This is an optimization exercise on Yosys and OpenROAD, whose aim is small area, not a production implementation.
Where RTL was checked, it was by simulation tests only, not by an equivalence proof against the original.
Some runs may be left out. An edit can pass the tests and still lose a function that they never use.
Function not checked in runs 2 to 6: the RTL went through the layout flow alone.

[run.sh]
#!/bin/bash
# synth_recipe.tcl (not shown) runs the flow's synth.tcl, then flattens the netlist and writes it again
# the make line also repeats each setting of config.mk as NAME=value (left out here)
make -C /OpenROAD-flow-scripts/flow DESIGN_CONFIG=/design/flow/config.mk WORK_HOME=/design/flow/orfs CLKGATE_MAP_FILE= SYNTH_SCRIPT=/design/flow/synth_recipe.tcl finish
[config.mk]
export PLATFORM = sky130hd
export DESIGN_NAME = dlf_core
export DESIGN_NICKNAME = dlf_core
export VERILOG_FILES = /design/flow/design.v
export SDC_FILE = /design/flow/constraint.sdc
export NUM_CORES = 4
export LEC_CHECK = 0
export CAP_MARGIN = 20
export CORE_MARGIN = 2
export CORE_UTILIZATION = 40
export SLEW_MARGIN = 20
[constraint.sdc]
create_clock -name core_clock -period 25.0 [get_ports {clk}]
set_input_delay 5.0000 -clock core_clock [delete_from_list [all_inputs] [get_ports {clk}]]
set_output_delay 5.0000 -clock core_clock [all_outputs]
set_load 0.01 [all_outputs]
[design.v]
module decimator
               (
                clk,
                enable,
                rstn,
                filter_in,
                filter_out,
                ce_out
                );
  input   clk; 
  input   enable; 
  input   rstn; 
  input   [5:0] filter_in;  
  output  [20:0] filter_out;  
  output  ce_out; 
  reg  [3:0] cur_count;  
  wire phase_1;  
  reg  ce_out_reg;  
  reg  signed [5:0] input_register;  
  wire signed [5:0] section_in1;  
  wire signed [20:0] section_cast1;  
  wire signed [20:0] sum1;  
  reg  signed [20:0] section_out1;  
  wire signed [20:0] add_cast;  
  wire signed [20:0] add_cast_1;  
  wire signed [21:0] add_temp;  
  wire signed [20:0] section_in2;  
  wire signed [20:0] sum2;  
  reg  signed [20:0] section_out2;  
  wire signed [20:0] add_cast_2;  
  wire signed [20:0] add_cast_3;  
  wire signed [21:0] add_temp_1;  
  wire signed [20:0] section_in3;  
  wire signed [20:0] sum3;  
  reg  signed [20:0] section_out3;  
  wire signed [20:0] add_cast_4;  
  wire signed [20:0] add_cast_5;  
  wire signed [21:0] add_temp_2;  
  wire signed [20:0] section_in4;  
  wire signed [20:0] diff1;  
  wire signed [20:0] section_out4;  
  wire signed [20:0] sub_cast;  
  wire signed [20:0] sub_cast_1;  
  wire signed [21:0] sub_temp;  
  reg  signed [20:0] int_delay_pipe [0:1] ;  
  wire signed [20:0] section_in5;  
  wire signed [20:0] diff2;  
  wire signed [20:0] section_out5;  
  wire signed [20:0] sub_cast_2;  
  wire signed [20:0] sub_cast_3;  
  wire signed [21:0] sub_temp_1;  
  reg  signed [20:0] int_delay_pipe_1 [0:1] ;  
  wire signed [20:0] section_in6;  
  wire signed [20:0] diff3;  
  wire signed [20:0] section_out6;  
  wire signed [20:0] sub_cast_4;  
  wire signed [20:0] sub_cast_5;  
  wire signed [21:0] sub_temp_2;  
  reg  signed [20:0] int_delay_pipe_2 [0:1] ;  
  reg  signed [20:0] output_register;  
  always @ (posedge clk or negedge rstn)
    begin: ce_output
      if (rstn == 1'b0) begin
        cur_count <= 4'b0000;
      end
      else begin
        if (enable == 1'b1) begin
          if (cur_count == 4'b1111) begin
            cur_count <= 4'b0000;
          end
          else begin
            cur_count <= cur_count + 1'b1;
          end
        end
      end
    end  
  assign  phase_1 = (cur_count == 4'b0001 && enable == 1'b1)? 1'b1 : 1'b0;
  always @ (posedge clk or negedge rstn)
    begin: ce_output_register
      if (rstn == 1'b0) begin
        ce_out_reg <= 1'b0;
      end
      else begin
          ce_out_reg <= phase_1;
      end
    end  
  always @ (posedge clk or negedge rstn)
    begin: input_reg_process
      if (rstn == 1'b0) begin
        input_register <= 0;
      end
      else begin
        if (enable == 1'b1) begin
          input_register <= filter_in;
        end
      end
    end  
  assign section_in1 = input_register;
  assign section_cast1 = $signed({{15{section_in1[5]}}, section_in1});
  assign add_cast = section_cast1;
  assign add_cast_1 = section_out1;
  assign add_temp = add_cast + add_cast_1;
  assign sum1 = add_temp[20:0];
  always @ (posedge clk or negedge rstn)
    begin: integrator_delay_section1
      if (rstn == 1'b0) begin
        section_out1 <= 0;
      end
      else begin
        if (enable == 1'b1) begin
          section_out1 <= sum1;
        end
      end
    end  
  assign section_in2 = section_out1;
  assign add_cast_2 = section_in2;
  assign add_cast_3 = section_out2;
  assign add_temp_1 = add_cast_2 + add_cast_3;
  assign sum2 = add_temp_1[20:0];
  always @ (posedge clk or negedge rstn)
    begin: integrator_delay_section2
      if (rstn == 1'b0) begin
        section_out2 <= 0;
      end
      else begin
        if (enable == 1'b1) begin
          section_out2 <= sum2;
        end
      end
    end  
  assign section_in3 = section_out2;
  assign add_cast_4 = section_in3;
  assign add_cast_5 = section_out3;
  assign add_temp_2 = add_cast_4 + add_cast_5;
  assign sum3 = add_temp_2[20:0];
  always @ (posedge clk or negedge rstn)
    begin: integrator_delay_section3
      if (rstn == 1'b0) begin
        section_out3 <= 0;
      end
      else begin
        if (enable == 1'b1) begin
          section_out3 <= sum3;
        end
      end
    end  
  assign section_in4 = section_out3;
  assign sub_cast = section_in4;
  assign sub_cast_1 = diff1;
  assign sub_temp = sub_cast - sub_cast_1;
  assign section_out4 = sub_temp[20:0];
  always @ (posedge clk or negedge rstn)
    begin: comb_delay_section4
      if (rstn == 1'b0) begin
        int_delay_pipe[0] <= 21'b000000000000000000000;
        int_delay_pipe[1] <= 21'b000000000000000000000;
      end
      else begin
        if (phase_1 == 1'b1) begin
          int_delay_pipe[1] <= int_delay_pipe[0];
          int_delay_pipe[0] <= section_in4;
        end
      end
    end  
  assign diff1 = int_delay_pipe[1];
  assign section_in5 = section_out4;
  assign sub_cast_2 = section_in5;
  assign sub_cast_3 = diff2;
  assign sub_temp_1 = sub_cast_2 - sub_cast_3;
  assign section_out5 = sub_temp_1[20:0];
  always @ (posedge clk or negedge rstn)
    begin: comb_delay_section5
      if (rstn == 1'b0) begin
        int_delay_pipe_1[0] <= 21'b000000000000000000000;
        int_delay_pipe_1[1] <= 21'b000000000000000000000;
      end
      else begin
        if (phase_1 == 1'b1) begin
          int_delay_pipe_1[1] <= int_delay_pipe_1[0];
          int_delay_pipe_1[0] <= section_in5;
        end
      end
    end  
  assign diff2 = int_delay_pipe_1[1];
  assign section_in6 = section_out5;
  assign sub_cast_4 = section_in6;
  assign sub_cast_5 = diff3;
  assign sub_temp_2 = sub_cast_4 - sub_cast_5;
  assign section_out6 = sub_temp_2[20:0];
  always @ (posedge clk or negedge rstn)
    begin: comb_delay_section6
      if (rstn == 1'b0) begin
        int_delay_pipe_2[0] <= 21'b000000000000000000000;
        int_delay_pipe_2[1] <= 21'b000000000000000000000;
      end
      else begin
        if (phase_1 == 1'b1) begin
          int_delay_pipe_2[1] <= int_delay_pipe_2[0];
          int_delay_pipe_2[0] <= section_in6;
        end
      end
    end  
  assign diff3 = int_delay_pipe_2[1];
  always @ (posedge clk or negedge rstn)
    begin: output_reg_process
      if (rstn == 1'b0) begin
        output_register <= 0;
      end
      else begin
        if (phase_1 == 1'b1) begin
          output_register <= section_out6;
        end
      end
    end  
  assign ce_out = ce_out_reg;
  assign filter_out = output_register;
endmodule   
`timescale 1 ns / 1 ns
module loop_filter
          (
           clk,
           rstn,
           enable,
           filter_in,
           ceout,
           filter_out,
           a2,a3,b1,b2
          );
  input   clk;
  input   rstn;
  input   enable;
  input   signed [15:0] filter_in;   
  output  ceout;
  output  signed [15:0] filter_out;   
  input signed [17:0] a2,a3,b1,b2;
  wire enb_1_16_0;
  wire signed [33:0] b_1_out1;   
  wire signed [33:0] b_2_out1;   
  wire signed [15:0] CastCAS_out1;   
  wire signed [33:0] a_2_out1;   
  wire signed [33:0] a_3_out1;   
  wire signed [15:0] CastStates3_out1;   
  reg signed [15:0] BodyDelay3_out1;   
  wire signed [36:0] BodyLSum2_sub_cast;   
  wire signed [37:0] BodyLSum2_sub_cast_1;   
  wire signed [36:0] BodyLSum2_sub_cast_2;   
  wire signed [37:0] BodyLSum2_sub_cast_3;   
  wire signed [37:0] BodyLSum2_sub_temp;   
  wire signed [36:0] BodyLSum2_out1;   
  wire signed [37:0] BodyRSum2_sub_cast;   
  wire signed [36:0] BodyRSum2_sub_cast_1;   
  wire signed [37:0] BodyRSum2_sub_cast_2;   
  wire signed [37:0] BodyRSum2_sub_temp;   
  wire signed [36:0] BodyRSum2_out1;   
  wire signed [15:0] CastStates2_out1;   
  reg signed [15:0] BodyDelay2_out1;   
  wire signed [36:0] HeadSum1_add_cast;   
  wire signed [37:0] HeadSum1_add_cast_1;   
  wire signed [36:0] HeadSum1_add_cast_2;   
  wire signed [37:0] HeadSum1_add_cast_3;   
  wire signed [37:0] HeadSum1_add_temp;   
  wire signed [36:0] HeadSum1_out1;   
  assign b_1_out1 = b1 * filter_in;
  assign b_2_out1 = b2 * filter_in;
  assign enb_1_16_0 = enable;
  assign a_2_out1 = a2 * CastCAS_out1;
  assign a_3_out1 = a3 * CastCAS_out1;
  assign CastStates3_out1 = {{3{a_3_out1[33]}}, a_3_out1[33:21]};
  always @(posedge clk or negedge rstn)
    begin : BodyDelay3_process
      if (rstn == 1'b0) begin
        BodyDelay3_out1 <= 16'sb0000000000000000;
      end
      else begin
        if (enb_1_16_0) begin
          BodyDelay3_out1 <= CastStates3_out1;
        end
      end
    end
  assign BodyLSum2_sub_cast = {{2{b_2_out1[33]}}, {b_2_out1, 1'b0}};
  assign BodyLSum2_sub_cast_1 = BodyLSum2_sub_cast;
  assign BodyLSum2_sub_cast_2 = {BodyDelay3_out1, 21'b000000000000000000000};
  assign BodyLSum2_sub_cast_3 = BodyLSum2_sub_cast_2;
  assign BodyLSum2_sub_temp = BodyLSum2_sub_cast_1 - BodyLSum2_sub_cast_3;
  assign BodyLSum2_out1 = ((BodyLSum2_sub_temp[37] == 1'b0) && (BodyLSum2_sub_temp[36] != 1'b0) ? 37'sh0FFFFFFFFF :
              ((BodyLSum2_sub_temp[37] == 1'b1) && (BodyLSum2_sub_temp[36] != 1'b1) ? 37'sh1000000000 :
              $signed(BodyLSum2_sub_temp[36:0])));
  assign BodyRSum2_sub_cast = BodyLSum2_out1;
  assign BodyRSum2_sub_cast_1 = a_2_out1;
  assign BodyRSum2_sub_cast_2 = BodyRSum2_sub_cast_1;
  assign BodyRSum2_sub_temp = BodyRSum2_sub_cast - BodyRSum2_sub_cast_2;
  assign BodyRSum2_out1 = ((BodyRSum2_sub_temp[37] == 1'b0) && (BodyRSum2_sub_temp[36] != 1'b0) ? 37'sh0FFFFFFFFF :
              ((BodyRSum2_sub_temp[37] == 1'b1) && (BodyRSum2_sub_temp[36] != 1'b1) ? 37'sh1000000000 :
              $signed(BodyRSum2_sub_temp[36:0])));
  assign CastStates2_out1 = ((BodyRSum2_out1[36] == 1'b0) && (BodyRSum2_out1[35:21] == 15'b111111111111111) ? 16'sb0111111111111111 :
              $signed(BodyRSum2_out1[36:21]));
  always @(posedge clk or negedge rstn)
    begin : BodyDelay2_process
      if (rstn == 1'b0) begin
        BodyDelay2_out1 <= 16'sb0000000000000000;
      end
      else begin
        if (enb_1_16_0) begin
          BodyDelay2_out1 <= CastStates2_out1;
        end
      end
    end
  assign HeadSum1_add_cast = {{2{b_1_out1[33]}}, {b_1_out1, 1'b0}};
  assign HeadSum1_add_cast_1 = HeadSum1_add_cast;
  assign HeadSum1_add_cast_2 = {BodyDelay2_out1, 21'b000000000000000000000};
  assign HeadSum1_add_cast_3 = HeadSum1_add_cast_2;
  assign HeadSum1_add_temp = HeadSum1_add_cast_1 + HeadSum1_add_cast_3;
  assign HeadSum1_out1 = ((HeadSum1_add_temp[37] == 1'b0) && (HeadSum1_add_temp[36] != 1'b0) ? 37'sh0FFFFFFFFF :
              ((HeadSum1_add_temp[37] == 1'b1) && (HeadSum1_add_temp[36] != 1'b1) ? 37'sh1000000000 :
              $signed(HeadSum1_add_temp[36:0])));
  assign CastCAS_out1 = ((HeadSum1_out1[36] == 1'b0) && (HeadSum1_out1[35:31] != 5'b00000) ? 16'sb0111111111111111 :
              ((HeadSum1_out1[36] == 1'b1) && (HeadSum1_out1[35:31] != 5'b11111) ? 16'sb1000000000000000 :
              $signed(HeadSum1_out1[31:16])));
  assign filter_out = CastCAS_out1;
  assign ceout = enable;
endmodule   
module dlf_core (
   input             clk,
   input             rstn,
   input             dlf_en,
   input  [4:0]      tdc_dout,
   input  [17:0]     dlf_a2,
   input  [17:0]     dlf_a3,
   input  [17:0]     dlf_b1,
   input  [17:0]     dlf_b2,
   input  [14:0]     dlf_sdm_nc_in,
   output [15:0]     dlf_out,
   output            dlf_valid
   );
   wire signed [5:0]  dec_in;
   wire signed [20:0] dec_out;
   wire signed [15:0] dec_out_slc;
   wire signed [15:0] dlf_sdm_nc_in_ext;
   wire signed [15:0] dlf_in;
   wire signed [15:0] lf_out;
   wire               dec_ce;
   reg  [15:0]        dlf_out_r;
   reg                dlf_valid_r;
   assign dec_in = tdc_dout - 6'sd16;
   assign dlf_sdm_nc_in_ext = {1'b0,dlf_sdm_nc_in};
   assign dec_out_slc = dec_out[20:5];
   assign dlf_in = dec_out_slc - dlf_sdm_nc_in_ext;
   decimator decimator_1(
			 .clk(clk),
			 .enable(dlf_en),
			 .rstn(rstn),
			 .filter_in(dec_in),
			 .filter_out(dec_out),
			 .ce_out(dec_ce)
			 );
   loop_filter loop_filter_1(
			     .clk(clk),
			     .rstn(rstn),
			     .enable(dec_ce),
			     .filter_in(dlf_in),
			     .ceout(),
			     .filter_out(lf_out),
			     .a2(dlf_a2),
			     .a3(dlf_a3),
			     .b1(dlf_b1),
			     .b2(dlf_b2)
			     );
   always @(posedge clk or negedge rstn) begin
      if (rstn == 1'b0) begin
	 dlf_out_r <= 16'd0;
	 dlf_valid_r <= 1'b0;
      end
      else begin
	 dlf_valid_r <= dec_ce;
	 if (dec_ce)
	   dlf_out_r <= lf_out;
      end
   end
   assign dlf_out = dlf_out_r;
   assign dlf_valid = dlf_valid_r;
endmodule
### M1 wires, run 1

Drawn at 1 px/um. Supply wires on this layer in grey.
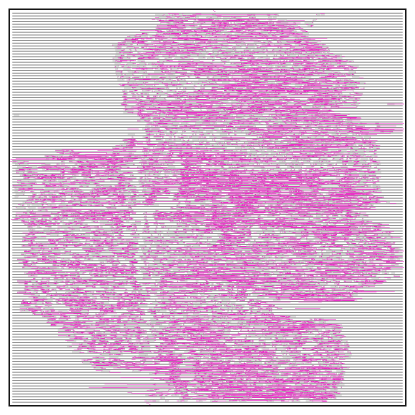
longest straight run: 107 um
nets with wire on the layer: 7829
share of all routed wire: 44%
main direction: horizontal
wire length on this layer: 65.4 mm

### The metal 2 layer, run 1

Drawn at 1 px/um.
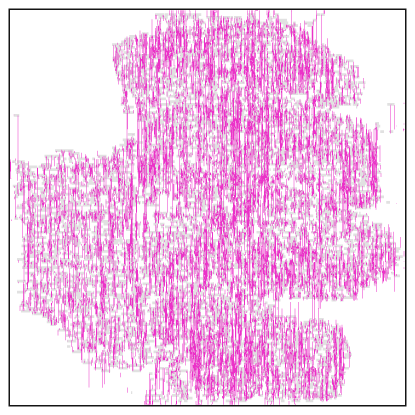
longest straight run: 102 um
main direction: vertical
nets with wire on the layer: 7322
Vias: 44100
final wirelength: 149000 um

### The metal 3 layer, run 1

Drawn at 1.5 px/um.
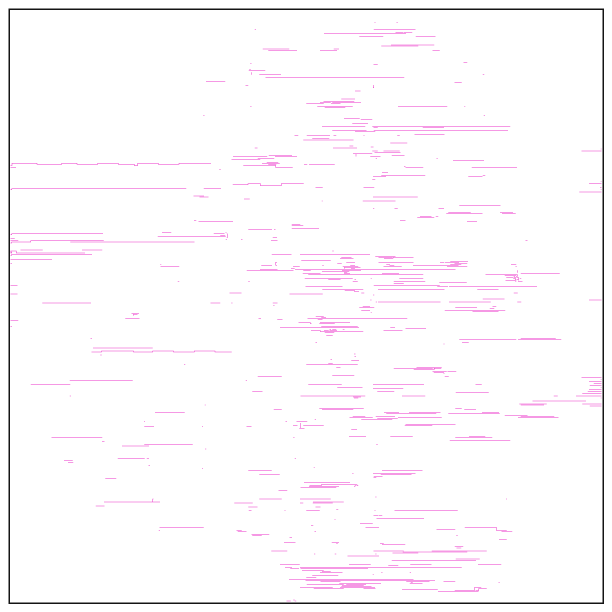
wire length on this layer: 7050 um
longest straight run: 116 um
main direction: horizontal
nets with wire on the layer: 311
share of all routed wire: 4.7%

### Critical path on the layout, run 1

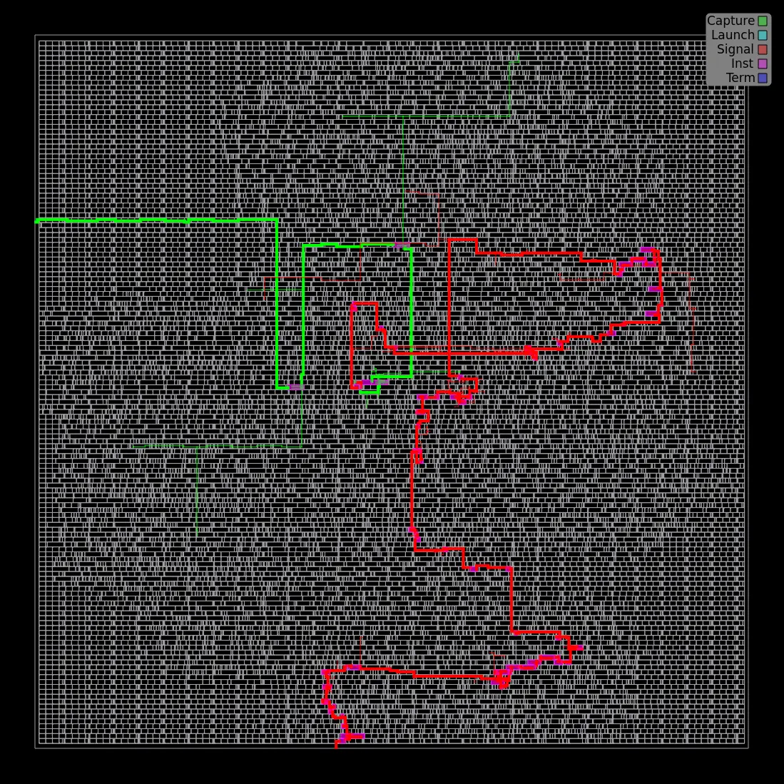
Final Non-Filler Cells: 8782
Worst Slack Setup Final: 1.33 ns
Setup TNS Final: 0 ns
Final min period: 23.67 ns
Final Util: 43.2%

==> reports/metrics.cfg, run 1 <==
[status]
status=no timing/DRC/antenna violations

[sta]
timing.fmax_mhz=42.2
finalHoldViolCount=0
finalCritPeriodShare_pct=94.7
whs_ns=0.462

[clock_network]
clk_path_buf_depth=3
clk_latency_ns=0.57
cts_root_buf=clkbuf_16
cts_made_buffers=34
postCtsSetupBuffers=0

[drt]
dr_wl_met2_um=72800
top_layer_used=met5

[global_routing]
use_met1_pct=27.2
grt_pass1_wl_um=251000
track_usage_pct=19.9
grt_pass1_vias=47100
antenna_found_initial=10
grt.met3_usage_pct=1.96

[floorplan]
die_h_um=395
core_area_um2=152000
die_x_um=395

[yosys]
synth_top_cell_area_share_pct=40.2
synthAdderAreaFrac_pct=50.8
synth_edf_count=0
yosys-top-cells-count=inv_1 (1477), fa_1 (1228), nand2_1 (972)
yosys.area_share.simple_pct=15.6
async_flop_share_pct=100
yosysSeqAreaShare_pct=10.7

[critical_path]
critPathLaunchType=input pin
rrSetupSlack_ns=5.64
crit_start=dlf_sdm_nc_in[0]
worstSetupPathDepth=72
rr_worst_depth=72
worstSetupPathType=input pin to register
cpMostUsedCell=fa_1

[finish]
clk_share_pct=1.73
n_sequential_cell=261
area_delta_synth_final_pct=7.27
multi_input_area_share_pct=73.4
regArea_um2=6530
multi_input_cells=4768
drive_gt1_share_pct=3.84

[placement]
pre_cts_ws_ns=0.517
io_buffers=111

## Run 2: files that changed since run 1, shown whole
==> design.v <==
module decimator (
   input             clk,
   input             rstn,
   input             enable,
   input      [4:0]  tdc,         
   output reg        sflag,       
   output     [15:0] dec_hi       
   );
   reg [3:0]  cnt;
   reg [4:0]  in1, in2;
   reg [19:0] i1, i2, i3;
   reg [19:0] d11, d12, d21, d22, d31, d32;
   wire [19:0] e1 = i3 - d12;
   wire [19:0] e2 = e1 - d22;
   wire [19:0] e3 = e2 - d32;
   wire [19:0] a1 = enable ? {{15{in2[4]}}, in2} : 20'd0;
   wire [19:0] a2 = enable ? i1 : 20'd0;
   wire [19:0] a3 = enable ? i2 : 20'd0;
   always @(posedge clk or negedge rstn) begin
      if (!rstn) begin
         cnt <= 4'd0;
         sflag <= 1'b0;
         in1 <= 5'd0;
         in2 <= 5'd0;
         i1 <= 20'd0;
         i2 <= 20'd0;
         i3 <= 20'd0;
         d11 <= 20'd0;
         d12 <= 20'd0;
         d21 <= 20'd0;
         d22 <= 20'd0;
         d31 <= 20'd0;
         d32 <= 20'd0;
      end
      else begin
         sflag <= enable & (cnt == 4'd1);
         if (enable) begin
            cnt <= cnt + 4'd1;
            in1 <= tdc ^ 5'h10;
            in2 <= in1;
         end
         i1 <= i1 + a1;
         i2 <= i2 + a2;
         i3 <= i3 + a3;
         if (sflag) begin
            d11 <= i3;
            d12 <= d11;
            d21 <= e1;
            d22 <= d21;
            d31 <= e2;
            d32 <= d31;
         end
      end
   end
   assign dec_hi = {e3[19], e3[19:5]};
endmodule
module loop_filter (
   input                    clk,
   input                    rstn,
   input                    start,
   input             [15:0] x_in,
   input  signed     [17:0] a2,
   input  signed     [17:0] a3,
   input  signed     [17:0] b1,
   input  signed     [17:0] b2,
   output reg        [15:0] y,
   output reg               valid
   );
   reg               run;
   reg        [3:0]  t;
   reg        [15:0] x;
   reg signed [18:0] acc;
   reg signed [13:0] s2;
   reg signed [12:0] s3;
   wire p1 = (t[3:2] == 2'b00);
   wire p3 = (t[3:2] == 2'b11);
   wire p2 = ~p1 & ~p3;
   wire first = (t == 4'd0) | (t == 4'd4) | (t == 4'd12);
   wire [2:0]  j  = t[2:0] - 3'd4;
   wire [2:0]  mA = p2 ? j : {t[1:0], 1'b0};
   wire [2:0]  mB = p2 ? j : {t[1:0], 1'b1};
   wire [16:0] xe = {x, 1'b0};
   wire [16:0] ye = {y, 1'b0};
   wire [16:0] srcA = p3 ? ye : xe;
   wire [16:0] srcB = p1 ? xe : ye;
   wire [2:0]  trA = srcA[{mA, 1'b0} +: 3];
   wire [2:0]  trB = srcB[{mB, 1'b0} +: 3];
   wire signed [18:0] mulA = p1 ? {b1, 1'b0} : p2 ? {b2, 1'b0} : {a3[17], a3};
   wire signed [20:0] mulB = p1 ? {b1, 3'b000} : p2 ? {{3{a2[17]}}, a2} : {a3[17], a3, 2'b00};
   wire negA = trA[2];
   wire oneA = trA[1] ^ trA[0];
   wire twoA = trA[2] ? ~(trA[1] | trA[0]) : (trA[1] & trA[0]);
   wire negB = trB[2] ^ p2;
   wire oneB = trB[1] ^ trB[0];
   wire twoB = trB[2] ? ~(trB[1] | trB[0]) : (trB[1] & trB[0]);
   wire [22:0] mA23 = {{4{mulA[18]}}, mulA};
   wire [22:0] mB23 = {{2{mulB[20]}}, mulB};
   wire [22:0] ppA = oneA ? mA23 : twoA ? {mA23[21:0], 1'b0} : 23'd0;
   wire [22:0] ppB = oneB ? mB23 : twoB ? {mB23[21:0], 1'b0} : 23'd0;
   wire [22:0] rowA = ppA ^ {23{negA}};
   wire [22:0] rowB = ppB ^ {23{negB}};
   wire [22:0] acc_in = first ? 23'd0 : {{4{acc[18]}}, acc};
   wire [22:0] sum = acc_in + rowA + rowB + {22'd0, negA} + {22'd0, negB};
   wire signed [19:0] z = $signed(sum[22:4]) + $signed({s2, 5'b00000});
   wire [15:0] ynew = (z[19:15] == 5'b00000 || z[19:15] == 5'b11111) ? z[15:0] :
                      (z[19] ? 16'h8000 : 16'h7fff);
   wire [13:0] s2new = sum[20:7] - {s3[12], s3};
   wire [12:0] s3new = sum[21:9];
   always @(posedge clk)
      if (run)
         acc <= p2 ? sum[20:2] : sum[22:4];
   always @(posedge clk)
      if (start)
         x <= x_in;
   always @(posedge clk or negedge rstn) begin
      if (!rstn) begin
         run <= 1'b0;
         t <= 4'd0;
         y <= 16'd0;
         valid <= 1'b0;
         s2 <= 14'sd0;
         s3 <= 13'sd0;
      end
      else begin
         valid <= run & (t == 4'd3);
         if (start) begin
            run <= 1'b1;
            t <= 4'd0;
         end
         else if (run) begin
            t <= t + 4'd1;
            if (t == 4'd15)
               run <= 1'b0;
         end
         if (run & (t == 4'd3))
            y <= ynew;
         if (run & (t == 4'd11))
            s2 <= s2new;
         if (run & (t == 4'd15))
            s3 <= s3new;
      end
   end
endmodule
module dlf_core (
   input             clk,
   input             rstn,
   input             dlf_en,
   input  [4:0]      tdc_dout,
   input  [17:0]     dlf_a2,
   input  [17:0]     dlf_a3,
   input  [17:0]     dlf_b1,
   input  [17:0]     dlf_b2,
   input  [14:0]     dlf_sdm_nc_in,
   output [15:0]     dlf_out,
   output            dlf_valid
   );
   wire        sflag;
   wire [15:0] dec_hi;
   wire [15:0] dlf_in = dec_hi - {1'b0, dlf_sdm_nc_in};
   decimator decimator_1 (
      .clk(clk),
      .rstn(rstn),
      .enable(dlf_en),
      .tdc(tdc_dout),
      .sflag(sflag),
      .dec_hi(dec_hi)
      );
   loop_filter loop_filter_1 (
      .clk(clk),
      .rstn(rstn),
      .start(sflag),
      .x_in(dlf_in),
      .a2(dlf_a2),
      .a3(dlf_a3),
      .b1(dlf_b1),
      .b2(dlf_b2),
      .y(dlf_out),
      .valid(dlf_valid)
      );
endmodule
==> config.mk <==
export PLATFORM = sky130hd
export DESIGN_NAME = dlf_core
export DESIGN_NICKNAME = dlf_core
export VERILOG_FILES = /design/flow/design.v
export SDC_FILE = /design/flow/constraint.sdc
export NUM_CORES = 4
export LEC_CHECK = 0
export ABC_AREA = 1
export CAP_MARGIN = 20
export CORE_MARGIN = 2
export CORE_UTILIZATION = 40
export SLEW_MARGIN = 20
### Critical path on the layout, run 2

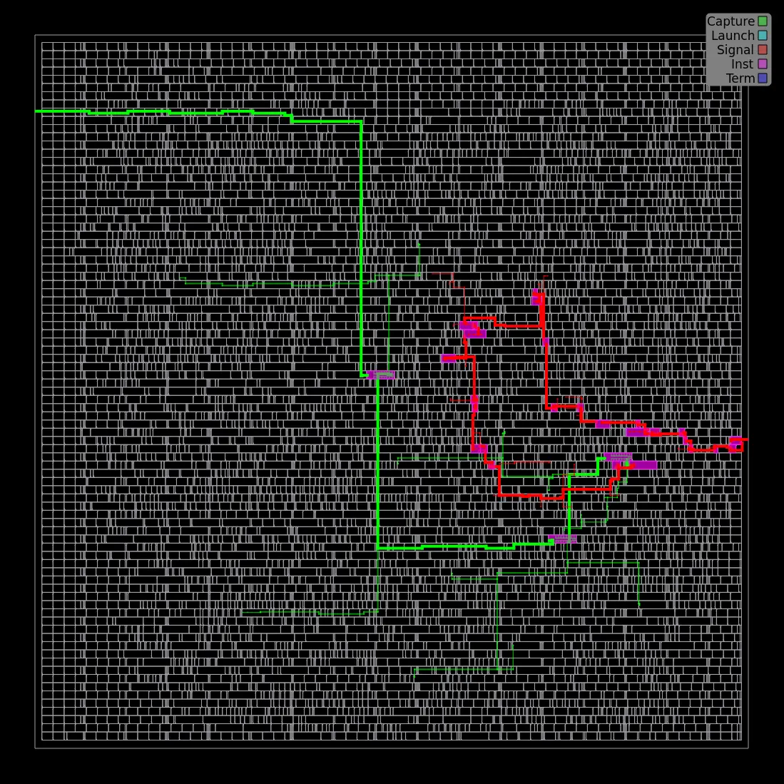
Final Util: 45.7%
Final Non-Filler Cells: 3690
Final min period: 10.78 ns

### Close-up of the layout, run 2

Region (103, 56) to (133, 86) um. Cells in grey, sequential cells in the stronger grey; small squares are vias.
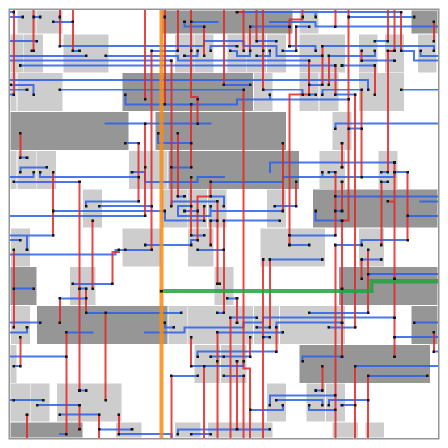
| colour | layer |
|---|---|
| red | metal 2 |
| blue | metal 1 |
| green | metal 3 |
| orange | metal 4 |
netlist names of flops here include: decimator_1.d22 (4), decimator_1.d21 (3), decimator_1.d11 (2)
sequential cells in the window: 9
cells with their middle in the window: 58
most frequent: nand2_1 (23), dfrtp_1 (9), inv_1 (6)

==> run 2 against run 1 <==
Compared with the run above:
- maximum frequency increased by 120%
- hold slack improved by 0.0092 ns
- clock skew decreased by 0.0026 ns
- count of clock-buffer cells in the layout increased by 2
- final cell count decreased by 58%
- non-clock buffer count decreased by 58
- die area decreased by 64%
- critical path depth decreased by 47
- worst setup slack improved by 13 ns
- design area decreased by 63%
- critical endpoint is now loop_filter_1.y[12]
==> reports/metrics.cfg, run 2 <==
[yosys]
yosysSeqAreaShare_pct=33.1  ; +22 points
synth_top_cell_area_share_pct=28.3  ; -12 points
async_flop_share_pct=87.5  ; -13 points
synthAdderAreaFrac_pct=13.6  ; -37 points
syn_area_um2=21600
yosys-top-cells-count=nand2_1 (795), inv_1 (343), dfrtp_1 (244)
yosys.area_share.simple_pct=22.7  ; +7.1 points
synth_edf_count=35  ; +35
synth.area.mux_share_pct=0.0463

[critical_path]
rr_worst_depth=33  ; -54%
worstSetupPathDepth=25  ; -65%
rrSetupSlack_ns=14.86  ; +9.22 ns
crit_start=dlf_a3[1]
critPathLaunchType=input pin
end_kind=register
worstSetupPathType=input pin to register

[finish]
n_sequential_cell=279  ; +6.9%
multi_input_cells=2182  ; -54%
area_delta_synth_final_pct=13.4
regArea_um2=7160  ; +9.6%
clk_share_pct=4.75  ; +3.0 points
multi_input_area_share_pct=52.2  ; -21 points
drive_gt1_share_pct=4.07  ; +0.24 points
nets=3283
n_all_buffers=121

[clock_network]
cts_root_buf=clkbuf_16
postCtsSetupBuffers=0  ; unchanged
holdBufCountCts=0
htreeDepth=2
cts_made_buffers=34  ; unchanged
clk_latency_ns=0.55  ; -0.02 ns
clk_path_buf_depth=3  ; unchanged

[sta]
layout_setup_ws_ns=14.22  ; +12.89 ns
finalCritPeriodShare_pct=43.1  ; -52 points
worst_pin_slew_ns=1.04
rsz0062_at_grt=false
finalHoldViolCount=0  ; unchanged
timing.fmax_mhz=92.7  ; +120%
fin_setup_tns_ns=0  ; unchanged
whs_ns=0.471  ; +0.00915 ns
finalSetupViolations=0

[global_routing]
antenna_found_initial=0  ; -10
track_usage_pct=20.0  ; +0.13 points
grt_pass1_wl_um=92800  ; -63%
grt_pass1_vias=18500  ; -61%
use_met1_pct=27.2  ; about the same

[floorplan]
top_level_ports=112
die_h_um=236  ; -40%
core_area_um2=53600  ; -65%
tap_cells=696
die_x_um=236  ; -40%

[drt]
num_vias=18800  ; -57%
drt-total-wl_um=55900  ; -62%
dr_wl_met2_um=25700  ; -65%
dr_wl_met3_um=2480
via_per_inst=5.10
top_layer_used=met4

[status]
status=no timing/DRC/antenna violations

[placement]
pre_cts_ws_ns=13.68  ; +13.16 ns
gp_congestion=0.900
io_buffers=111  ; unchanged

[hold_path]
min_to=decimator_1.d11[3]

--- run 3 (diff from run 2) ---
--- a/design.v
+++ b/design.v
@@ -12,5 +12,6 @@
    reg [19:0] d11, d12, d21, d22, d31, d32;
-   wire [19:0] e1 = i3 - d12;
-   wire [19:0] e2 = e1 - d22;
-   wire [19:0] e3 = e2 - d32;
+   wire [19:0] e1, e2, e3, n1, n2, n3;
+   rca #(20) u_c1 (.a(i3), .b(~d12), .ci(1'b1), .s(e1));
+   rca #(20) u_c2 (.a(e1), .b(~d22), .ci(1'b1), .s(e2));
+   rca #(20) u_c3 (.a(e2), .b(~d32), .ci(1'b1), .s(e3));
    wire [19:0] a1 = enable ? {{15{in2[4]}}, in2} : 20'd0;
@@ -18,2 +19,5 @@
    wire [19:0] a3 = enable ? i2 : 20'd0;
+   rca #(20) u_i1 (.a(i1), .b(a1), .ci(1'b0), .s(n1));
+   rca #(20) u_i2 (.a(i2), .b(a2), .ci(1'b0), .s(n2));
+   rca #(20) u_i3 (.a(i3), .b(a3), .ci(1'b0), .s(n3));
    always @(posedge clk or negedge rstn) begin
@@ -41,5 +45,5 @@
          end
-         i1 <= i1 + a1;
-         i2 <= i2 + a2;
-         i3 <= i3 + a3;
+         i1 <= n1;
+         i2 <= n2;
+         i3 <= n3;
          if (sflag) begin
@@ -102,7 +106,13 @@
    wire [22:0] acc_in = first ? 23'd0 : {{4{acc[18]}}, acc};
-   wire [22:0] sum = acc_in + rowA + rowB + {22'd0, negA} + {22'd0, negB};
-   wire signed [19:0] z = $signed(sum[22:4]) + $signed({s2, 5'b00000});
+   wire [22:0] cs_s = acc_in ^ rowA ^ rowB;
+   wire [22:0] cs_c = (acc_in & rowA) | (acc_in & rowB) | (rowA & rowB);
+   wire [22:0] sum;
+   rca #(23) u_sum (.a(cs_s), .b({cs_c[21:0], negA}), .ci(negB), .s(sum));
+   wire [14:0] zh;
+   rca #(15) u_z (.a({sum[22], sum[22:9]}), .b({s2[13], s2}), .ci(1'b0), .s(zh));
+   wire [19:0] z = {zh, sum[8:4]};
    wire [15:0] ynew = (z[19:15] == 5'b00000 || z[19:15] == 5'b11111) ? z[15:0] :
                       (z[19] ? 16'h8000 : 16'h7fff);
-   wire [13:0] s2new = sum[20:7] - {s3[12], s3};
+   wire [13:0] s2new;
+   rca #(14) u_s2 (.a(sum[20:7]), .b(~{s3[12], s3}), .ci(1'b1), .s(s2new));
    wire [12:0] s3new = sum[21:9];
@@ -158,3 +168,4 @@
    wire [15:0] dec_hi;
-   wire [15:0] dlf_in = dec_hi - {1'b0, dlf_sdm_nc_in};
+   wire [15:0] dlf_in;
+   rca #(16) u_x (.a(dec_hi), .b(~{1'b0, dlf_sdm_nc_in}), .ci(1'b1), .s(dlf_in));
    decimator decimator_1 (
@@ -180 +191,17 @@
 endmodule
+module rca #(parameter W = 8) (
+   input  [W-1:0] a,
+   input  [W-1:0] b,
+   input          ci,
+   output [W-1:0] s
+   );
+   wire [W:0] c;
+   assign c[0] = ci;
+   genvar i;
+   generate
+      for (i = 0; i < W; i = i + 1) begin : bit_
+         assign s[i] = a[i] ^ b[i] ^ c[i];
+         assign c[i+1] = (a[i] & b[i]) | (c[i] & (a[i] ^ b[i]));
+      end
+   endgenerate
+endmodule
--- a/config.mk
+++ b/config.mk
@@ -7,3 +7,2 @@
 export LEC_CHECK = 0
-export ABC_AREA = 1
 export CAP_MARGIN = 20
### Wires after detailed routing, run 3

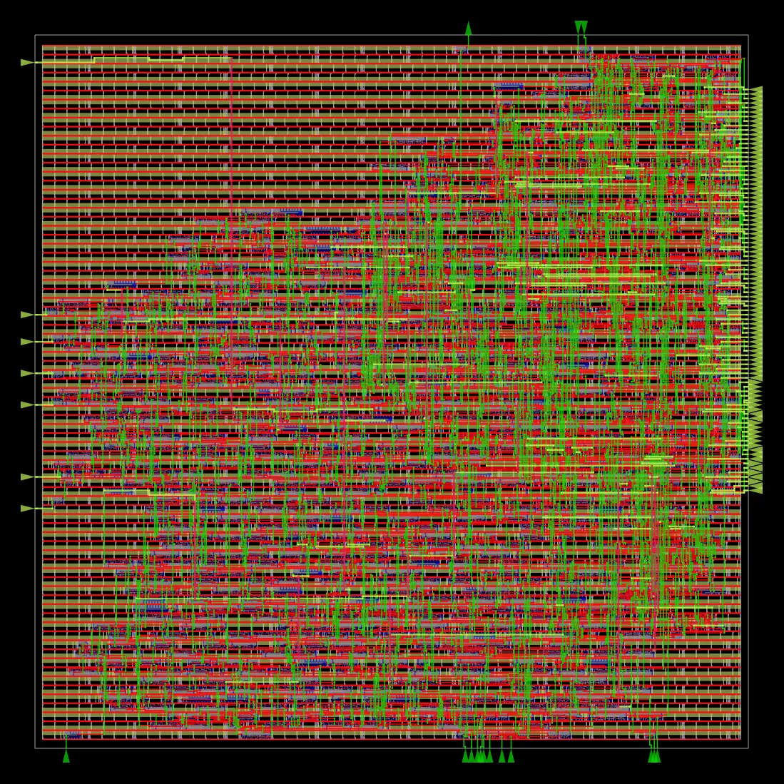
Top Layer Used: met4
DR WL met3: 2080 um

### M1 wires, run 3

Drawn at 2 px/um. Supply wires on this layer in grey.
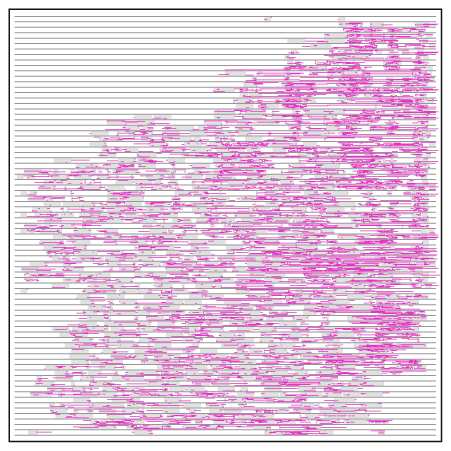
share of all routed wire: 46%
nets with wire on the layer: 1757
wire length on this layer: 17200 um
longest straight run: 48.3 um

==> run 3 against run 2 <==
Compared with the run above:
- still clean on timing, DRC and antenna
- area after synthesis decreased by 17%
- utilization increased by 0.97 points
- register-to-register slack got worse by 5.4 ns
- design area is 16% lower
- hold slack got worse by 0.016 ns
- routed wire length decreased by 32%
- critical path type unchanged
==> reports/metrics.cfg, run 3 <==
[finish]
fin_util_pct=46.7  ; +0.97 points
clock_buffers=42
regArea_um2=7160  ; unchanged
clk_share_pct=5.12  ; +0.38 points
drive_gt1_share_pct=13.1  ; +9.0 points
n_sequential_cell=279  ; unchanged
n_all_buffers=129  ; +6.6%
multi_input_area_share_pct=46.8  ; -5.4 points
area_delta_synth_final_pct=15.2

[sta]
rsz0062_at_grt=false
whs_ns=0.455  ; -0.0156 ns
finalSetupViolations=0  ; unchanged
finalCritPeriodShare_pct=68.0  ; +25 points
timing.fmax_mhz=58.8  ; -37%

[yosys]
syn_area_um2=17900  ; -17%
yosys-top-cells-count=dfrtp_1 (244), inv_1 (198), fa_1 (185)
synth_top_cell_area_share_pct=34.2  ; +5.9 points
synth_edf_count=35  ; unchanged
yosysSeqAreaShare_pct=40.0  ; +6.9 points
synthAdderAreaFrac_pct=22.5  ; +8.9 points
yosys.area_share.simple_pct=6.96  ; -16 points
synth.area.mux_share_pct=12.3  ; +12 points

[global_routing]
grt_pass1_vias=11800  ; -36%
use_met1_pct=23.9  ; -3.3 points
track_usage_pct=17.0  ; -3.0 points
antenna_found_initial=0  ; unchanged

[clock_network]
clk_latency_ns=0.59  ; +0.04 ns
cts_root_buf=clkbuf_16
postCtsSetupBuffers=0  ; unchanged
htreeDepth=1  ; -1
cts.clk_slew.worst_paths_ns=0.06
cts_made_buffers=30  ; -12%
holdBufCountCts=0  ; unchanged
clk_path_buf_depth=3  ; unchanged

[floorplan]
core_area_um2=44100  ; -18%
die_h_um=215  ; -8.9%
top_level_ports=112  ; unchanged
die_x_um=215  ; -8.9%
tap_cells=592  ; -15%

[hold_path]
min_to=decimator_1.sflag

[critical_path]
critPathLaunchType=input pin
crit_start=dlf_a3[1]
worstSetupPathType=input pin to register
worstSetupPathDepth=42  ; +68%
rrSetupSlack_ns=9.45  ; -5.41 ns

[placement]
gp_congestion=0.900  ; about the same
io_buffers=111  ; unchanged

[drt]
dr_wl_met2_um=17600  ; -32%
num_vias=11100  ; -41%
drt-total-wl_um=37800  ; -32%

[status]
status=no timing/DRC/antenna violations

--- run 4 (diff from run 3) ---
--- a/design.v
+++ b/design.v
@@ -10,14 +10,23 @@
    reg [4:0]  in1, in2;
-   reg [19:0] i1, i2, i3;
-   reg [19:0] d11, d12, d21, d22, d31, d32;
-   wire [19:0] e1, e2, e3, n1, n2, n3;
-   rca #(20) u_c1 (.a(i3), .b(~d12), .ci(1'b1), .s(e1));
-   rca #(20) u_c2 (.a(e1), .b(~d22), .ci(1'b1), .s(e2));
-   rca #(20) u_c3 (.a(e2), .b(~d32), .ci(1'b1), .s(e3));
-   wire [19:0] a1 = enable ? {{15{in2[4]}}, in2} : 20'd0;
-   wire [19:0] a2 = enable ? i1 : 20'd0;
-   wire [19:0] a3 = enable ? i2 : 20'd0;
-   rca #(20) u_i1 (.a(i1), .b(a1), .ci(1'b0), .s(n1));
-   rca #(20) u_i2 (.a(i2), .b(a2), .ci(1'b0), .s(n2));
-   rca #(20) u_i3 (.a(i3), .b(a3), .ci(1'b0), .s(n3));
+   reg [16:0] i1, i2, j3;
+   reg [16:0] r1, r2, c1;
+   reg [17:0] c2;
+   reg [18:0] c3;
+   wire [16:0] g1 = enable ? {{12{in2[4]}}, in2} : 17'd0;
+   wire [16:0] g2 = enable ? i1 : 17'd0;
+   wire [16:0] g3 = enable ? i2 : 17'd0;
+   wire [16:0] j3f = sflag ? 17'd0 : j3;
+   wire [16:0] n1, n2, n3;
+   rca #(17) u_i1 (.a(i1), .b(g1), .ci(1'b0), .s(n1));
+   rca #(17) u_i2 (.a(i2), .b(g2), .ci(1'b0), .s(n2));
+   rca #(17) u_i3 (.a(j3f), .b(g3), .ci(1'b0), .s(n3));
+   wire [16:0] f1, f2;
+   wire [17:0] v1;
+   wire [18:0] v2;
+   wire [19:0] dec;
+   rca #(17) u_f1 (.a(j3), .b(~r1), .ci(1'b1), .s(f1));
+   rca #(17) u_f2 (.a(f1), .b(~r2), .ci(1'b1), .s(f2));
+   rca #(18) u_v1 (.a({f2[16], f2}), .b({c1[16], c1}), .ci(1'b0), .s(v1));
+   rca #(19) u_v2 (.a({v1[17], v1}), .b({c2[17], c2}), .ci(1'b0), .s(v2));
+   rca #(20) u_v3 (.a({v2[18], v2}), .b({c3[18], c3}), .ci(1'b0), .s(dec));
    always @(posedge clk or negedge rstn) begin
@@ -28,11 +37,10 @@
          in2 <= 5'd0;
-         i1 <= 20'd0;
-         i2 <= 20'd0;
-         i3 <= 20'd0;
-         d11 <= 20'd0;
-         d12 <= 20'd0;
-         d21 <= 20'd0;
-         d22 <= 20'd0;
-         d31 <= 20'd0;
-         d32 <= 20'd0;
+         i1 <= 17'd0;
+         i2 <= 17'd0;
+         j3 <= 17'd0;
+         r1 <= 17'd0;
+         r2 <= 17'd0;
+         c1 <= 17'd0;
+         c2 <= 18'd0;
+         c3 <= 19'd0;
       end
@@ -47,10 +55,9 @@
          i2 <= n2;
-         i3 <= n3;
+         j3 <= n3;
          if (sflag) begin
-            d11 <= i3;
-            d12 <= d11;
-            d21 <= e1;
-            d22 <= d21;
-            d31 <= e2;
-            d32 <= d31;
+            r1 <= j3;
+            r2 <= f1;
+            c1 <= f2;
+            c2 <= v1;
+            c3 <= v2;
          end
@@ -58,3 +65,3 @@
    end
-   assign dec_hi = {e3[19], e3[19:5]};
+   assign dec_hi = {dec[19], dec[19:5]};
 endmodule
@@ -119,4 +126,3 @@
    always @(posedge clk)
-      if (run)
-         acc <= p2 ? sum[20:2] : sum[22:4];
+      acc <= p2 ? sum[20:2] : sum[22:4];
    always @(posedge clk)
--- a/config.mk
+++ b/config.mk
@@ -9,3 +9,6 @@
 export CORE_MARGIN = 2
-export CORE_UTILIZATION = 40
+export CORE_UTILIZATION = 60
+export CTS_BUF_LIST = sky130_fd_sc_hd__clkbuf_8
+export CTS_CLUSTER_DIAMETER = 50
+export CTS_CLUSTER_SIZE = 20
 export SLEW_MARGIN = 20
### Critical path on the layout, run 4

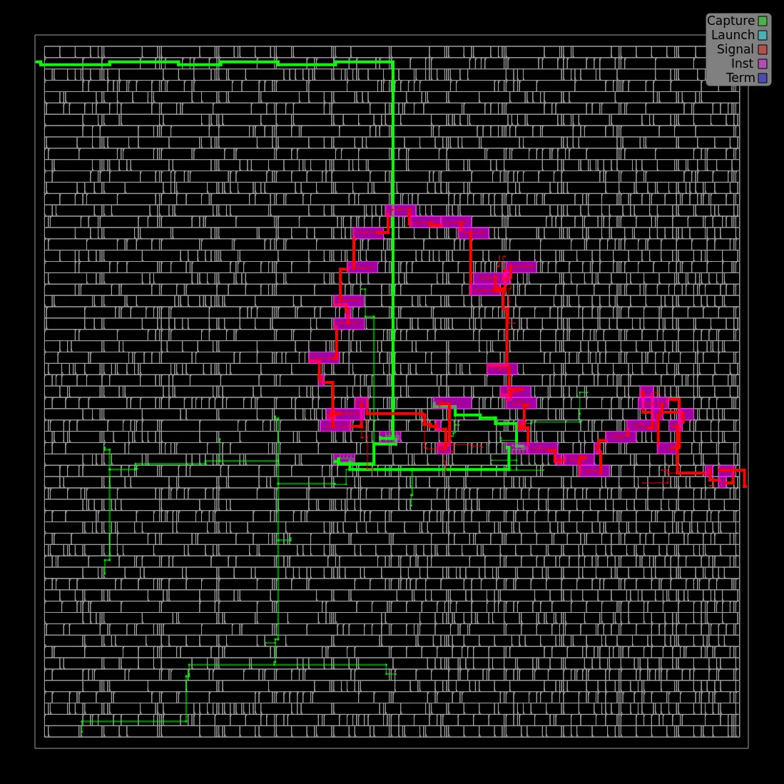
Final min period: 16.47 ns
Final Util: 67.8%
Worst Slack Setup Final: 8.53 ns
Final Non-Filler Cells: 1969

### M1 wires, run 4

Drawn at 3 px/um. Supply wires on this layer in grey.
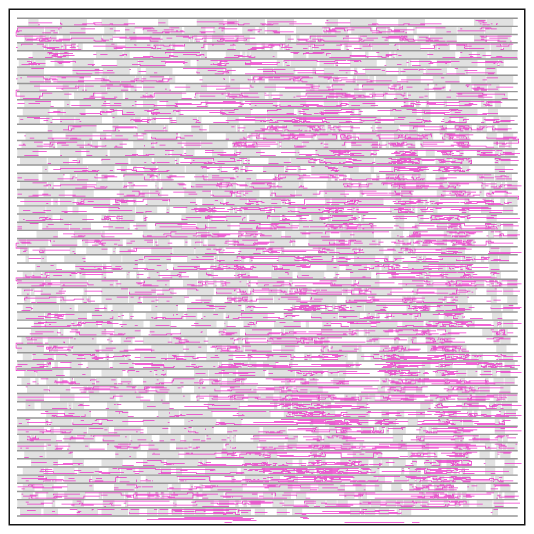
wire length on this layer: 15900 um
nets with wire on the layer: 1743
main direction: horizontal
share of all routed wire: 44%
met1 Usage GRT: 35.9%
final wirelength: 36500 um
Vias: 11000

==> run 4 against run 3 <==
Compared with the run above:
- clock skew is 0.015 ns lower
- synthesized cell count is 1.6% lower
- maximum frequency is 3.3% higher
- sequential share of layout area is 3.1 points lower
- worst setup slack better by 0.54 ns
- hold slack better by 0.0059 ns
- critical path type unchanged
==> reports/metrics.cfg, run 4 <==
[yosys]
synth_top_cell_area_share_pct=30.2  ; -3.9 points
syn_area_um2=16800  ; -6.0%
synth.area.mux_share_pct=10.7  ; -1.6 points
synth_compound_area_share_pct=10.0
yosys-top-cells-count=dfrtp_1 (203), fa_1 (203), inv_1 (193)
synth_edf_count=16  ; -54%
yosysSeqAreaShare_pct=35.3  ; -4.7 points
synthAdderAreaFrac_pct=26.3  ; +3.7 points
yosys.area_share.simple_pct=7.94  ; +0.98 points

[finish]
n_all_buffers=127  ; -1.6%
clk_share_pct=3.30  ; -1.8 points
layout_common_cells=fa_1 (203), dfrtp_1 (202), inv_1 (197)
drive_gt1_share_pct=11.9  ; -1.2 points
clock_buffers=31  ; -26%
multi_input_area_share_pct=52.1  ; +5.3 points
n_sequential_cell=238  ; -15%
regArea_um2=5940  ; -17%

[critical_path]
crit_start=dlf_a3[1]
worstSetupPathDepth=41  ; -2.4%
worstSetupPathType=input pin to register
max_stage_delay_ns=0.73
critPathLaunchType=input pin
rrSetupSlack_ns=9.63  ; +0.18 ns
crit_slowest_cell=a41oi_1

[hold_path]
hp-class=register to register
min_to=decimator_1.sflag
hold_path_depth=1

[floorplan]
top_level_ports=112  ; unchanged
core_area_um2=27700  ; -37%
tap_cells=378  ; -36%
die_x_um=171  ; -20%
die_h_um=171  ; -20%

[status]
status=no timing/DRC/antenna violations

[drt]
dr_wl_met3_um=1620  ; -22%
top_layer_used=met4
drc_errors=0
dr_wl_met2_um=17800  ; +1.0%
ant_nets=0

[global_routing]
track_usage_pct=26.1  ; +9.1 points
grt_pass1_wl_um=60000
grt_pass1_vias=11500  ; -2.2%
grt_util_met2_pct=43.6
antenna_found_initial=1  ; +1

[clock_network]
holdBufCountCts=0  ; unchanged
clk_latency_ns=0.56  ; -0.03 ns
cts_made_buffers=28  ; -6.7%
clk_path_buf_depth=3  ; unchanged
htreeDepth=1  ; unchanged
postCtsSetupBuffers=0  ; unchanged
cts.clk_slew.worst_paths_ns=0.08  ; +0.02 ns
cts_root_buf=clkbuf_8

[placement]
gp_congestion=0.917  ; +1.9%
place_inst=1916
hpwlAfterDp_um=27600
io_buffers=111  ; unchanged

[sta]
whs_ns=0.461  ; +0.00591 ns
rsz0062_at_grt=false
finalCritPeriodShare_pct=65.9  ; -2.2 points
finalSetupViolations=0  ; unchanged

--- run 5 (diff from run 4) ---
--- a/config.mk
+++ b/config.mk
@@ -10,5 +10,5 @@
 export CORE_UTILIZATION = 60
-export CTS_BUF_LIST = sky130_fd_sc_hd__clkbuf_8
-export CTS_CLUSTER_DIAMETER = 50
-export CTS_CLUSTER_SIZE = 20
+export CTS_BUF_LIST = sky130_fd_sc_hd__clkbuf_4
+export CTS_CLUSTER_DIAMETER = 40
+export CTS_CLUSTER_SIZE = 12
 export SLEW_MARGIN = 20
### The metal 3 layer, run 5

Drawn at 4 px/um.
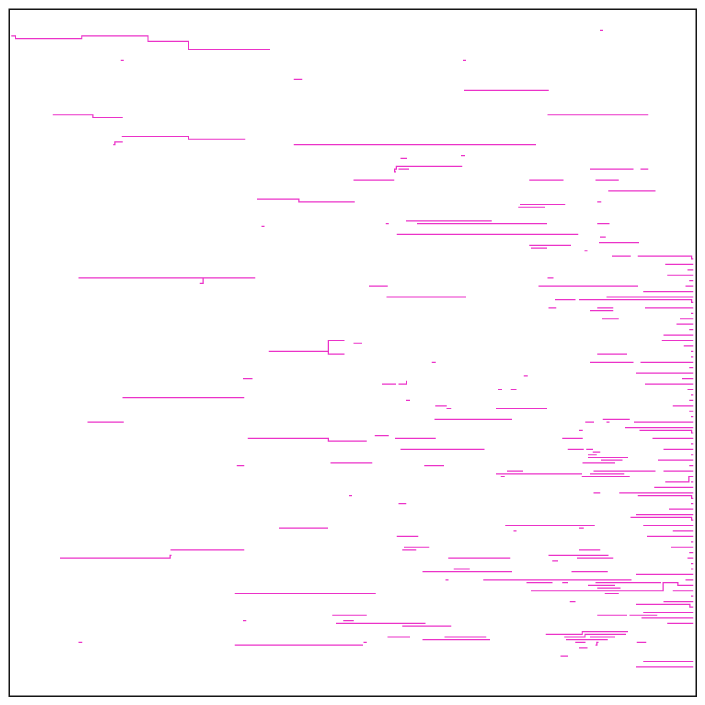
share of all routed wire: 5.2%
main direction: horizontal
longest straight run: 60.3 um
met3 Usage GRT: 3.96%
Vias: 11100
final wirelength: 36600 um

### Critical path on the layout, run 5

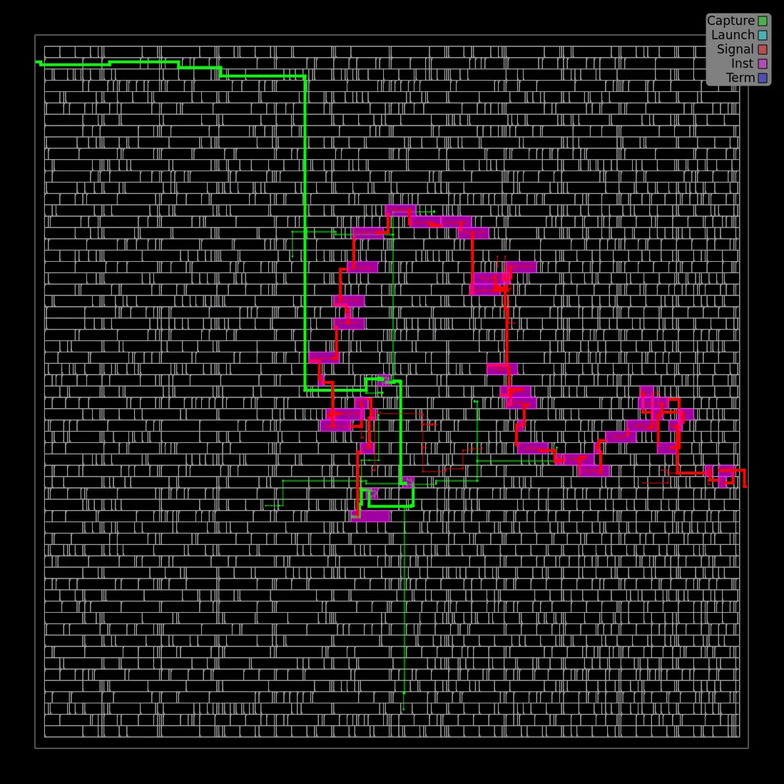
Final Non-Filler Cells: 1987
Final Util: 67.8%
Worst Slack Setup Final: 8.56 ns
Final min period: 16.44 ns

==> run 5 against run 4 <==
Compared with the run above:
- non-clock buffer count stayed put
- utilization hardly changed
- global-route usage is 0.19 points higher
- count of clock-buffer cells in the layout is 15 higher
- first-iteration DRC count is 2.0% higher
- synthesized cell count stayed put
- flip-flop and latch count stayed put
- critical endpoint is now loop_filter_1.y[14]
- sequential share of layout area hardly changed
==> reports/metrics.cfg, run 5 <==
[placement]
gp_congestion=0.917  ; unchanged
place_area_um2=18200
hpwlAfterDp_um=27600  ; unchanged
pre_cts_ws_ns=7.91
io_buffers=111  ; unchanged
place_inst=1916  ; unchanged

[finish]
multi_input_area_share_pct=52.1  ; about the same
drive_gt1_share_pct=12.9  ; +0.99 points
layout_common_cells=fa_1 (203), dfrtp_1 (202), inv_1 (193)
area_share_nonclk_buffers_pct=6.55
n_sequential_cell=238  ; unchanged
top_regs=decimator_1.c3 (19), loop_filter_1.acc (19), decimator_1.c2 (18)
regArea_um2=5940  ; unchanged
clk_share_pct=3.33  ; +0.038 points
area_delta_synth_final_pct=11.8
clock_buffers=46  ; +48%
stdcell_area_um2=18800
n_all_buffers=127  ; unchanged

[hold_path]
min_to=decimator_1.sflag
hold_path_depth=1  ; unchanged
hp-start=decimator_1.cnt[3]
hp-class=register to register

[critical_path]
crit_family=adder cells
worstPathRequired_ns=25.47
critPathLaunchType=input pin
crit_path_end=loop_filter_1.y[14]
crit_slowest_cell=a41oi_1
rrSetupSlack_ns=9.53  ; -0.10 ns
max_stage_delay_ns=0.74  ; about the same
worstSetupPathType=input pin to register
crit_start=dlf_a3[1]
worstSetupPathDepth=41  ; unchanged

[global_routing]
grt_util_met2_pct=43.4  ; -0.21 points
busiest_layer=met2
track_usage_pct=26.3  ; +0.19 points
grt_pass1_wl_um=60100  ; +0.24%
antenna_found_initial=2  ; +1
use_met1_pct=35.8  ; -0.064 points
grt_pass1_vias=11600  ; +0.70%

[status]
status=no timing/DRC/antenna violations

[clock_network]
cts_root_buf=clkbuf_4
holdBufCountCts=0  ; unchanged
cts.clk_slew.worst_paths_ns=0.11  ; +0.03 ns
clk_latency_ns=0.66  ; +0.10 ns
postCtsSetupBuffers=0  ; unchanged
clk_path_buf_depth=3  ; unchanged
cts_made_buffers=38  ; +36%
htreeDepth=2  ; +1

[yosys]
yosys-top-cells-count=dfrtp_1 (203), fa_1 (203), inv_1 (193)
synth_top_cell_area_share_pct=30.2  ; unchanged
syn_area_um2=16800  ; unchanged
synthXorXnorAreaFrac_pct=3.07
synth_edf_count=16  ; unchanged
yosys.area_share.simple_pct=7.94  ; unchanged
synth_compound_area_share_pct=10.0  ; unchanged
synthAdderAreaFrac_pct=26.3  ; unchanged
yosysSeqAreaShare_pct=35.3  ; unchanged
synth.area.mux_share_pct=10.7  ; unchanged

[sta]
finalCritPeriodShare_pct=65.8  ; -0.099 points
rsz0062_at_grt=false
slew_viol_final=0
whs_ns=0.462  ; +0.000711 ns
finalSetupViolations=0  ; unchanged

[drt]
drc_errors=0  ; unchanged
met1_length_um=15600
ant_nets=0  ; unchanged
top_layer_used=met4
dr_wl_met2_um=17800  ; +0.14%
dr_wl_met3_um=1900  ; +17%

[floorplan]
die_x_um=171  ; unchanged
top_level_ports=112  ; unchanged
core_area_um2=27700  ; unchanged
tap_cells=378  ; unchanged
die_h_um=171  ; unchanged

--- run 6 (diff from run 5) ---
==> flow/run.sh (new file) <==
#!/bin/bash
# Own flow: the standard layout (standard.sh), with the buffers that the
# placement step puts on the input and output ports made of
# sky130_fd_sc_hd__buf_1 instead of the placer's default buffer cell.
set -euo pipefail
export BUFFER_PORTS_ARGS="-buffer_cell sky130_fd_sc_hd__buf_1"
bash standard.sh > standard.log 2>&1
==> standard.sh (new file) <==
#!/bin/bash
# synth_recipe.tcl (not shown) runs the flow's synth.tcl, then flattens the netlist and writes it again
# the make line also repeats each setting of config.mk as NAME=value (left out here)
make -C /OpenROAD-flow-scripts/flow DESIGN_CONFIG=/design/flow/config.mk WORK_HOME=/design/flow/orfs CLKGATE_MAP_FILE= SYNTH_SCRIPT=/design/flow/synth_recipe.tcl "${@:-finish}"
--- a/config.mk
+++ b/config.mk
@@ -10,5 +10,5 @@
 export CORE_UTILIZATION = 60
-export CTS_BUF_LIST = sky130_fd_sc_hd__clkbuf_4
-export CTS_CLUSTER_DIAMETER = 40
-export CTS_CLUSTER_SIZE = 12
+export CTS_BUF_LIST = sky130_fd_sc_hd__clkbuf_16
+export CTS_CLUSTER_DIAMETER = 100
+export CTS_CLUSTER_SIZE = 25
 export SLEW_MARGIN = 20
removed: run.sh
### The metal 3 layer, run 6

Drawn at 4 px/um.
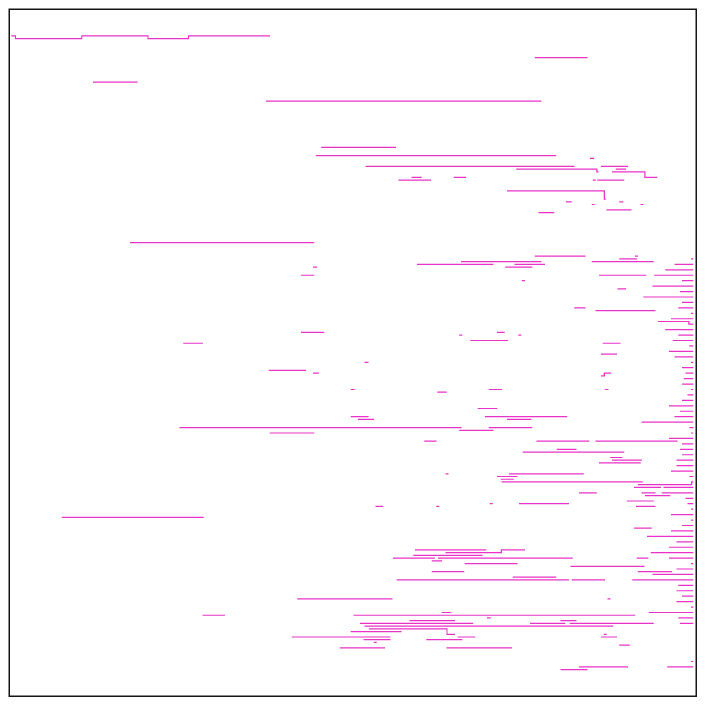
wire length on this layer: 1860 um
longest straight run: 70.2 um
main direction: horizontal
nets with wire on the layer: 148
share of all routed wire: 5.2%

### M1 wires, run 6

Drawn at 3 px/um. Supply wires on this layer in grey.
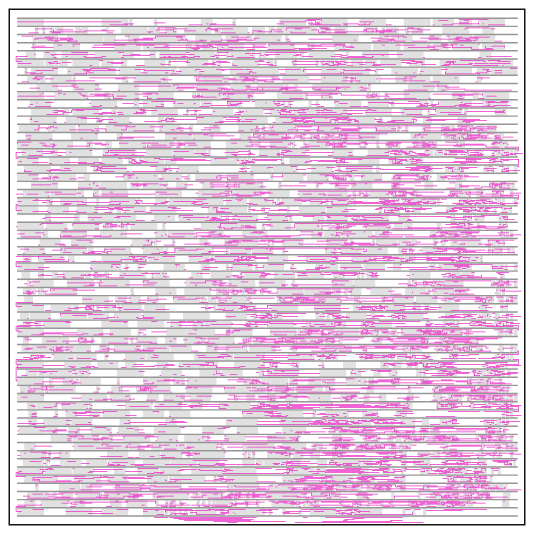
longest straight run: 46.9 um
main direction: horizontal
share of all routed wire: 43%
wire length on this layer: 15300 um

==> run 6 against run 5 <==
Compared with the run above:
- still clean
- count of clock-buffer cells in the layout decreased by 33
- worst setup slack improved by 0.28 ns
- area after synthesis did not move
- global-route usage is 1.0 points lower
- via count shrank 1.9%
- final cell count down 2.3%
- utilization decreased by 3.3 points
- critical path depth stayed put
- critical endpoint is now loop_filter_1.y[13]
- highest routed layer unchanged
==> reports/metrics.cfg, run 6 <==
[finish]
stdcell_area_um2=17900  ; -4.8%
clock_buffers=13  ; -72%
n_antenna_cell=0
layout_common_cells=fa_1 (203), dfrtp_1 (202), inv_1 (199)
area_delta_synth_final_pct=6.44
drive_gt1_share_pct=10.3  ; -2.6 points
nets=1883
fin_util_pct=64.6  ; -3.3 points
multi_input_area_share_pct=54.7  ; +2.6 points
instances_no_fill=1941  ; -2.3%
clk_share_pct=2.03  ; -1.3 points
regArea_um2=5940  ; unchanged
n_all_buffers=131  ; +3.1%
top_regs=decimator_1.c3 (19), loop_filter_1.acc (19), decimator_1.c2 (18)

[yosys]
synth.area.mux_share_pct=10.7  ; unchanged
yosys-top-cells-count=dfrtp_1 (203), fa_1 (203), inv_1 (193)
avgSynthCellArea_um2=11.2
synthAdderAreaFrac_pct=26.3  ; unchanged
synth.largest_area_cell=dfrtp_1
synthXorXnorAreaFrac_pct=3.07  ; unchanged
syn_area_um2=16800  ; unchanged
synth_compound_area_share_pct=10.0  ; unchanged
yosysSeqAreaShare_pct=35.3  ; unchanged
synth_edf_count=16  ; unchanged
synth_top_cell_area_share_pct=30.2  ; unchanged
yosys.area_share.simple_pct=7.94  ; unchanged

[clock_network]
clk_path_buf_depth=3  ; unchanged
cts_root_buf=clkbuf_16
cts_sinks=238
clk_latency_ns=0.48  ; -0.18 ns
cts_resized=0
postCtsSetupBuffers=0  ; unchanged
cts_made_buffers=13  ; -66%
holdBufCountCts=0  ; unchanged
cts.clk_slew.worst_paths_ns=0.11  ; about the same
htreeDepth=1  ; -1

[drt]
dr_wl_met3_um=1860  ; -2.2%
drt-total-wl_um=35500  ; -2.8%
ant_nets=0  ; unchanged
dr_wl_met2_um=17300  ; -3.0%
num_vias=10900  ; -1.9%
top_layer_used=met4
drc_errors=0  ; unchanged
met1_length_um=15300  ; -1.9%
drt-wirelength-per-cell_um=18.3

[critical_path]
r2r-start=loop_filter_1.t[2]
worstSetupPathDepth=41  ; unchanged
crit_start=dlf_a3[1]
critPathLaunchType=input pin
crit_path_end=loop_filter_1.y[13]
rrSetupSlack_ns=9.57  ; +0.04 ns
worstPathRequired_ns=25.37  ; -0.10 ns
worstSetupPathType=input pin to register
crit_family=adder cells
crit_slowest_cell=a41oi_1
max_stage_delay_ns=0.78  ; +0.04 ns
rr_worst_depth=49

[floorplan]
core_area_um2=27700  ; unchanged
tap_cells=378  ; unchanged
die_x_um=171  ; unchanged
top_level_ports=112  ; unchanged
die_area_um2=29400
die_h_um=171  ; unchanged

[sta]
whs_ns=0.459  ; -0.00303 ns
finalCritPeriodShare_pct=64.6  ; -1.1 points
finalSetupViolations=0  ; unchanged
min_period_ns=16.16  ; -0.285 ns
rsz0062_at_grt=false
slew_headroom_pct=33.2
slew_viol_final=0  ; unchanged
layout_setup_ws_ns=8.84  ; +0.285 ns

[placement]
gp_congestion=0.895  ; -2.5%
hpwlAfterDp_um=26900  ; -2.7%
io_buffers=111  ; unchanged
place_area_um2=17500  ; -3.7%
pre_cts_ws_ns=8.32  ; +0.412 ns
place_inst=1919  ; +0.16%

[hold_path]
hp-class=register to register
hold_path_depth=1  ; unchanged
hp-start=decimator_1.cnt[3]
min_to=decimator_1.sflag

[global_routing]
antenna_found_initial=0  ; -2
grt_pass1_wl_um=57700  ; -4.0%
track_usage_pct=25.3  ; -1.0 points
busiest_layer=met2
grt_pass1_vias=11100  ; -4.5%
grt_max_degree=79
grt_util_met2_pct=42.1  ; -1.2 points
grt.overflow.total=0
use_met1_pct=34.9  ; -0.91 points
grt.met3_usage_pct=3.36  ; -0.60 points

[status]
status=no timing/DRC/antenna violations

--- run 7 (diff from run 6) ---
--- a/design.v
+++ b/design.v
@@ -77,3 +77,3 @@
    output reg        [15:0] y,
-   output reg               valid
+   output                   valid
    );
@@ -90,12 +90,13 @@
    wire [2:0]  j  = t[2:0] - 3'd4;
-   wire [2:0]  mA = p2 ? j : {t[1:0], 1'b0};
    wire [2:0]  mB = p2 ? j : {t[1:0], 1'b1};
-   wire [16:0] xe = {x, 1'b0};
    wire [16:0] ye = {y, 1'b0};
-   wire [16:0] srcA = p3 ? ye : xe;
-   wire [16:0] srcB = p1 ? xe : ye;
-   wire [2:0]  trA = srcA[{mA, 1'b0} +: 3];
-   wire [2:0]  trB = srcB[{mB, 1'b0} +: 3];
+   wire        xprev = ~first & x[15];
+   wire [2:0]  trX0 = {x[1:0], xprev};
+   wire [2:0]  trX1 = x[3:1];
+   wire [2:0]  trY0 = ye[{t[1:0], 2'b00} +: 3];
+   wire [2:0]  trYB = ye[{mB, 1'b0} +: 3];
+   wire [2:0]  trA = p3 ? trY0 : trX0;
+   wire [2:0]  trB = p1 ? trX1 : trYB;
    wire signed [18:0] mulA = p1 ? {b1, 1'b0} : p2 ? {b2, 1'b0} : {a3[17], a3};
-   wire signed [20:0] mulB = p1 ? {b1, 3'b000} : p2 ? {{3{a2[17]}}, a2} : {a3[17], a3, 2'b00};
+   wire signed [20:0] mulB = p2 ? {{3{a2[17]}}, a2} : {mulA, 2'b00};
    wire negA = trA[2];
@@ -128,4 +129,4 @@
    always @(posedge clk)
-      if (start)
-         x <= x_in;
+      x <= start ? x_in : p1 ? {x[3:0], x[15:4]} : {x[1:0], x[15:2]};
+   assign valid = run & (t == 4'd4);
    always @(posedge clk or negedge rstn) begin
@@ -135,3 +136,2 @@
          y <= 16'd0;
-         valid <= 1'b0;
          s2 <= 14'sd0;
@@ -140,3 +140,2 @@
       else begin
-         valid <= run & (t == 4'd3);
          if (start) begin
==> flow/run.sh (replaced) <==
#!/bin/bash
# Own flow: the standard layout (standard.sh) with two changes:
#  - the buffers that the placement step puts on the input and output ports
#    are sky130_fd_sc_hd__buf_1 instead of the placer's default buffer cell;
#  - clock tree synthesis uses clkbuf_8 buffers in clusters of up to 14
#    sinks and inserts no dummy load cells.
set -euo pipefail
export BUFFER_PORTS_ARGS="-buffer_cell sky130_fd_sc_hd__buf_1"
export CTS_ARGS="-sink_clustering_enable -repair_clock_nets -dont_use_dummy_load -buf_list sky130_fd_sc_hd__clkbuf_8 -sink_clustering_size 14 -sink_clustering_max_diameter 60"
bash standard.sh > standard.log 2>&1
==> config.mk (replaced) <==
export PLATFORM = sky130hd
export DESIGN_NAME = dlf_core
export DESIGN_NICKNAME = dlf_core
export VERILOG_FILES = /design/flow/design.v
export SDC_FILE = /design/flow/constraint.sdc
export NUM_CORES = 4
export LEC_CHECK = 0
export CAP_MARGIN = 5
export CORE_MARGIN = 2
export CORE_UTILIZATION = 60
export GPL_TIMING_DRIVEN = 0
export SLEW_MARGIN = 5
### Sequential cells grouped by signal name, run 7

Drawn at 3 px/um. Other sequential cells in the stronger grey, the rest of the logic in the fainter grey.
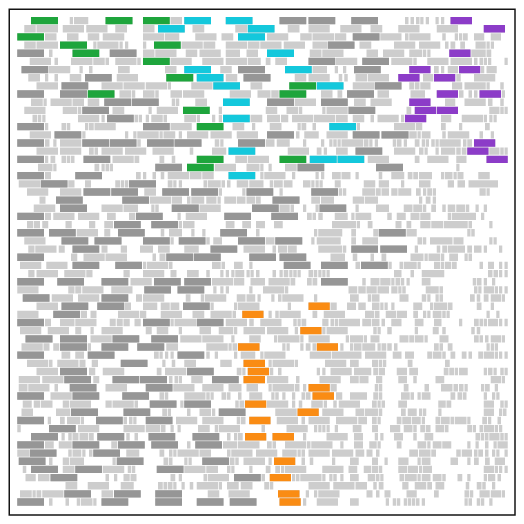
| colour | name in the netlist | placed flops |
|---|---|---|
| orange | loop_filter_1.acc | 19 |
| cyan | decimator_1.c2 | 18 |
| purple | loop_filter_1.x | 16 |
| green | decimator_1.c1 | 17 |
register area: 5760 um^2

### Critical path on the layout, run 7

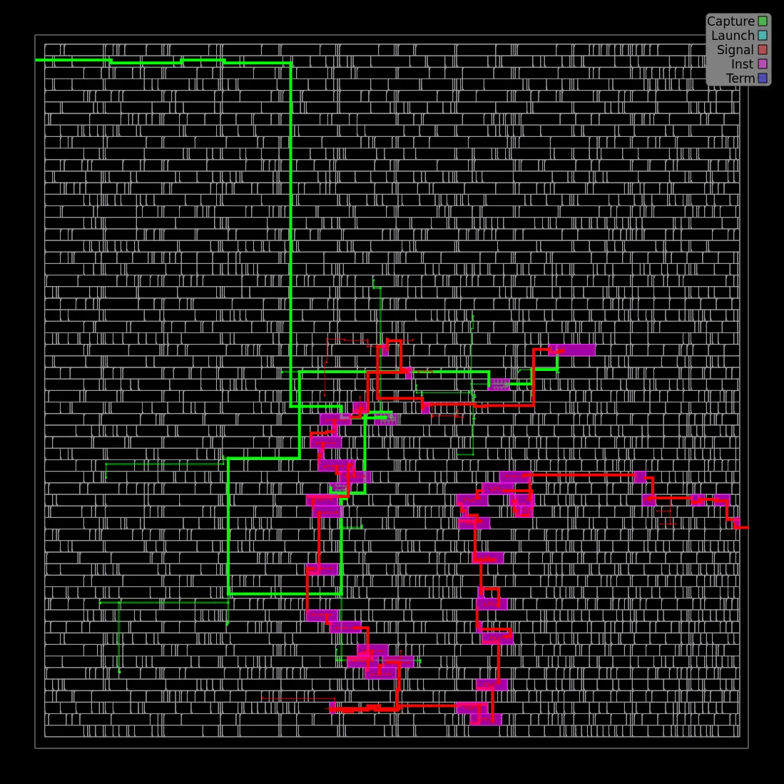
Final Non-Filler Cells: 1922
Worst Slack Setup Final: 8.47 ns

==> run 7 against run 6 <==
Compared with the run above:
- still clean
- synthesized cell count fell by 3.8%
- non-clock buffer count is 56 higher
- first-iteration DRC count shrank 15%
- critical path type unchanged
- largest cell class unchanged
==> reports/metrics.cfg, run 7 <==
[yosys]
syn_area_um2=16200  ; -3.9%
synthXorXnorAreaFrac_pct=3.62  ; +0.55 points
yosys.area_share.simple_pct=7.79  ; -0.15 points
synth_ff_type=dfrtp_1
yosysSeqAreaShare_pct=35.6  ; +0.28 points
synth_edf_count=0  ; -16
synthAdderAreaFrac_pct=27.5  ; +1.3 points
avgSynthCellArea_um2=11.2  ; about the same
synth_top_cell_area_share_pct=31.3  ; +1.1 points
synth_compound_area_share_pct=8.32  ; -1.7 points
synth.area.mux_share_pct=10.5  ; -0.21 points
yosys-top-cells-count=fa_1 (204), dfrtp_1 (202), inv_1 (195)
synth.largest_area_cell=dfrtp_1

[critical_path]
max_stage_delay_ns=0.60  ; -0.18 ns
crit_start=dlf_a3[1]
crit_slowest_cell=fa_1
crit_path_end=loop_filter_1.y[5]
rrSetupSlack_ns=9.19  ; -0.38 ns
worstSetupPathDepth=45  ; +9.8%
rr_worst_depth=54  ; +10%
critPathLaunchType=input pin
worstPathRequired_ns=25.41  ; +0.04 ns

[finish]
top_regs=decimator_1.c3 (19), loop_filter_1.acc (19), decimator_1.c2 (18)
area_delta_synth_final_pct=8.16
fin_util_pct=65.4  ; +0.82 points
stdcell_area_um2=17500  ; -2.3%
n_all_buffers=187  ; +43%
clk_share_pct=2.05  ; +0.019 points
multi_input_area_share_pct=53.4  ; -1.3 points
layout_common_cells=fa_1 (204), dfrtp_1 (202), inv_1 (195)
n_antenna_cell=0  ; unchanged

[sta]
whs_ns=0.449  ; -0.00973 ns
slew_headroom_pct=39.3  ; +6.1 points
rsz0062_at_grt=false
slew_viol_final=0  ; unchanged
finalSetupViolations=0  ; unchanged
min_period_ns=16.53  ; +0.379 ns
finalCritPeriodShare_pct=66.1  ; +1.5 points

[drt]
dr_wl_met3_um=2000  ; +7.4%
drt-wirelength-per-cell_um=18.1  ; -1.2%
ant_nets=0  ; unchanged
top_layer_used=met4
met1_length_um=16500  ; +7.7%
drc_errors=0  ; unchanged
dr_wl_met2_um=15700  ; -8.8%
drt-total-wl_um=34800  ; -2.2%
num_vias=10400  ; -4.7%

[floorplan]
core_area_um2=26700  ; -3.5%
die_x_um=168  ; -1.9%
tap_cells=341  ; -9.8%
die_area_um2=28300  ; -3.8%
top_level_ports=112  ; unchanged

[status]
status=no timing/DRC/antenna violations

[placement]
io_buffers=110  ; -0.90%
place_area_um2=17100  ; -2.2%
gp_congestion=0.869  ; -2.9%
place_inst=1896  ; -1.2%
pre_cts_ws_ns=7.86  ; -0.461 ns

[clock_network]
clk_latency_ns=0.58  ; +0.10 ns
cts_root_buf=clkbuf_8
cts_sinks=237  ; -0.42%
cts_made_buffers=26  ; +13
postCtsSetupBuffers=0  ; unchanged
cts_resized=0  ; unchanged
cts.clk_slew.worst_paths_ns=0.08  ; -0.03 ns
htreeDepth=1  ; unchanged

[global_routing]
track_usage_pct=26.4  ; +1.1 points
busiest_layer=met2
grt_max_degree=37  ; -53%
grt.met3_usage_pct=3.88  ; +0.52 points
grt_pass1_vias=11200  ; +1.2%
grt_pass1_wl_um=58500  ; +1.4%
grt.overflow.total=0  ; unchanged

[hold_path]
hp-start=decimator_1.cnt[3]
hold_path_depth=1  ; unchanged
min_to=decimator_1.sflag
hp-class=register to register

--- run 8 (diff from run 7) ---
--- a/config.mk
+++ b/config.mk
@@ -7,6 +7,5 @@
 export LEC_CHECK = 0
-export CAP_MARGIN = 5
+export CAP_MARGIN = 20
 export CORE_MARGIN = 2
 export CORE_UTILIZATION = 60
-export GPL_TIMING_DRIVEN = 0
-export SLEW_MARGIN = 5
+export SLEW_MARGIN = 20
### Wires after detailed routing, run 8

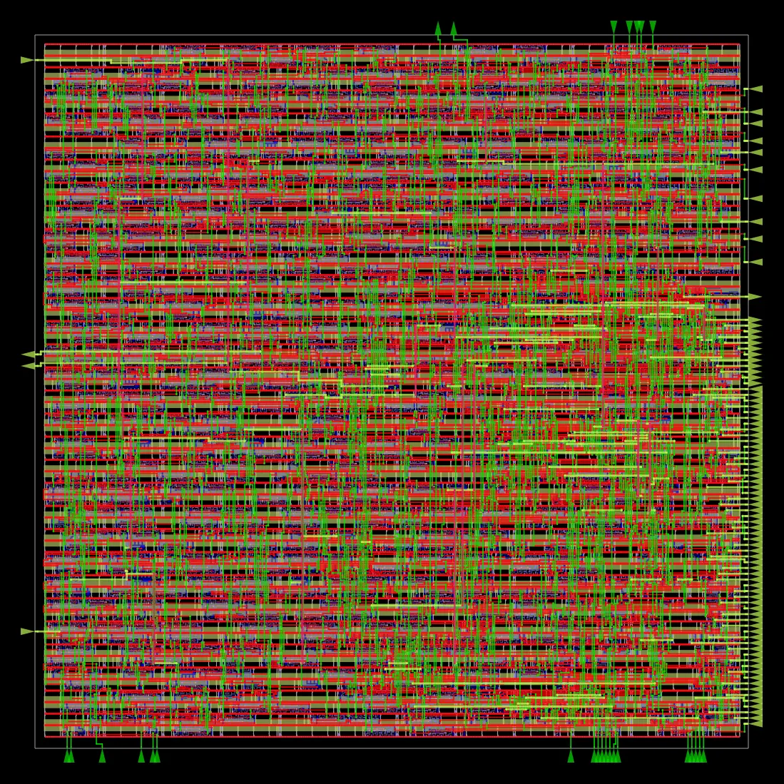
DR WL met3: 1600 um
Vias: 9955
final wirelength: 30900 um
drt wl/cell: 16.6 um
M1 WL: 14800 um

### M1 wires, run 8

Drawn at 3 px/um. Supply wires on this layer in grey.
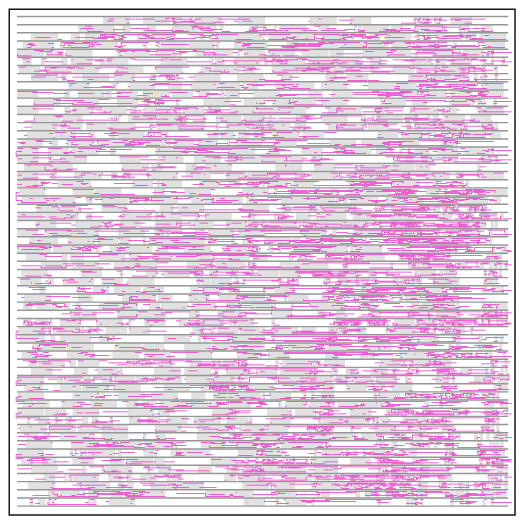
longest straight run: 56.1 um
share of all routed wire: 48%
main direction: horizontal

==> run 8 against run 7 <==
Compared with the run above:
- still clean on timing, DRC and antenna
- via count shrank 4.3%
- largest cell class unchanged
- critical endpoint unchanged
- synthesized cell count is the same
- highest routed layer unchanged
==> reports/metrics.cfg, run 8 <==
[status]
status=no timing/DRC/antenna violations

[critical_path]
max_stage_delay_ns=0.57  ; -0.03 ns
arrival_ns=16.58
crit_path_end=loop_filter_1.y[5]
crit_slowest_cell=fa_1
crit_start=dlf_b2[0]
rrSetupSlack_ns=10.08  ; +0.89 ns
critPathLaunchType=input pin
rr_worst_depth=52  ; -3.7%
worstPathRequired_ns=25.44  ; +0.03 ns
worstSetupPathDepth=44  ; -2.2%

[yosys]
yosysSeqAreaShare_pct=35.6  ; unchanged
yosys-top-cells-count=fa_1 (204), dfrtp_1 (202), inv_1 (195)
synth_ff_type=dfrtp_1
avgSynthCellArea_um2=11.2  ; unchanged
synthXorXnorAreaFrac_pct=3.62  ; unchanged
ys_seq_elements=237
yosys.area_share.simple_pct=7.79  ; unchanged
synth.largest_area_cell=dfrtp_1
synth_edf_count=0  ; unchanged
synth_compound_area_share_pct=8.32  ; unchanged
synthAdderAreaFrac_pct=27.5  ; unchanged
syn_area_um2=16200  ; unchanged
synth.area.mux_share_pct=10.5  ; unchanged

[drt]
first_pass_iters=5
ant_nets=0  ; unchanged
drc_errors=0  ; unchanged
via_per_inst=5.37
top_layer_used=met4
dr_wl_met2_um=13900  ; -12%

[floorplan]
tap_cells=341  ; unchanged
top_level_ports=112  ; unchanged
die_area_um2=28300  ; unchanged
die_x_um=168  ; unchanged
core_area_um2=26700  ; unchanged

[clock_network]
cts_sinks=237  ; unchanged
postCtsSetupBuffers=0  ; unchanged
cts_made_buffers=28  ; +7.7%
cts_resized=0  ; unchanged
htreeDepth=1  ; unchanged
clk_latency_ns=0.57  ; about the same

[global_routing]
track_usage_pct=23.0  ; -3.3 points
grt.met3_usage_pct=3.29  ; -0.59 points
grt_max_degree=163  ; +340%
grt.overflow.total=0  ; unchanged
busiest_layer=met2
grt_pass1_wl_um=52500  ; -10%

[placement]
io_buffers=111  ; +0.91%
pre_cts_ws_ns=8.23  ; +0.376 ns
place_inst=1827  ; -3.6%
gp_congestion=0.860  ; -1.0%
place_area_um2=16800  ; -2.1%

[sta]
layout_setup_ws_ns=8.86  ; +0.393 ns
finalCritPeriodShare_pct=64.6  ; -1.6 points
slew_headroom_pct=33.2  ; -6.1 points
slew_viol_final=0  ; unchanged
rsz0062_at_grt=false
min_period_ns=16.14  ; -0.393 ns
whs_ns=0.456  ; +0.00711 ns
finalSetupViolations=0  ; unchanged

[job]
max_cap_violations=0

[finish]
regArea_um2=5760  ; about the same
instances_no_fill=1855  ; -3.5%
top_regs=decimator_1.c3 (19), loop_filter_1.acc (19), decimator_1.c2 (18)
clk_share_pct=2.25  ; +0.20 points
stdcell_area_um2=17100  ; -1.9%
n_antenna_cell=0  ; unchanged
area_delta_synth_final_pct=6.12
fin_util_pct=64.2  ; -1.2 points
layout_common_cells=fa_1 (204), dfrtp_1 (201), inv_1 (195)
multi_input_area_share_pct=54.5  ; +1.1 points
n_all_buffers=118  ; -37%

[hold_path]
hp-start=decimator_1.cnt[3]
min_to=decimator_1.sflag
hold_path_depth=1  ; unchanged
hp-class=register to register

--- run 9 (diff from run 8) ---
==> flow/run.sh (replaced) <==
#!/bin/bash
# Own flow: the standard layout (standard.sh) with two changes:
#  - the buffers that the placement step puts on the input and output ports
#    are sky130_fd_sc_hd__buf_1 instead of the placer's default buffer cell;
#  - clock tree synthesis uses clkbuf_16 buffers in clusters of up to 30
#    sinks and inserts no dummy load cells.
set -euo pipefail
export BUFFER_PORTS_ARGS="-buffer_cell sky130_fd_sc_hd__buf_1"
export CTS_ARGS="-sink_clustering_enable -repair_clock_nets -dont_use_dummy_load -buf_list sky130_fd_sc_hd__clkbuf_16 -sink_clustering_size 30 -sink_clustering_max_diameter 100"
bash standard.sh > standard.log 2>&1
### M1 wires, run 9

Drawn at 3 px/um. Supply wires on this layer in grey.
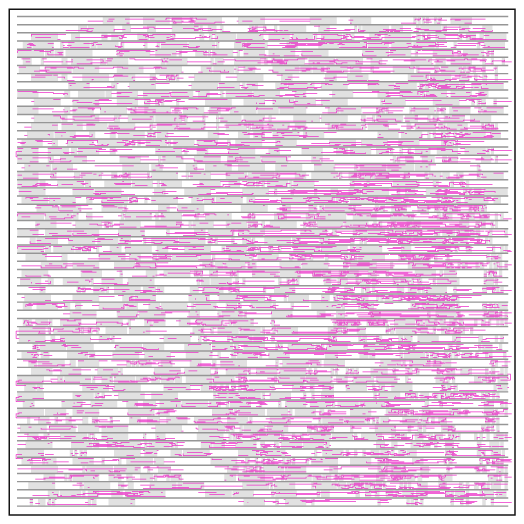
wire length on this layer: 14700 um
main direction: horizontal
longest straight run: 56.1 um

### Sequential cells grouped by signal name, run 9

Drawn at 3 px/um. Other sequential cells in the stronger grey, the rest of the logic in the fainter grey.
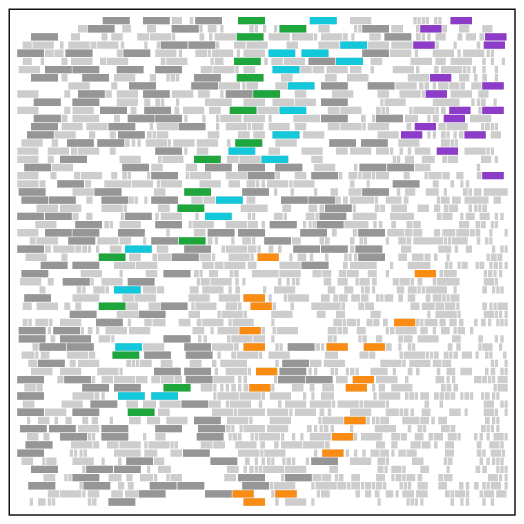
| colour | name in the netlist | placed flops |
|---|---|---|
| orange | loop_filter_1.acc | 19 |
| purple | loop_filter_1.x | 16 |
| cyan | decimator_1.c2 | 18 |
| green | decimator_1.c1 | 17 |
Seq area share: 33.8%
register area: 5760 um^2

==> run 9 against run 8 <==
Compared with the run above:
- still clean on timing, DRC and antenna
- first-iteration DRC count down 7.5%
- critical path depth stayed put
- routed wire length is 1.1% lower
- final cell count is 0.86% lower
- non-clock buffer count is the same
- worst setup slack worse by 0.11 ns
- flip-flop and latch count is the same
- hold slack improved by 0.0086 ns
- die area unchanged
- largest cell class unchanged
==> reports/metrics.cfg, run 9 <==
[sta]
layout_setup_ws_ns=8.75  ; -0.114 ns
min_period_ns=16.25  ; +0.114 ns
finalSetupViolations=0  ; unchanged
rsz0062_at_grt=false

[yosys]
avgSynthCellArea_um2=11.2  ; unchanged
synth_compound_area_share_pct=8.32  ; unchanged
synthAdderAreaFrac_pct=27.5  ; unchanged
synth.largest_area_cell=dfrtp_1
ys_seq_elements=237  ; unchanged
synth_edf_count=0  ; unchanged
yosysSeqAreaShare_pct=35.6  ; unchanged
synth.area.mux_share_pct=10.5  ; unchanged
yosys-top-cells-count=fa_1 (204), dfrtp_1 (202), inv_1 (195)
synthXorXnorAreaFrac_pct=3.62  ; unchanged

[critical_path]
rr_worst_depth=52  ; unchanged
arrival_ns=16.59  ; about the same
crit_start=dlf_b2[0]
worstPathRequired_ns=25.34  ; -0.10 ns
crit_slowest_cell=fa_1

[finish]
n_all_buffers=118  ; unchanged
multi_input_area_share_pct=54.8  ; +0.27 points

[clock_network]
postCtsSetupBuffers=0  ; unchanged
cts_sinks=237  ; unchanged

[global_routing]
grt_max_degree=163  ; unchanged
grt_pass1_wl_um=52000  ; -0.92%
grt.overflow.total=0  ; unchanged

[placement]
gp_congestion=0.860  ; unchanged

[drt]
dr_wl_met3_um=1560  ; -2.6%
top_layer_used=met4
num_vias=9888  ; -0.67%
first_pass_iters=5  ; unchanged

[floorplan]
top_level_ports=112  ; unchanged
die_area_um2=28300  ; unchanged

[status]
status=no timing/DRC/antenna violations

[hold_path]
min_to=decimator_1.sflag
hold_path_depth=1  ; unchanged

[job]
max_cap_violations=0  ; unchanged

--- run 10 (diff from run 9) ---
--- a/design.v
+++ b/design.v
@@ -99,3 +99,3 @@
    wire [2:0]  trB = p1 ? trX1 : trYB;
-   wire signed [18:0] mulA = p1 ? {b1, 1'b0} : p2 ? {b2, 1'b0} : {a3[17], a3};
+   wire signed [18:0] mulA = p1 ? {b1[17], b1} : p2 ? {b2, 1'b0} : {a3[17], a3};
    wire signed [20:0] mulB = p2 ? {{3{a2[17]}}, a2} : {mulA, 2'b00};
@@ -107,16 +107,16 @@
    wire twoB = trB[2] ? ~(trB[1] | trB[0]) : (trB[1] & trB[0]);
-   wire [22:0] mA23 = {{4{mulA[18]}}, mulA};
-   wire [22:0] mB23 = {{2{mulB[20]}}, mulB};
-   wire [22:0] ppA = oneA ? mA23 : twoA ? {mA23[21:0], 1'b0} : 23'd0;
-   wire [22:0] ppB = oneB ? mB23 : twoB ? {mB23[21:0], 1'b0} : 23'd0;
-   wire [22:0] rowA = ppA ^ {23{negA}};
-   wire [22:0] rowB = ppB ^ {23{negB}};
-   wire [22:0] acc_in = first ? 23'd0 : {{4{acc[18]}}, acc};
-   wire [22:0] cs_s = acc_in ^ rowA ^ rowB;
-   wire [22:0] cs_c = (acc_in & rowA) | (acc_in & rowB) | (rowA & rowB);
-   wire [22:0] sum;
-   rca #(23) u_sum (.a(cs_s), .b({cs_c[21:0], negA}), .ci(negB), .s(sum));
+   wire [21:0] mA22 = {{3{mulA[18]}}, mulA};
+   wire [21:0] mB22 = {mulB[20], mulB};
+   wire [21:0] ppA = oneA ? mA22 : twoA ? {mA22[20:0], 1'b0} : 22'd0;
+   wire [21:0] ppB = oneB ? mB22 : twoB ? {mB22[20:0], 1'b0} : 22'd0;
+   wire [21:0] rowA = ppA ^ {22{negA}};
+   wire [21:0] rowB = ppB ^ {22{negB}};
+   wire [21:0] acc_in = first ? 22'd0 : {{3{acc[18]}}, acc};
+   wire [21:0] cs_s = acc_in ^ rowA ^ rowB;
+   wire [21:0] cs_c = (acc_in & rowA) | (acc_in & rowB) | (rowA & rowB);
+   wire [21:0] sum;
+   rca #(22) u_sum (.a(cs_s), .b({cs_c[20:0], negA}), .ci(negB), .s(sum));
    wire [14:0] zh;
-   rca #(15) u_z (.a({sum[22], sum[22:9]}), .b({s2[13], s2}), .ci(1'b0), .s(zh));
-   wire [19:0] z = {zh, sum[8:4]};
+   rca #(15) u_z (.a({sum[21], sum[21:8]}), .b({s2[13], s2}), .ci(1'b0), .s(zh));
+   wire [19:0] z = {zh, sum[7:3]};
    wire [15:0] ynew = (z[19:15] == 5'b00000 || z[19:15] == 5'b11111) ? z[15:0] :
@@ -127,3 +127,3 @@
    always @(posedge clk)
-      acc <= p2 ? sum[20:2] : sum[22:4];
+      acc <= p2 ? sum[20:2] : {sum[21], sum[21:4]};
    always @(posedge clk)
--- a/config.mk
+++ b/config.mk
@@ -7,5 +7,6 @@
 export LEC_CHECK = 0
+export ABC_AREA = 1
 export CAP_MARGIN = 20
 export CORE_MARGIN = 2
-export CORE_UTILIZATION = 60
+export CORE_UTILIZATION = 85
 export SLEW_MARGIN = 20
### Sequential cells grouped by signal name, run 10

Drawn at 4 px/um. Other sequential cells in the stronger grey, the rest of the logic in the fainter grey.
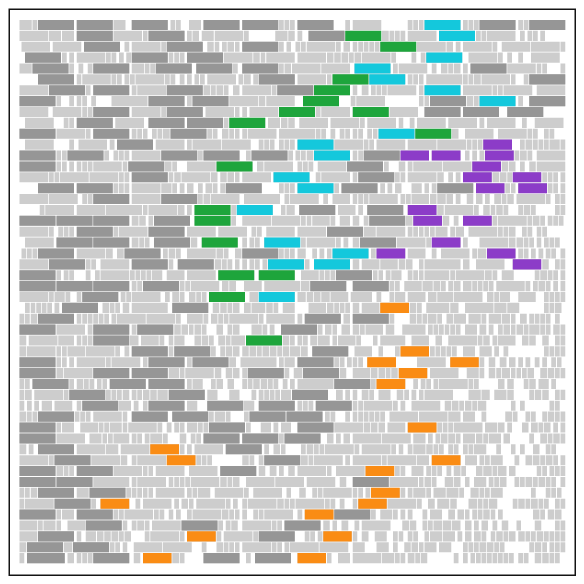
| colour | name in the netlist | placed flops |
|---|---|---|
| cyan | decimator_1.c2 | 18 |
| green | decimator_1.c1 | 17 |
| purple | loop_filter_1.x | 16 |
| orange | loop_filter_1.acc | 19 |
not coloured: 167

### Critical path on the layout, run 10

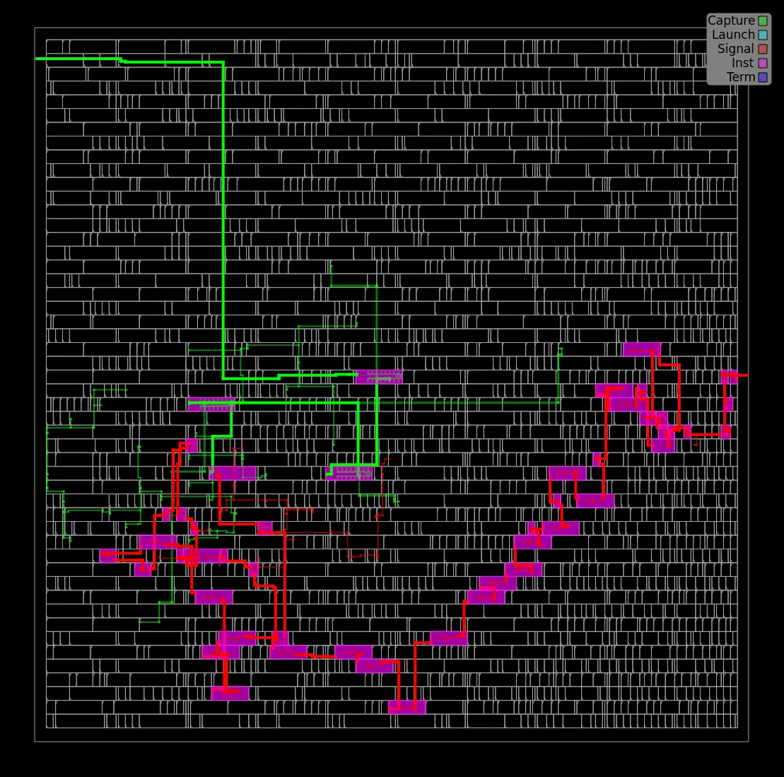
Final min period: 15.83 ns
Final Non-Filler Cells: 2041
Worst Slack Setup Final: 9.17 ns
Final Util: 89.9%

==> run 10 against run 9 <==
Compared with the run above:
- first-iteration DRC count increased by 56%
- non-clock buffer count up 2
- critical endpoint unchanged
- area after synthesis is 1.1% lower
- synthesized cell count is 22% higher
- worst setup slack better by 0.42 ns
- count of clock-buffer cells in the layout down 1
- design area fell by 2.1%
- maximum frequency rose by 2.7%
- highest routed layer unchanged
- register-to-register slack better by 0.40 ns
- sequential share of layout area up 0.72 points
- critical path depth is 2 higher
==> reports/metrics.cfg, run 10 <==
[yosys]
synthXorXnorAreaFrac_pct=3.29  ; -0.34 points
yosysWarningCount=2
yosys-top-cells-count=nand2_1 (438), inv_1 (292), dfrtp_1 (202), fa_1 (202), o21ai_0 (178)
synthAdderAreaFrac_pct=27.7  ; +0.14 points
synth.largest_area_cell=dfrtp_1
avgSynthCellArea_um2=9.12  ; -19%
synth_edf_count=0  ; unchanged
yosysSeqAreaShare_pct=36.0  ; +0.40 points
synth.area.mux_share_pct=0.141  ; -10 points
synth_top_family_by_area=adder cells
ys_seq_elements=237  ; unchanged
synth_compound_area_share_pct=9.08  ; +0.76 points

[critical_path]
crit_fanout=15
rr_worst_depth=52  ; unchanged
worstPathRequired_ns=25.34  ; about the same
arrival_ns=16.18  ; -0.41 ns
crit_start=dlf_b2[0]
crit_slowest_cell=a21oi_2
crit_family=adder cells

[finish]
nFillCells=794
seq_area_share_pct=34.5  ; +0.72 points
clk_share_pct=1.65
multi_input_area_share_pct=52.4  ; -2.4 points

[global_routing]
grt.overflow.total=0  ; unchanged
grt_max_degree=127  ; -22%
grt_pass1_wl_um=62600  ; +20%

[clock_network]
postCtsSetupBuffers=0  ; unchanged
cts_sinks=237  ; unchanged

[floorplan]
die_area_um2=19900  ; -30%
top_level_ports=112  ; unchanged

[drt]
first_pass_iters=5  ; unchanged
top_layer_used=met4
dr_wl_met3_um=3450  ; +120%
num_vias=12200  ; +23%

[status]
status=no timing/DRC/antenna violations

[sta]
rsz0062_at_grt=false
finalSetupViolations=0  ; unchanged

[job]
max_cap_violations=0  ; unchanged

[placement]
gp_congestion=0.965  ; +12%
place_inst=2030

[hold_path]
hold_path_depth=2  ; +1
min_to=loop_filter_1.x[12]

--- run 11 (diff from run 10) ---
--- a/config.mk
+++ b/config.mk
@@ -10,3 +10,4 @@
 export CORE_MARGIN = 2
-export CORE_UTILIZATION = 85
+export CORE_UTILIZATION = 75
+export GPL_TIMING_DRIVEN = 0
 export SLEW_MARGIN = 20
### Wires after detailed routing, run 11

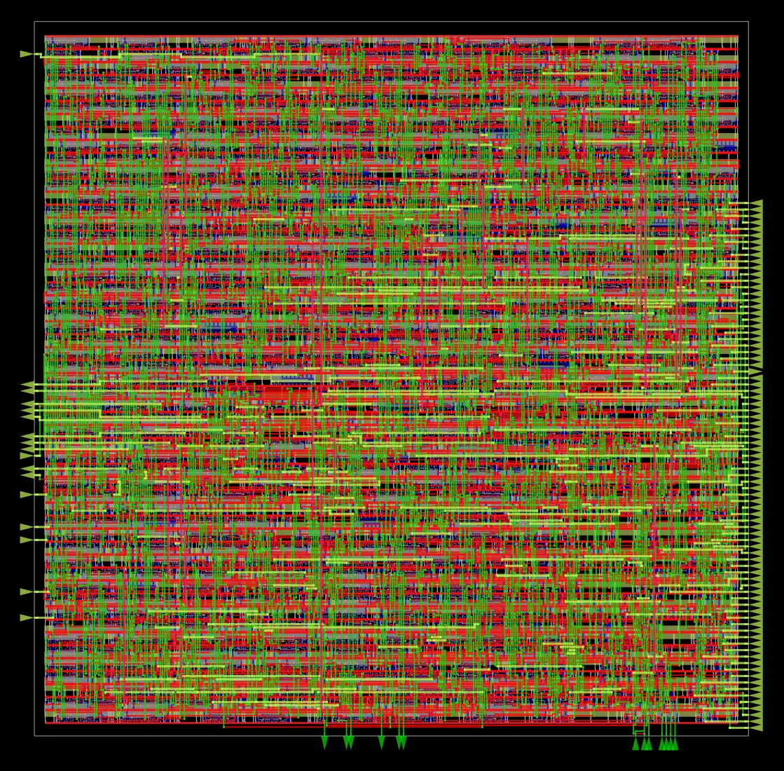
Detail Route met2 WL: 17900 um
final wirelength: 37200 um
GR Util All Layers: 34.8%
DR WL met3: 2910 um

### Critical path on the layout, run 11

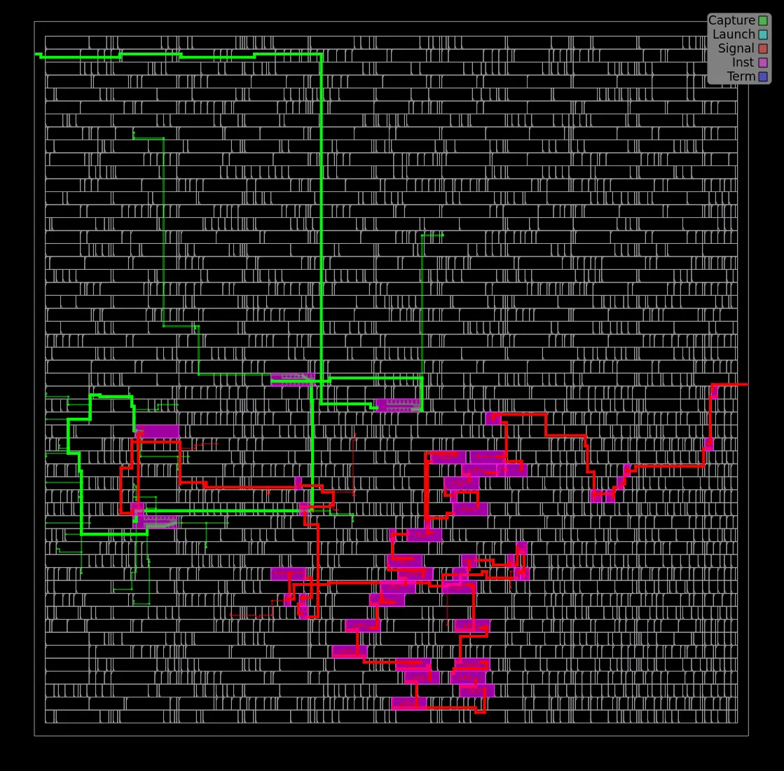
Worst Slack Setup Final: 8.95 ns
Final Non-Filler Cells: 2156
Final min period: 16.05 ns
Final Util: 82.0%

==> run 11 against run 10 <==
Compared with the run above:
- still clean on timing, DRC and antenna
- register-to-register slack better by 0.45 ns
- synthesized cell count stayed put
- area after synthesis stayed put
- critical path depth is 1 lower
- critical path type unchanged
- highest routed layer unchanged
==> reports/metrics.cfg, run 11 <==
[status]
status=no timing/DRC/antenna violations

[global_routing]
use_met1_pct=49.6
busiest_layer=met2
grt_pass1_vias=12300
grt_pass1_wl_um=60400  ; -3.5%
grt_util_met2_pct=57.3
grt_max_degree=34  ; -73%
grt.met3_usage_pct=5.49
grt.overflow.total=0  ; unchanged

[hold_path]
hold_path_depth=2  ; unchanged
hp-class=register to register
min_to=loop_filter_1.x[13]

[floorplan]
top_level_ports=112  ; unchanged
die_area_um2=22500  ; +13%
die_x_um=150

[finish]
clock_buffers=12
multi_input_area_um2=8740
layout_commonest_cell=nand2_1
drive_gt1_share_pct=4.25
nFillCells=1305  ; +64%
n_antenna_cell=0
top_area_cell_class=multi-input gates
n_all_inverters=299
multi_input_cells=1140
multi_input_area_share_pct=50.8  ; -1.6 points
regArea_um2=5760
clk_share_pct=1.75  ; +0.099 points
seq_area_share_pct=33.5  ; -0.99 points
n_sequential_cell=237
stdcell_area_um2=17200
layout_common_cells=nand2_1 (438), inv_1 (292), fa_1 (202), dfrtp_1 (202), o21ai_0 (178)
nets=2210
area_delta_synth_final_pct=7.55

[yosys]
synth_top_family_by_area=adder cells
synth.area.mux_share_pct=0.141  ; unchanged
avgSynthCellArea_um2=9.12  ; unchanged
syn_area_um2=16000
synthAdderAreaFrac_pct=27.7  ; unchanged
synth.top_cells.by_area=dfrtp_1 (32%), fa_1 (25%), nand2_1 (10%)
ys_seq_elements=237  ; unchanged
yosysSeqAreaShare_pct=36.0  ; unchanged
yosysWarningCount=2  ; unchanged
synthXorXnorAreaFrac_pct=3.29  ; unchanged
synth_compound_area_share_pct=9.08  ; unchanged
yosys.area_share.simple_pct=14.5
synth_edf_count=0  ; unchanged
synthMostInstantiatedCell=nand2_1
synth_cell_types=42
async_flop_share_pct=85.2
yosys-top-cells-count=nand2_1 (438), inv_1 (292), dfrtp_1 (202), fa_1 (202), o21ai_0 (178)
synth.largest_area_cell=dfrtp_1

[clock_network]
holdBufCountCts=0
cts_sinks=237  ; unchanged
cts_resized=0
cts_made_buffers=12
cts_root_buf=clkbuf_16
clk_latency_ns=0.50
clk_path_buf_depth=3
postCtsSetupBuffers=0  ; unchanged
htreeDepth=1

[sta]
finalSetupViolations=0  ; unchanged
finClkSkew_ns=0.0800
slew_headroom_pct=32.8
rsz0062_at_grt=false
finalCritPeriodShare_pct=64.2
worst_pin_slew_ns=1.00
fin_setup_tns_ns=0
whs_ns=0.447
slew_viol_final=0
finalHoldViolCount=0

[critical_path]
crit_fanout=10  ; -5
r2r-start=loop_filter_1.t[2]
end_kind=register
cp_num_buf_inv=9
crit_slowest_cell=fa_1
arrival_ns=16.41  ; +0.23 ns
max_stage_delay_ns=0.50
crit_start=dlf_b1[1]
critPathLaunchType=input pin
worstSetupPathDepth=45
crit_family=adder cells
rrSetupSlack_ns=10.84
rr_worst_depth=50  ; -3.8%
worstPathRequired_ns=25.36  ; +0.02 ns
cpMostUsedCell=fa_1

[drt]
first_pass_iters=6  ; +1
drc_errors=0
top_layer_used=met4
num_vias=11900  ; -2.3%
drt_iter0_drc=787
met1_length_um=15700
via_per_inst=5.52

[placement]
gp_congestion=0.925  ; -4.2%
place_area_um2=16900
place_inst=2144  ; +5.6%

[job]
max_cap_violations=0  ; unchanged

--- run 12 (diff from run 11) ---
--- a/config.mk
+++ b/config.mk
@@ -11,3 +11,2 @@
 export CORE_UTILIZATION = 75
-export GPL_TIMING_DRIVEN = 0
 export SLEW_MARGIN = 20
### The metal 2 layer, run 12

Drawn at 2 px/um.
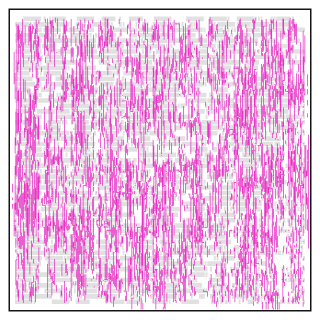
wire length on this layer: 16000 um
longest straight run: 56.8 um
met2 usage: 51.2%
final wirelength: 34000 um
Vias: 11400

### Sequential cells grouped by signal name, run 12

Drawn at 4 px/um. Other sequential cells in the stronger grey, the rest of the logic in the fainter grey.
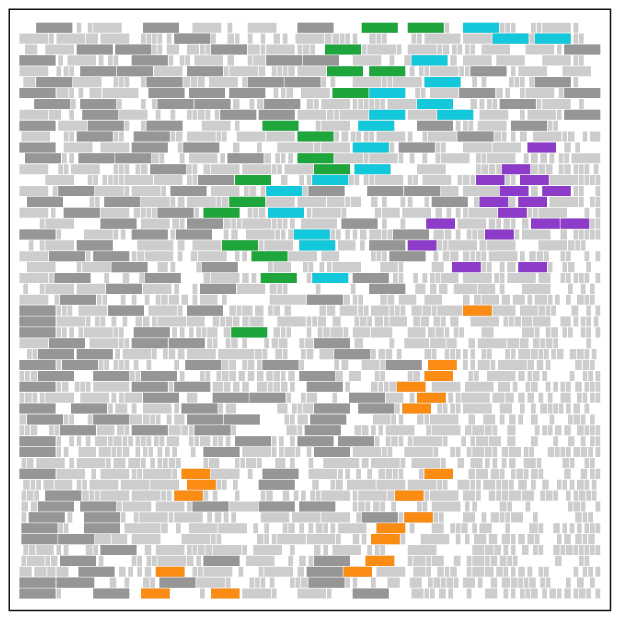
| colour | name in the netlist | placed flops |
|---|---|---|
| orange | loop_filter_1.acc | 19 |
| cyan | decimator_1.c2 | 18 |
| purple | loop_filter_1.x | 16 |
| green | decimator_1.c1 | 17 |
Final Util: 79.9%
Seq area share: 34.4%

==> run 12 against run 11 <==
Compared with the run above:
- hold slack gained 0.016 ns
- utilization shrank 2.1 points
- synthesized cell count is the same
- via count fell by 4.5%
- first-iteration DRC count up 1.5%
- count of clock-buffer cells in the layout fell by 1
==> reports/metrics.cfg, run 12 <==
[clock_network]
cts_root_buf=clkbuf_16
cts_sinks=237  ; unchanged
holdBufCountCts=0  ; unchanged
clk_path_buf_depth=3  ; unchanged
clk_latency_ns=0.48  ; -0.02 ns

[yosys]
yosysWarningCount=2  ; unchanged
synth_compound_area_share_pct=9.08  ; unchanged
yosys.area_share.simple_pct=14.5  ; unchanged
synth.top_cells.by_area=dfrtp_1 (32%), fa_1 (25%), nand2_1 (10%)
syn_area_um2=16000  ; unchanged
synth.largest_area_cell=dfrtp_1
yosys-top-cells-count=nand2_1 (438), inv_1 (292), dfrtp_1 (202), fa_1 (202), o21ai_0 (178)
synthAdderAreaFrac_pct=27.7  ; unchanged
avgSynthCellArea_um2=9.12  ; unchanged
synthXorXnorAreaFrac_pct=3.29  ; unchanged
ys_seq_elements=237  ; unchanged
synth.area.mux_share_pct=0.141  ; unchanged
synthMostInstantiatedCell=nand2_1
yosysSeqAreaShare_pct=36.0  ; unchanged

[drt]
top_layer_used=met4
via_per_inst=5.46  ; -1.1%
dr_wl_met2_um=16000  ; -11%
dr_wl_met3_um=3110  ; +7.1%

[floorplan]
top_level_ports=112  ; unchanged
die_area_um2=22500  ; unchanged
die_x_um=150  ; unchanged

[finish]
instances_no_fill=2081  ; -3.5%
stdcell_area_um2=16700  ; -2.5%
multi_input_cells=1140  ; unchanged
clock_buffers=11  ; -1
nets=2135  ; -3.4%
n_sequential_cell=237  ; unchanged
layout_common_cells=nand2_1 (438), inv_1 (292), fa_1 (202)
area_delta_synth_final_pct=4.82
multi_input_area_um2=8750  ; +0.13%
layout_commonest_cell=nand2_1
n_all_inverters=299  ; unchanged
nFillCells=1389  ; +6.4%

[sta]
slew_viol_final=0  ; unchanged
finalSetupViolations=0  ; unchanged
fin_setup_tns_ns=0  ; unchanged
slew_headroom_pct=35.9  ; +3.1 points
finalCritPeriodShare_pct=62.5  ; -1.7 points
whs_ns=0.464  ; +0.0164 ns
finClkSkew_ns=0.0211  ; -0.0590 ns
worst_pin_slew_ns=0.961  ; -0.0385 ns

[hold_path]
hp-class=register to register
min_to=decimator_1.sflag
hold_path_depth=1  ; -1

[critical_path]
worstSetupPathDepth=46  ; +2.2%
max_stage_delay_ns=0.58  ; +0.08 ns
crit_start=dlf_b2[0]
r2r-start=loop_filter_1.t[2]
arrival_ns=15.96  ; -0.45 ns
critPathLaunchType=input pin
crit_slowest_cell=a21oi_2
rr_worst_depth=52  ; +4.0%
worstPathRequired_ns=25.34  ; -0.02 ns

[placement]
place_inst=2070  ; -3.5%
gp_congestion=0.923  ; -0.21%

[global_routing]
grt_max_degree=152  ; +350%
busiest_layer=met2
grt_pass1_vias=11500  ; -6.3%
grt_pass1_wl_um=56300  ; -6.8%
grt.met3_usage_pct=7.93  ; +2.4 points
grt.overflow.total=0  ; unchanged
use_met1_pct=46.3  ; -3.3 points

[status]
status=no timing/DRC/antenna violations

[job]
max_cap_violations=0  ; unchanged

--- run 13 (diff from run 12) ---
==> flow/run.sh (replaced) <==
#!/bin/bash
# Own flow: the standard layout (standard.sh) with two changes:
#  - the buffers that the placement step puts on the input and output ports
#    are sky130_fd_sc_hd__buf_1 instead of the placer's default buffer cell;
#  - clock tree synthesis uses clkbuf_8 buffers in clusters of up to 18
#    sinks and inserts no dummy load cells.
set -euo pipefail
export BUFFER_PORTS_ARGS="-buffer_cell sky130_fd_sc_hd__buf_1"
export CTS_ARGS="-sink_clustering_enable -repair_clock_nets -dont_use_dummy_load -buf_list sky130_fd_sc_hd__clkbuf_8 -sink_clustering_size 18 -sink_clustering_max_diameter 80"
bash standard.sh > standard.log 2>&1
### Critical path on the layout, run 13

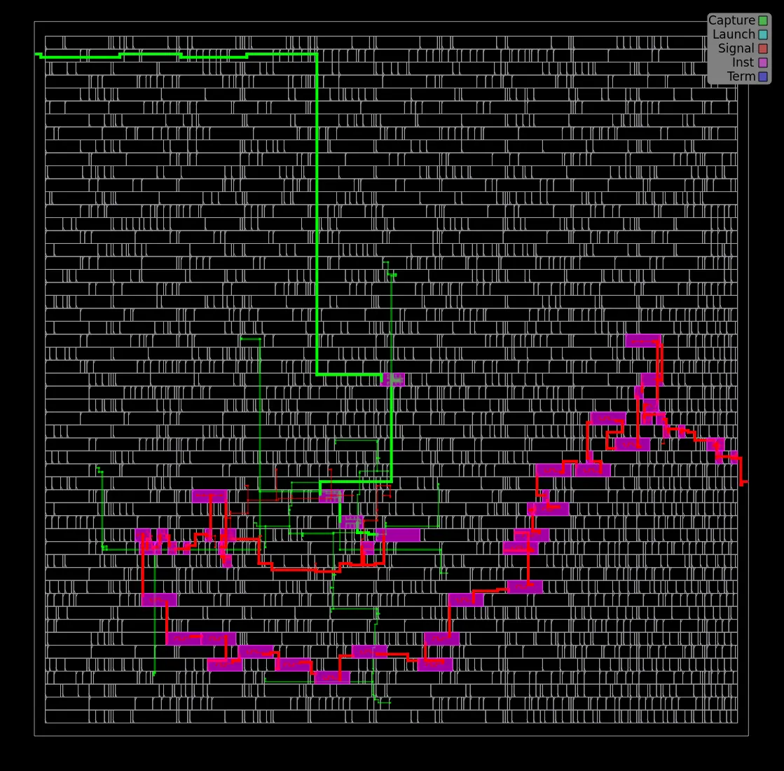
Final Non-Filler Cells: 2087
Worst Slack Setup Final: 9.42 ns
Final Util: 79.7%
Final min period: 15.58 ns

### Wires after detailed routing, run 13

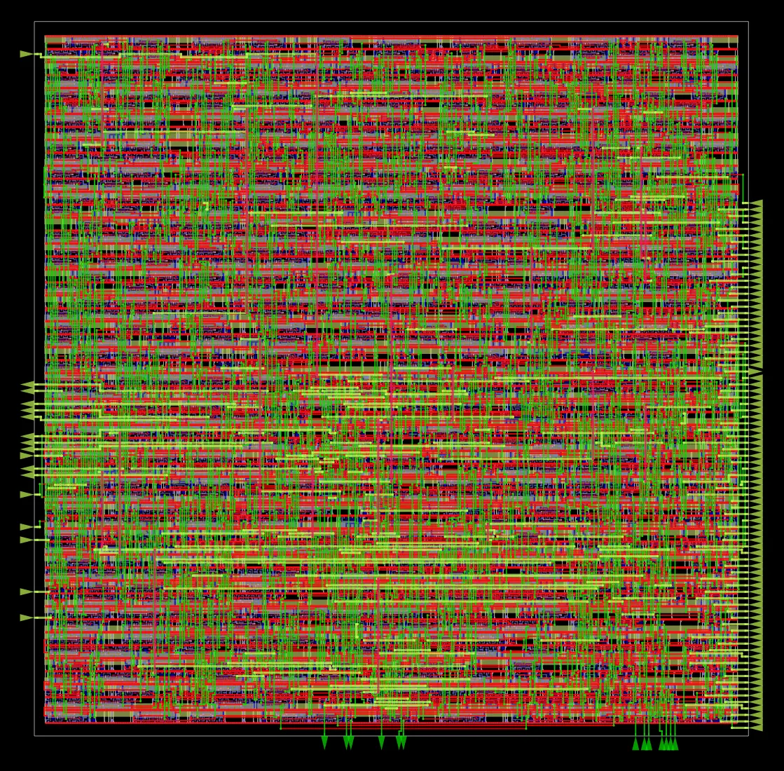
DR WL met3: 3050 um
M1 WL: 14500 um
Detail Route met2 WL: 15900 um
Vias: 11400

==> run 13 against run 12 <==
Compared with the run above:
- maximum frequency up 0.33%
- first-iteration DRC count down 2.5%
- critical endpoint is now loop_filter_1.y[7]
- area after synthesis unchanged
- die area unchanged
- count of clock-buffer cells in the layout up 6
==> reports/metrics.cfg, run 13 <==
[status]
status=no timing/DRC/antenna violations

[floorplan]
die_area_um2=22500  ; unchanged
top_level_ports=112  ; unchanged

[critical_path]
max_stage_delay_ns=0.58  ; about the same
crit_path_end=loop_filter_1.y[7]
crit_slowest_cell=a21oi_2
arrival_ns=15.94  ; -0.02 ns
rr_worst_depth=52  ; unchanged
worstPathRequired_ns=25.37  ; +0.03 ns
critPathLaunchType=input pin

[clock_network]
cts_made_buffers=17
clk_latency_ns=0.54  ; +0.06 ns
cts_sinks=237  ; unchanged
cts_root_buf=clkbuf_8
holdBufCountCts=0  ; unchanged

[drt]
drt-total-wl_um=33900  ; -0.11%
via_per_inst=5.46  ; about the same
top_layer_used=met4

[placement]
gp_congestion=0.923  ; unchanged
place_inst=2070  ; unchanged

[job]
max_cap_violations=0  ; unchanged

[finish]
n_sequential_cell=237  ; unchanged
top_regs=decimator_1.c3 (19), loop_filter_1.acc (19), decimator_1.c2 (18)
seq_area_share_pct=34.5  ; +0.085 points
nets=2141  ; +0.28%
stdcell_area_um2=16700  ; -0.25%
multi_input_cells=1140  ; unchanged
area_delta_synth_final_pct=4.56
n_all_inverters=299  ; unchanged
layout_common_cells=nand2_1 (438), inv_1 (292), fa_1 (202)
clock_buffers=17  ; +6
layout_commonest_cell=nand2_1
nFillCells=1414  ; +1.8%
multi_input_area_um2=8750  ; unchanged

[sta]
slew_headroom_pct=38.9  ; +3.0 points
finalSetupViolations=0  ; unchanged
finalCritPeriodShare_pct=62.3  ; -0.20 points
worst_pin_slew_ns=0.915  ; -0.0467 ns
whs_ns=0.465  ; +0.000910 ns
finClkSkew_ns=0.0649  ; +0.0438 ns
fin_setup_tns_ns=0  ; unchanged
slew_viol_final=0  ; unchanged

[global_routing]
grt.met3_usage_pct=8.54  ; +0.61 points
grt_pass1_wl_um=56200  ; about the same
grt_util_met2_pct=51.6  ; +0.43 points
grt.overflow.total=0  ; unchanged
busiest_layer=met2
use_met1_pct=45.1  ; -1.1 points

[yosys]
avgSynthCellArea_um2=9.12  ; unchanged
synth.top_cells.by_area=dfrtp_1 (32%), fa_1 (25%), nand2_1 (10%)
synth.area.mux_share_pct=0.141  ; unchanged
synth.largest_area_cell=dfrtp_1
yosysWarningCount=2  ; unchanged
yosys.area_share.simple_pct=14.5  ; unchanged
synthMostInstantiatedCell=nand2_1
yosysSeqAreaShare_pct=36.0  ; unchanged
synth_compound_area_share_pct=9.08  ; unchanged
syn_area_um2=16000  ; unchanged

[hold_path]
min_to=decimator_1.sflag
hold_path_depth=1  ; unchanged


==> notes/layouts.md <==
Pictures saved along the way, in no particular order.

M1 wires.
picture 1
Drawn at 2 px/um. Supply wires on this layer in grey.
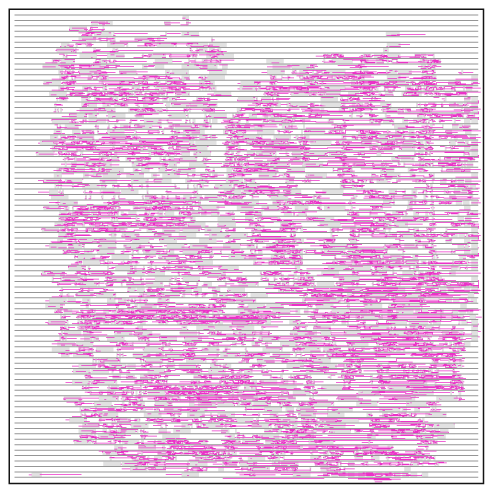
picture 2
Drawn at 3 px/um. Supply wires on this layer in grey.
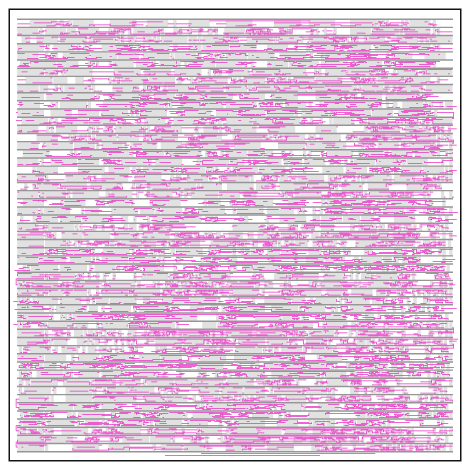
picture 3
Drawn at 3 px/um. Supply wires on this layer in grey.
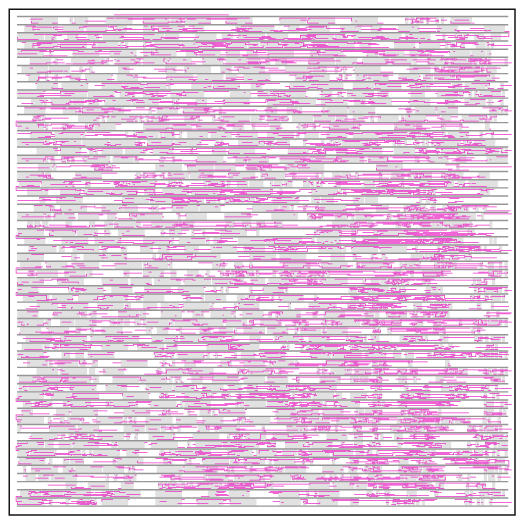
picture 4
Drawn at 3 px/um. Supply wires on this layer in grey.
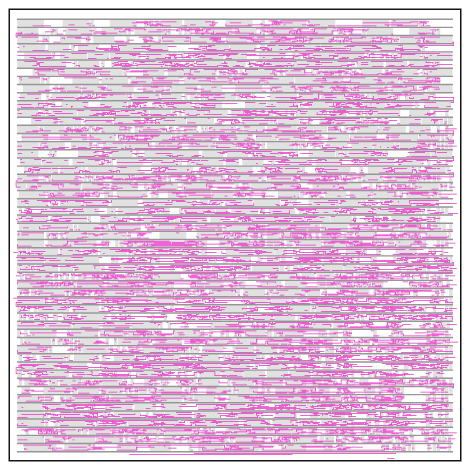
picture 5
Drawn at 3 px/um. Supply wires on this layer in grey.
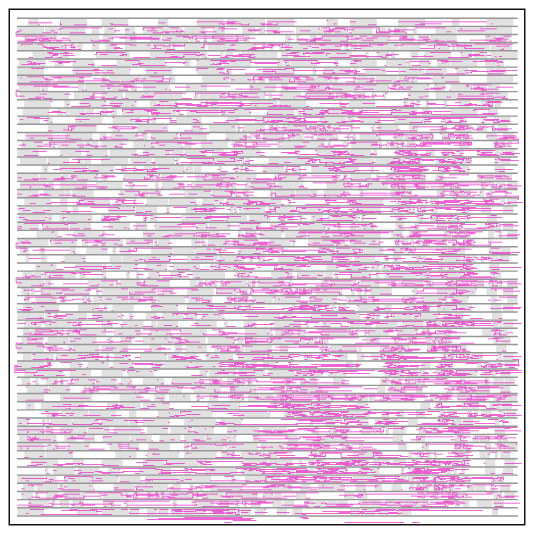
Picture 3 is run 7.
Picture 1 is run 2.
Picture 5 is run 5.
Picture 4 is run 11.
Picture 2 is run 13.


==> layout pictures side by side <==
The metal 3 layer.
image #1
Drawn at 4 px/um.
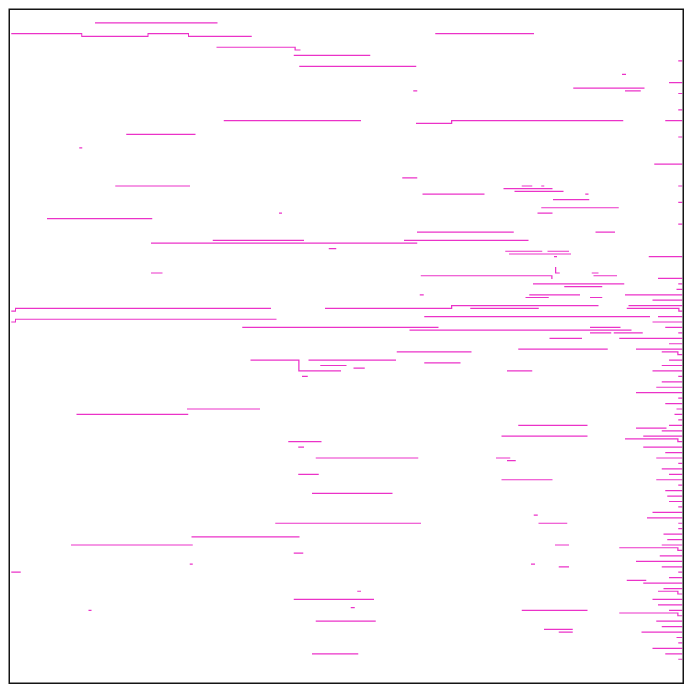
image #2
Drawn at 4 px/um.
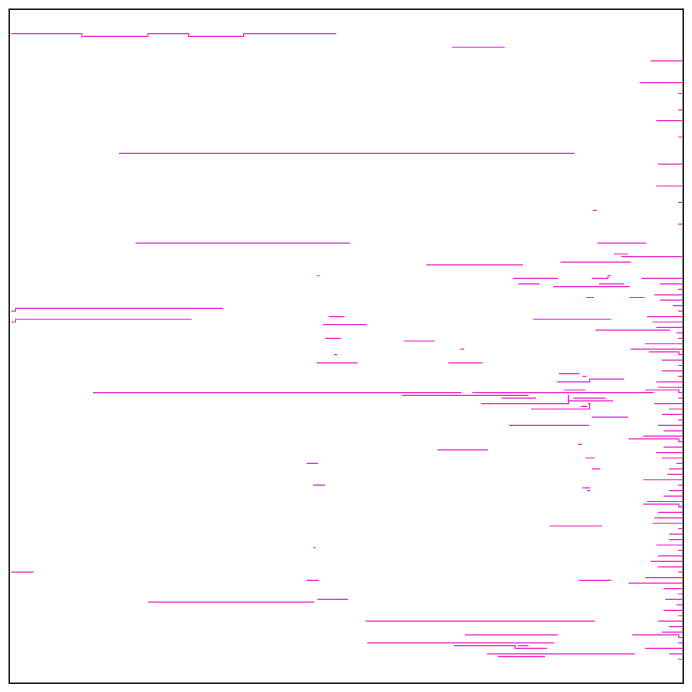
image #3
Drawn at 4 px/um.
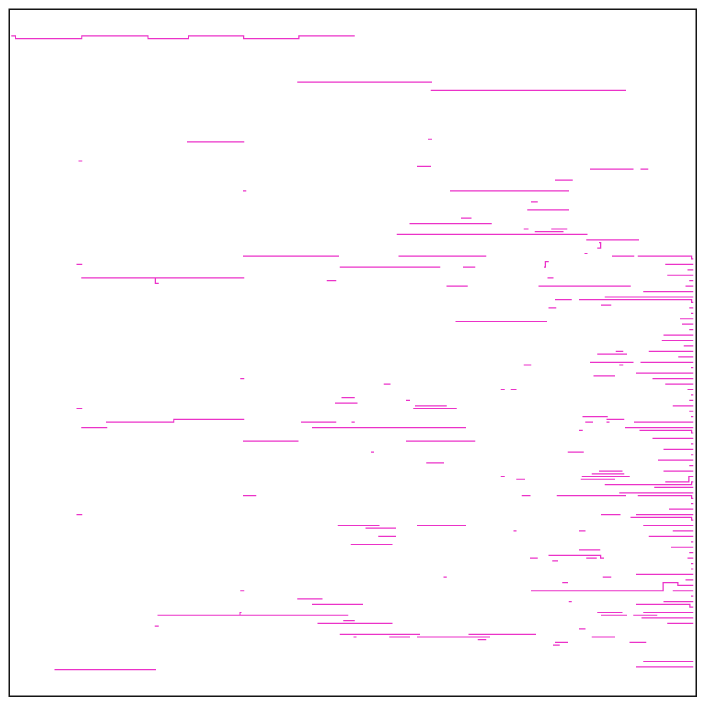
image #4
Drawn at 3 px/um.
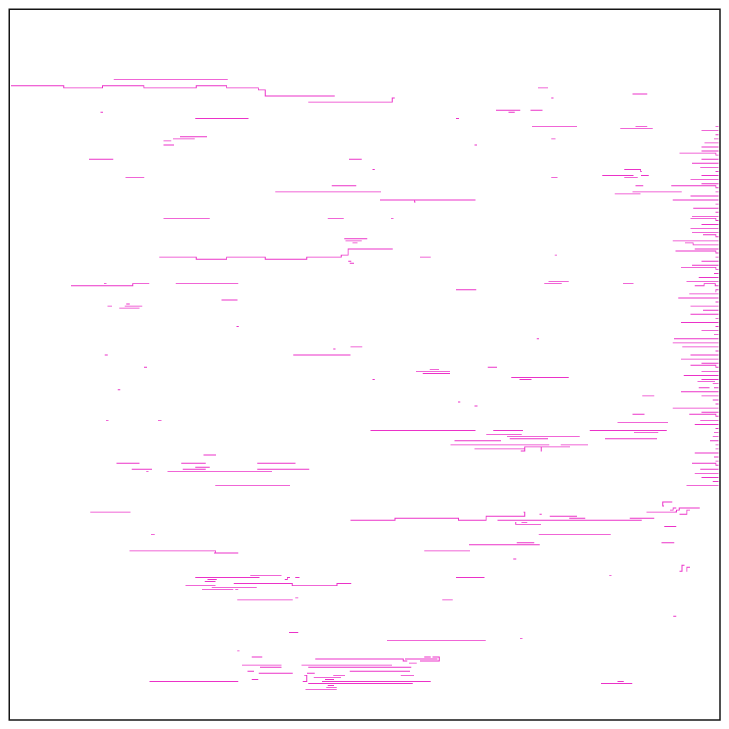
image #5
Drawn at 4 px/um.
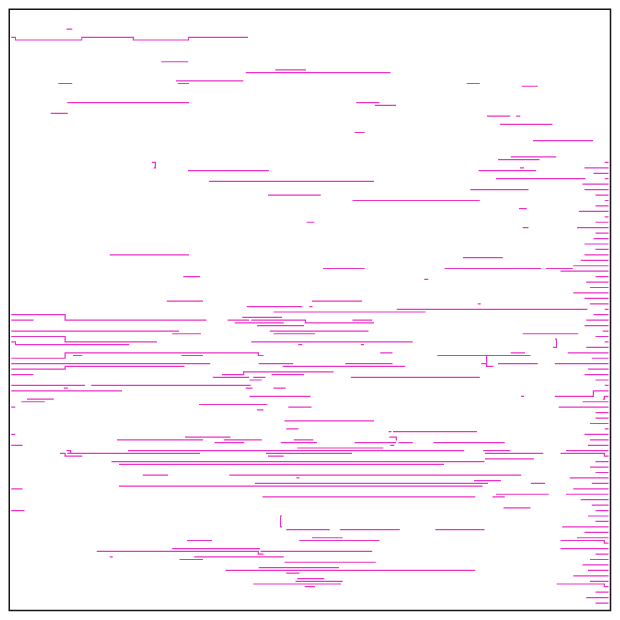
image #6
Drawn at 4 px/um.
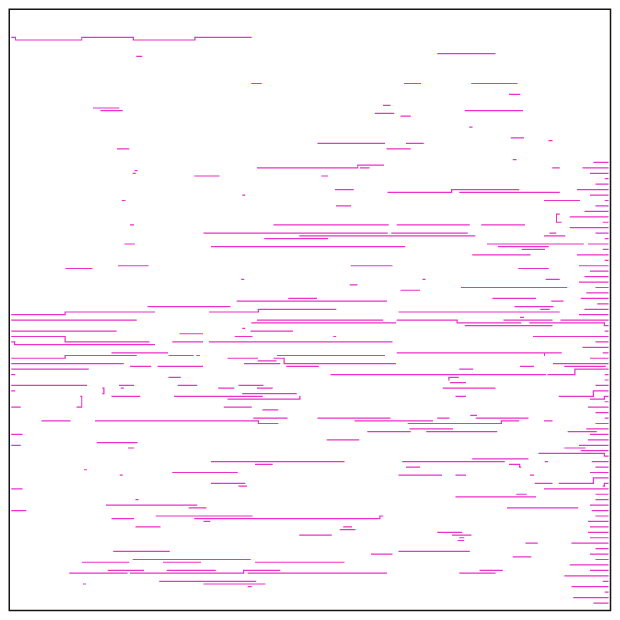
image #3: run 4
image #4: run 2
image #6: run 11
image #2: run 9
image #5: run 13
image #1: run 7
The one with the largest die is image #4.

afterwards: timing with drivers on the ports:
How much do the figures lean on ideal ports? The routed layouts below were timed once more, with nothing changed but the port constraints. Step 1, drivers: a clkbuf_16 drives clk and a buf_2 each remaining input, both assumed. Step 2 times the ports against the registers' clock, not the clock port: input delays grow and output delays shrink by t, the midpoint of the rising clock arrivals with the driver on. a / b / c = ideal / step 1 / step 2; a / b = the first two.
run | shift t [ns] | slack for setup (ns) | cell pins on the clock port's net
run 1 | 0.617 | 1.328 / 1.365 / 0.747 | 1
run 2 | 0.594 | 14.217 / 14.245 / 13.651 | 1
run 3 | 0.627 | 7.995 / 8.016 / 7.389 | 1
run 4 | 0.605 | 8.535 / 8.559 / 7.954 | 1
run 5 | 0.666 | 8.560 / 8.581 / 7.915 | 1
run 6 | 0.523 | 8.844 / 8.873 / 8.350 | 1
run 7 | 0.599 | 8.465 / 8.493 / 7.894 | 1
run 8 | 0.589 | 8.859 / 8.881 / 8.292 | 1
run 9 | 0.518 | 8.745 / 8.772 / 8.254 | 1
run 10 | 0.522 | 9.166 / 9.193 / 8.672 | 1
run 11 | 0.507 | 8.946 / 8.972 / 8.465 | 1
run 12 | 0.518 | 9.373 / 9.397 / 8.880 | 1
run 13 | 0.550 | 9.424 / 9.444 / 8.894 | 1
After both steps setup and hold are still met in every run listed. For run 5, which loses most, drivers alone change the setup slack by +0.021 ns; drivers and shift together by -0.645 ns.
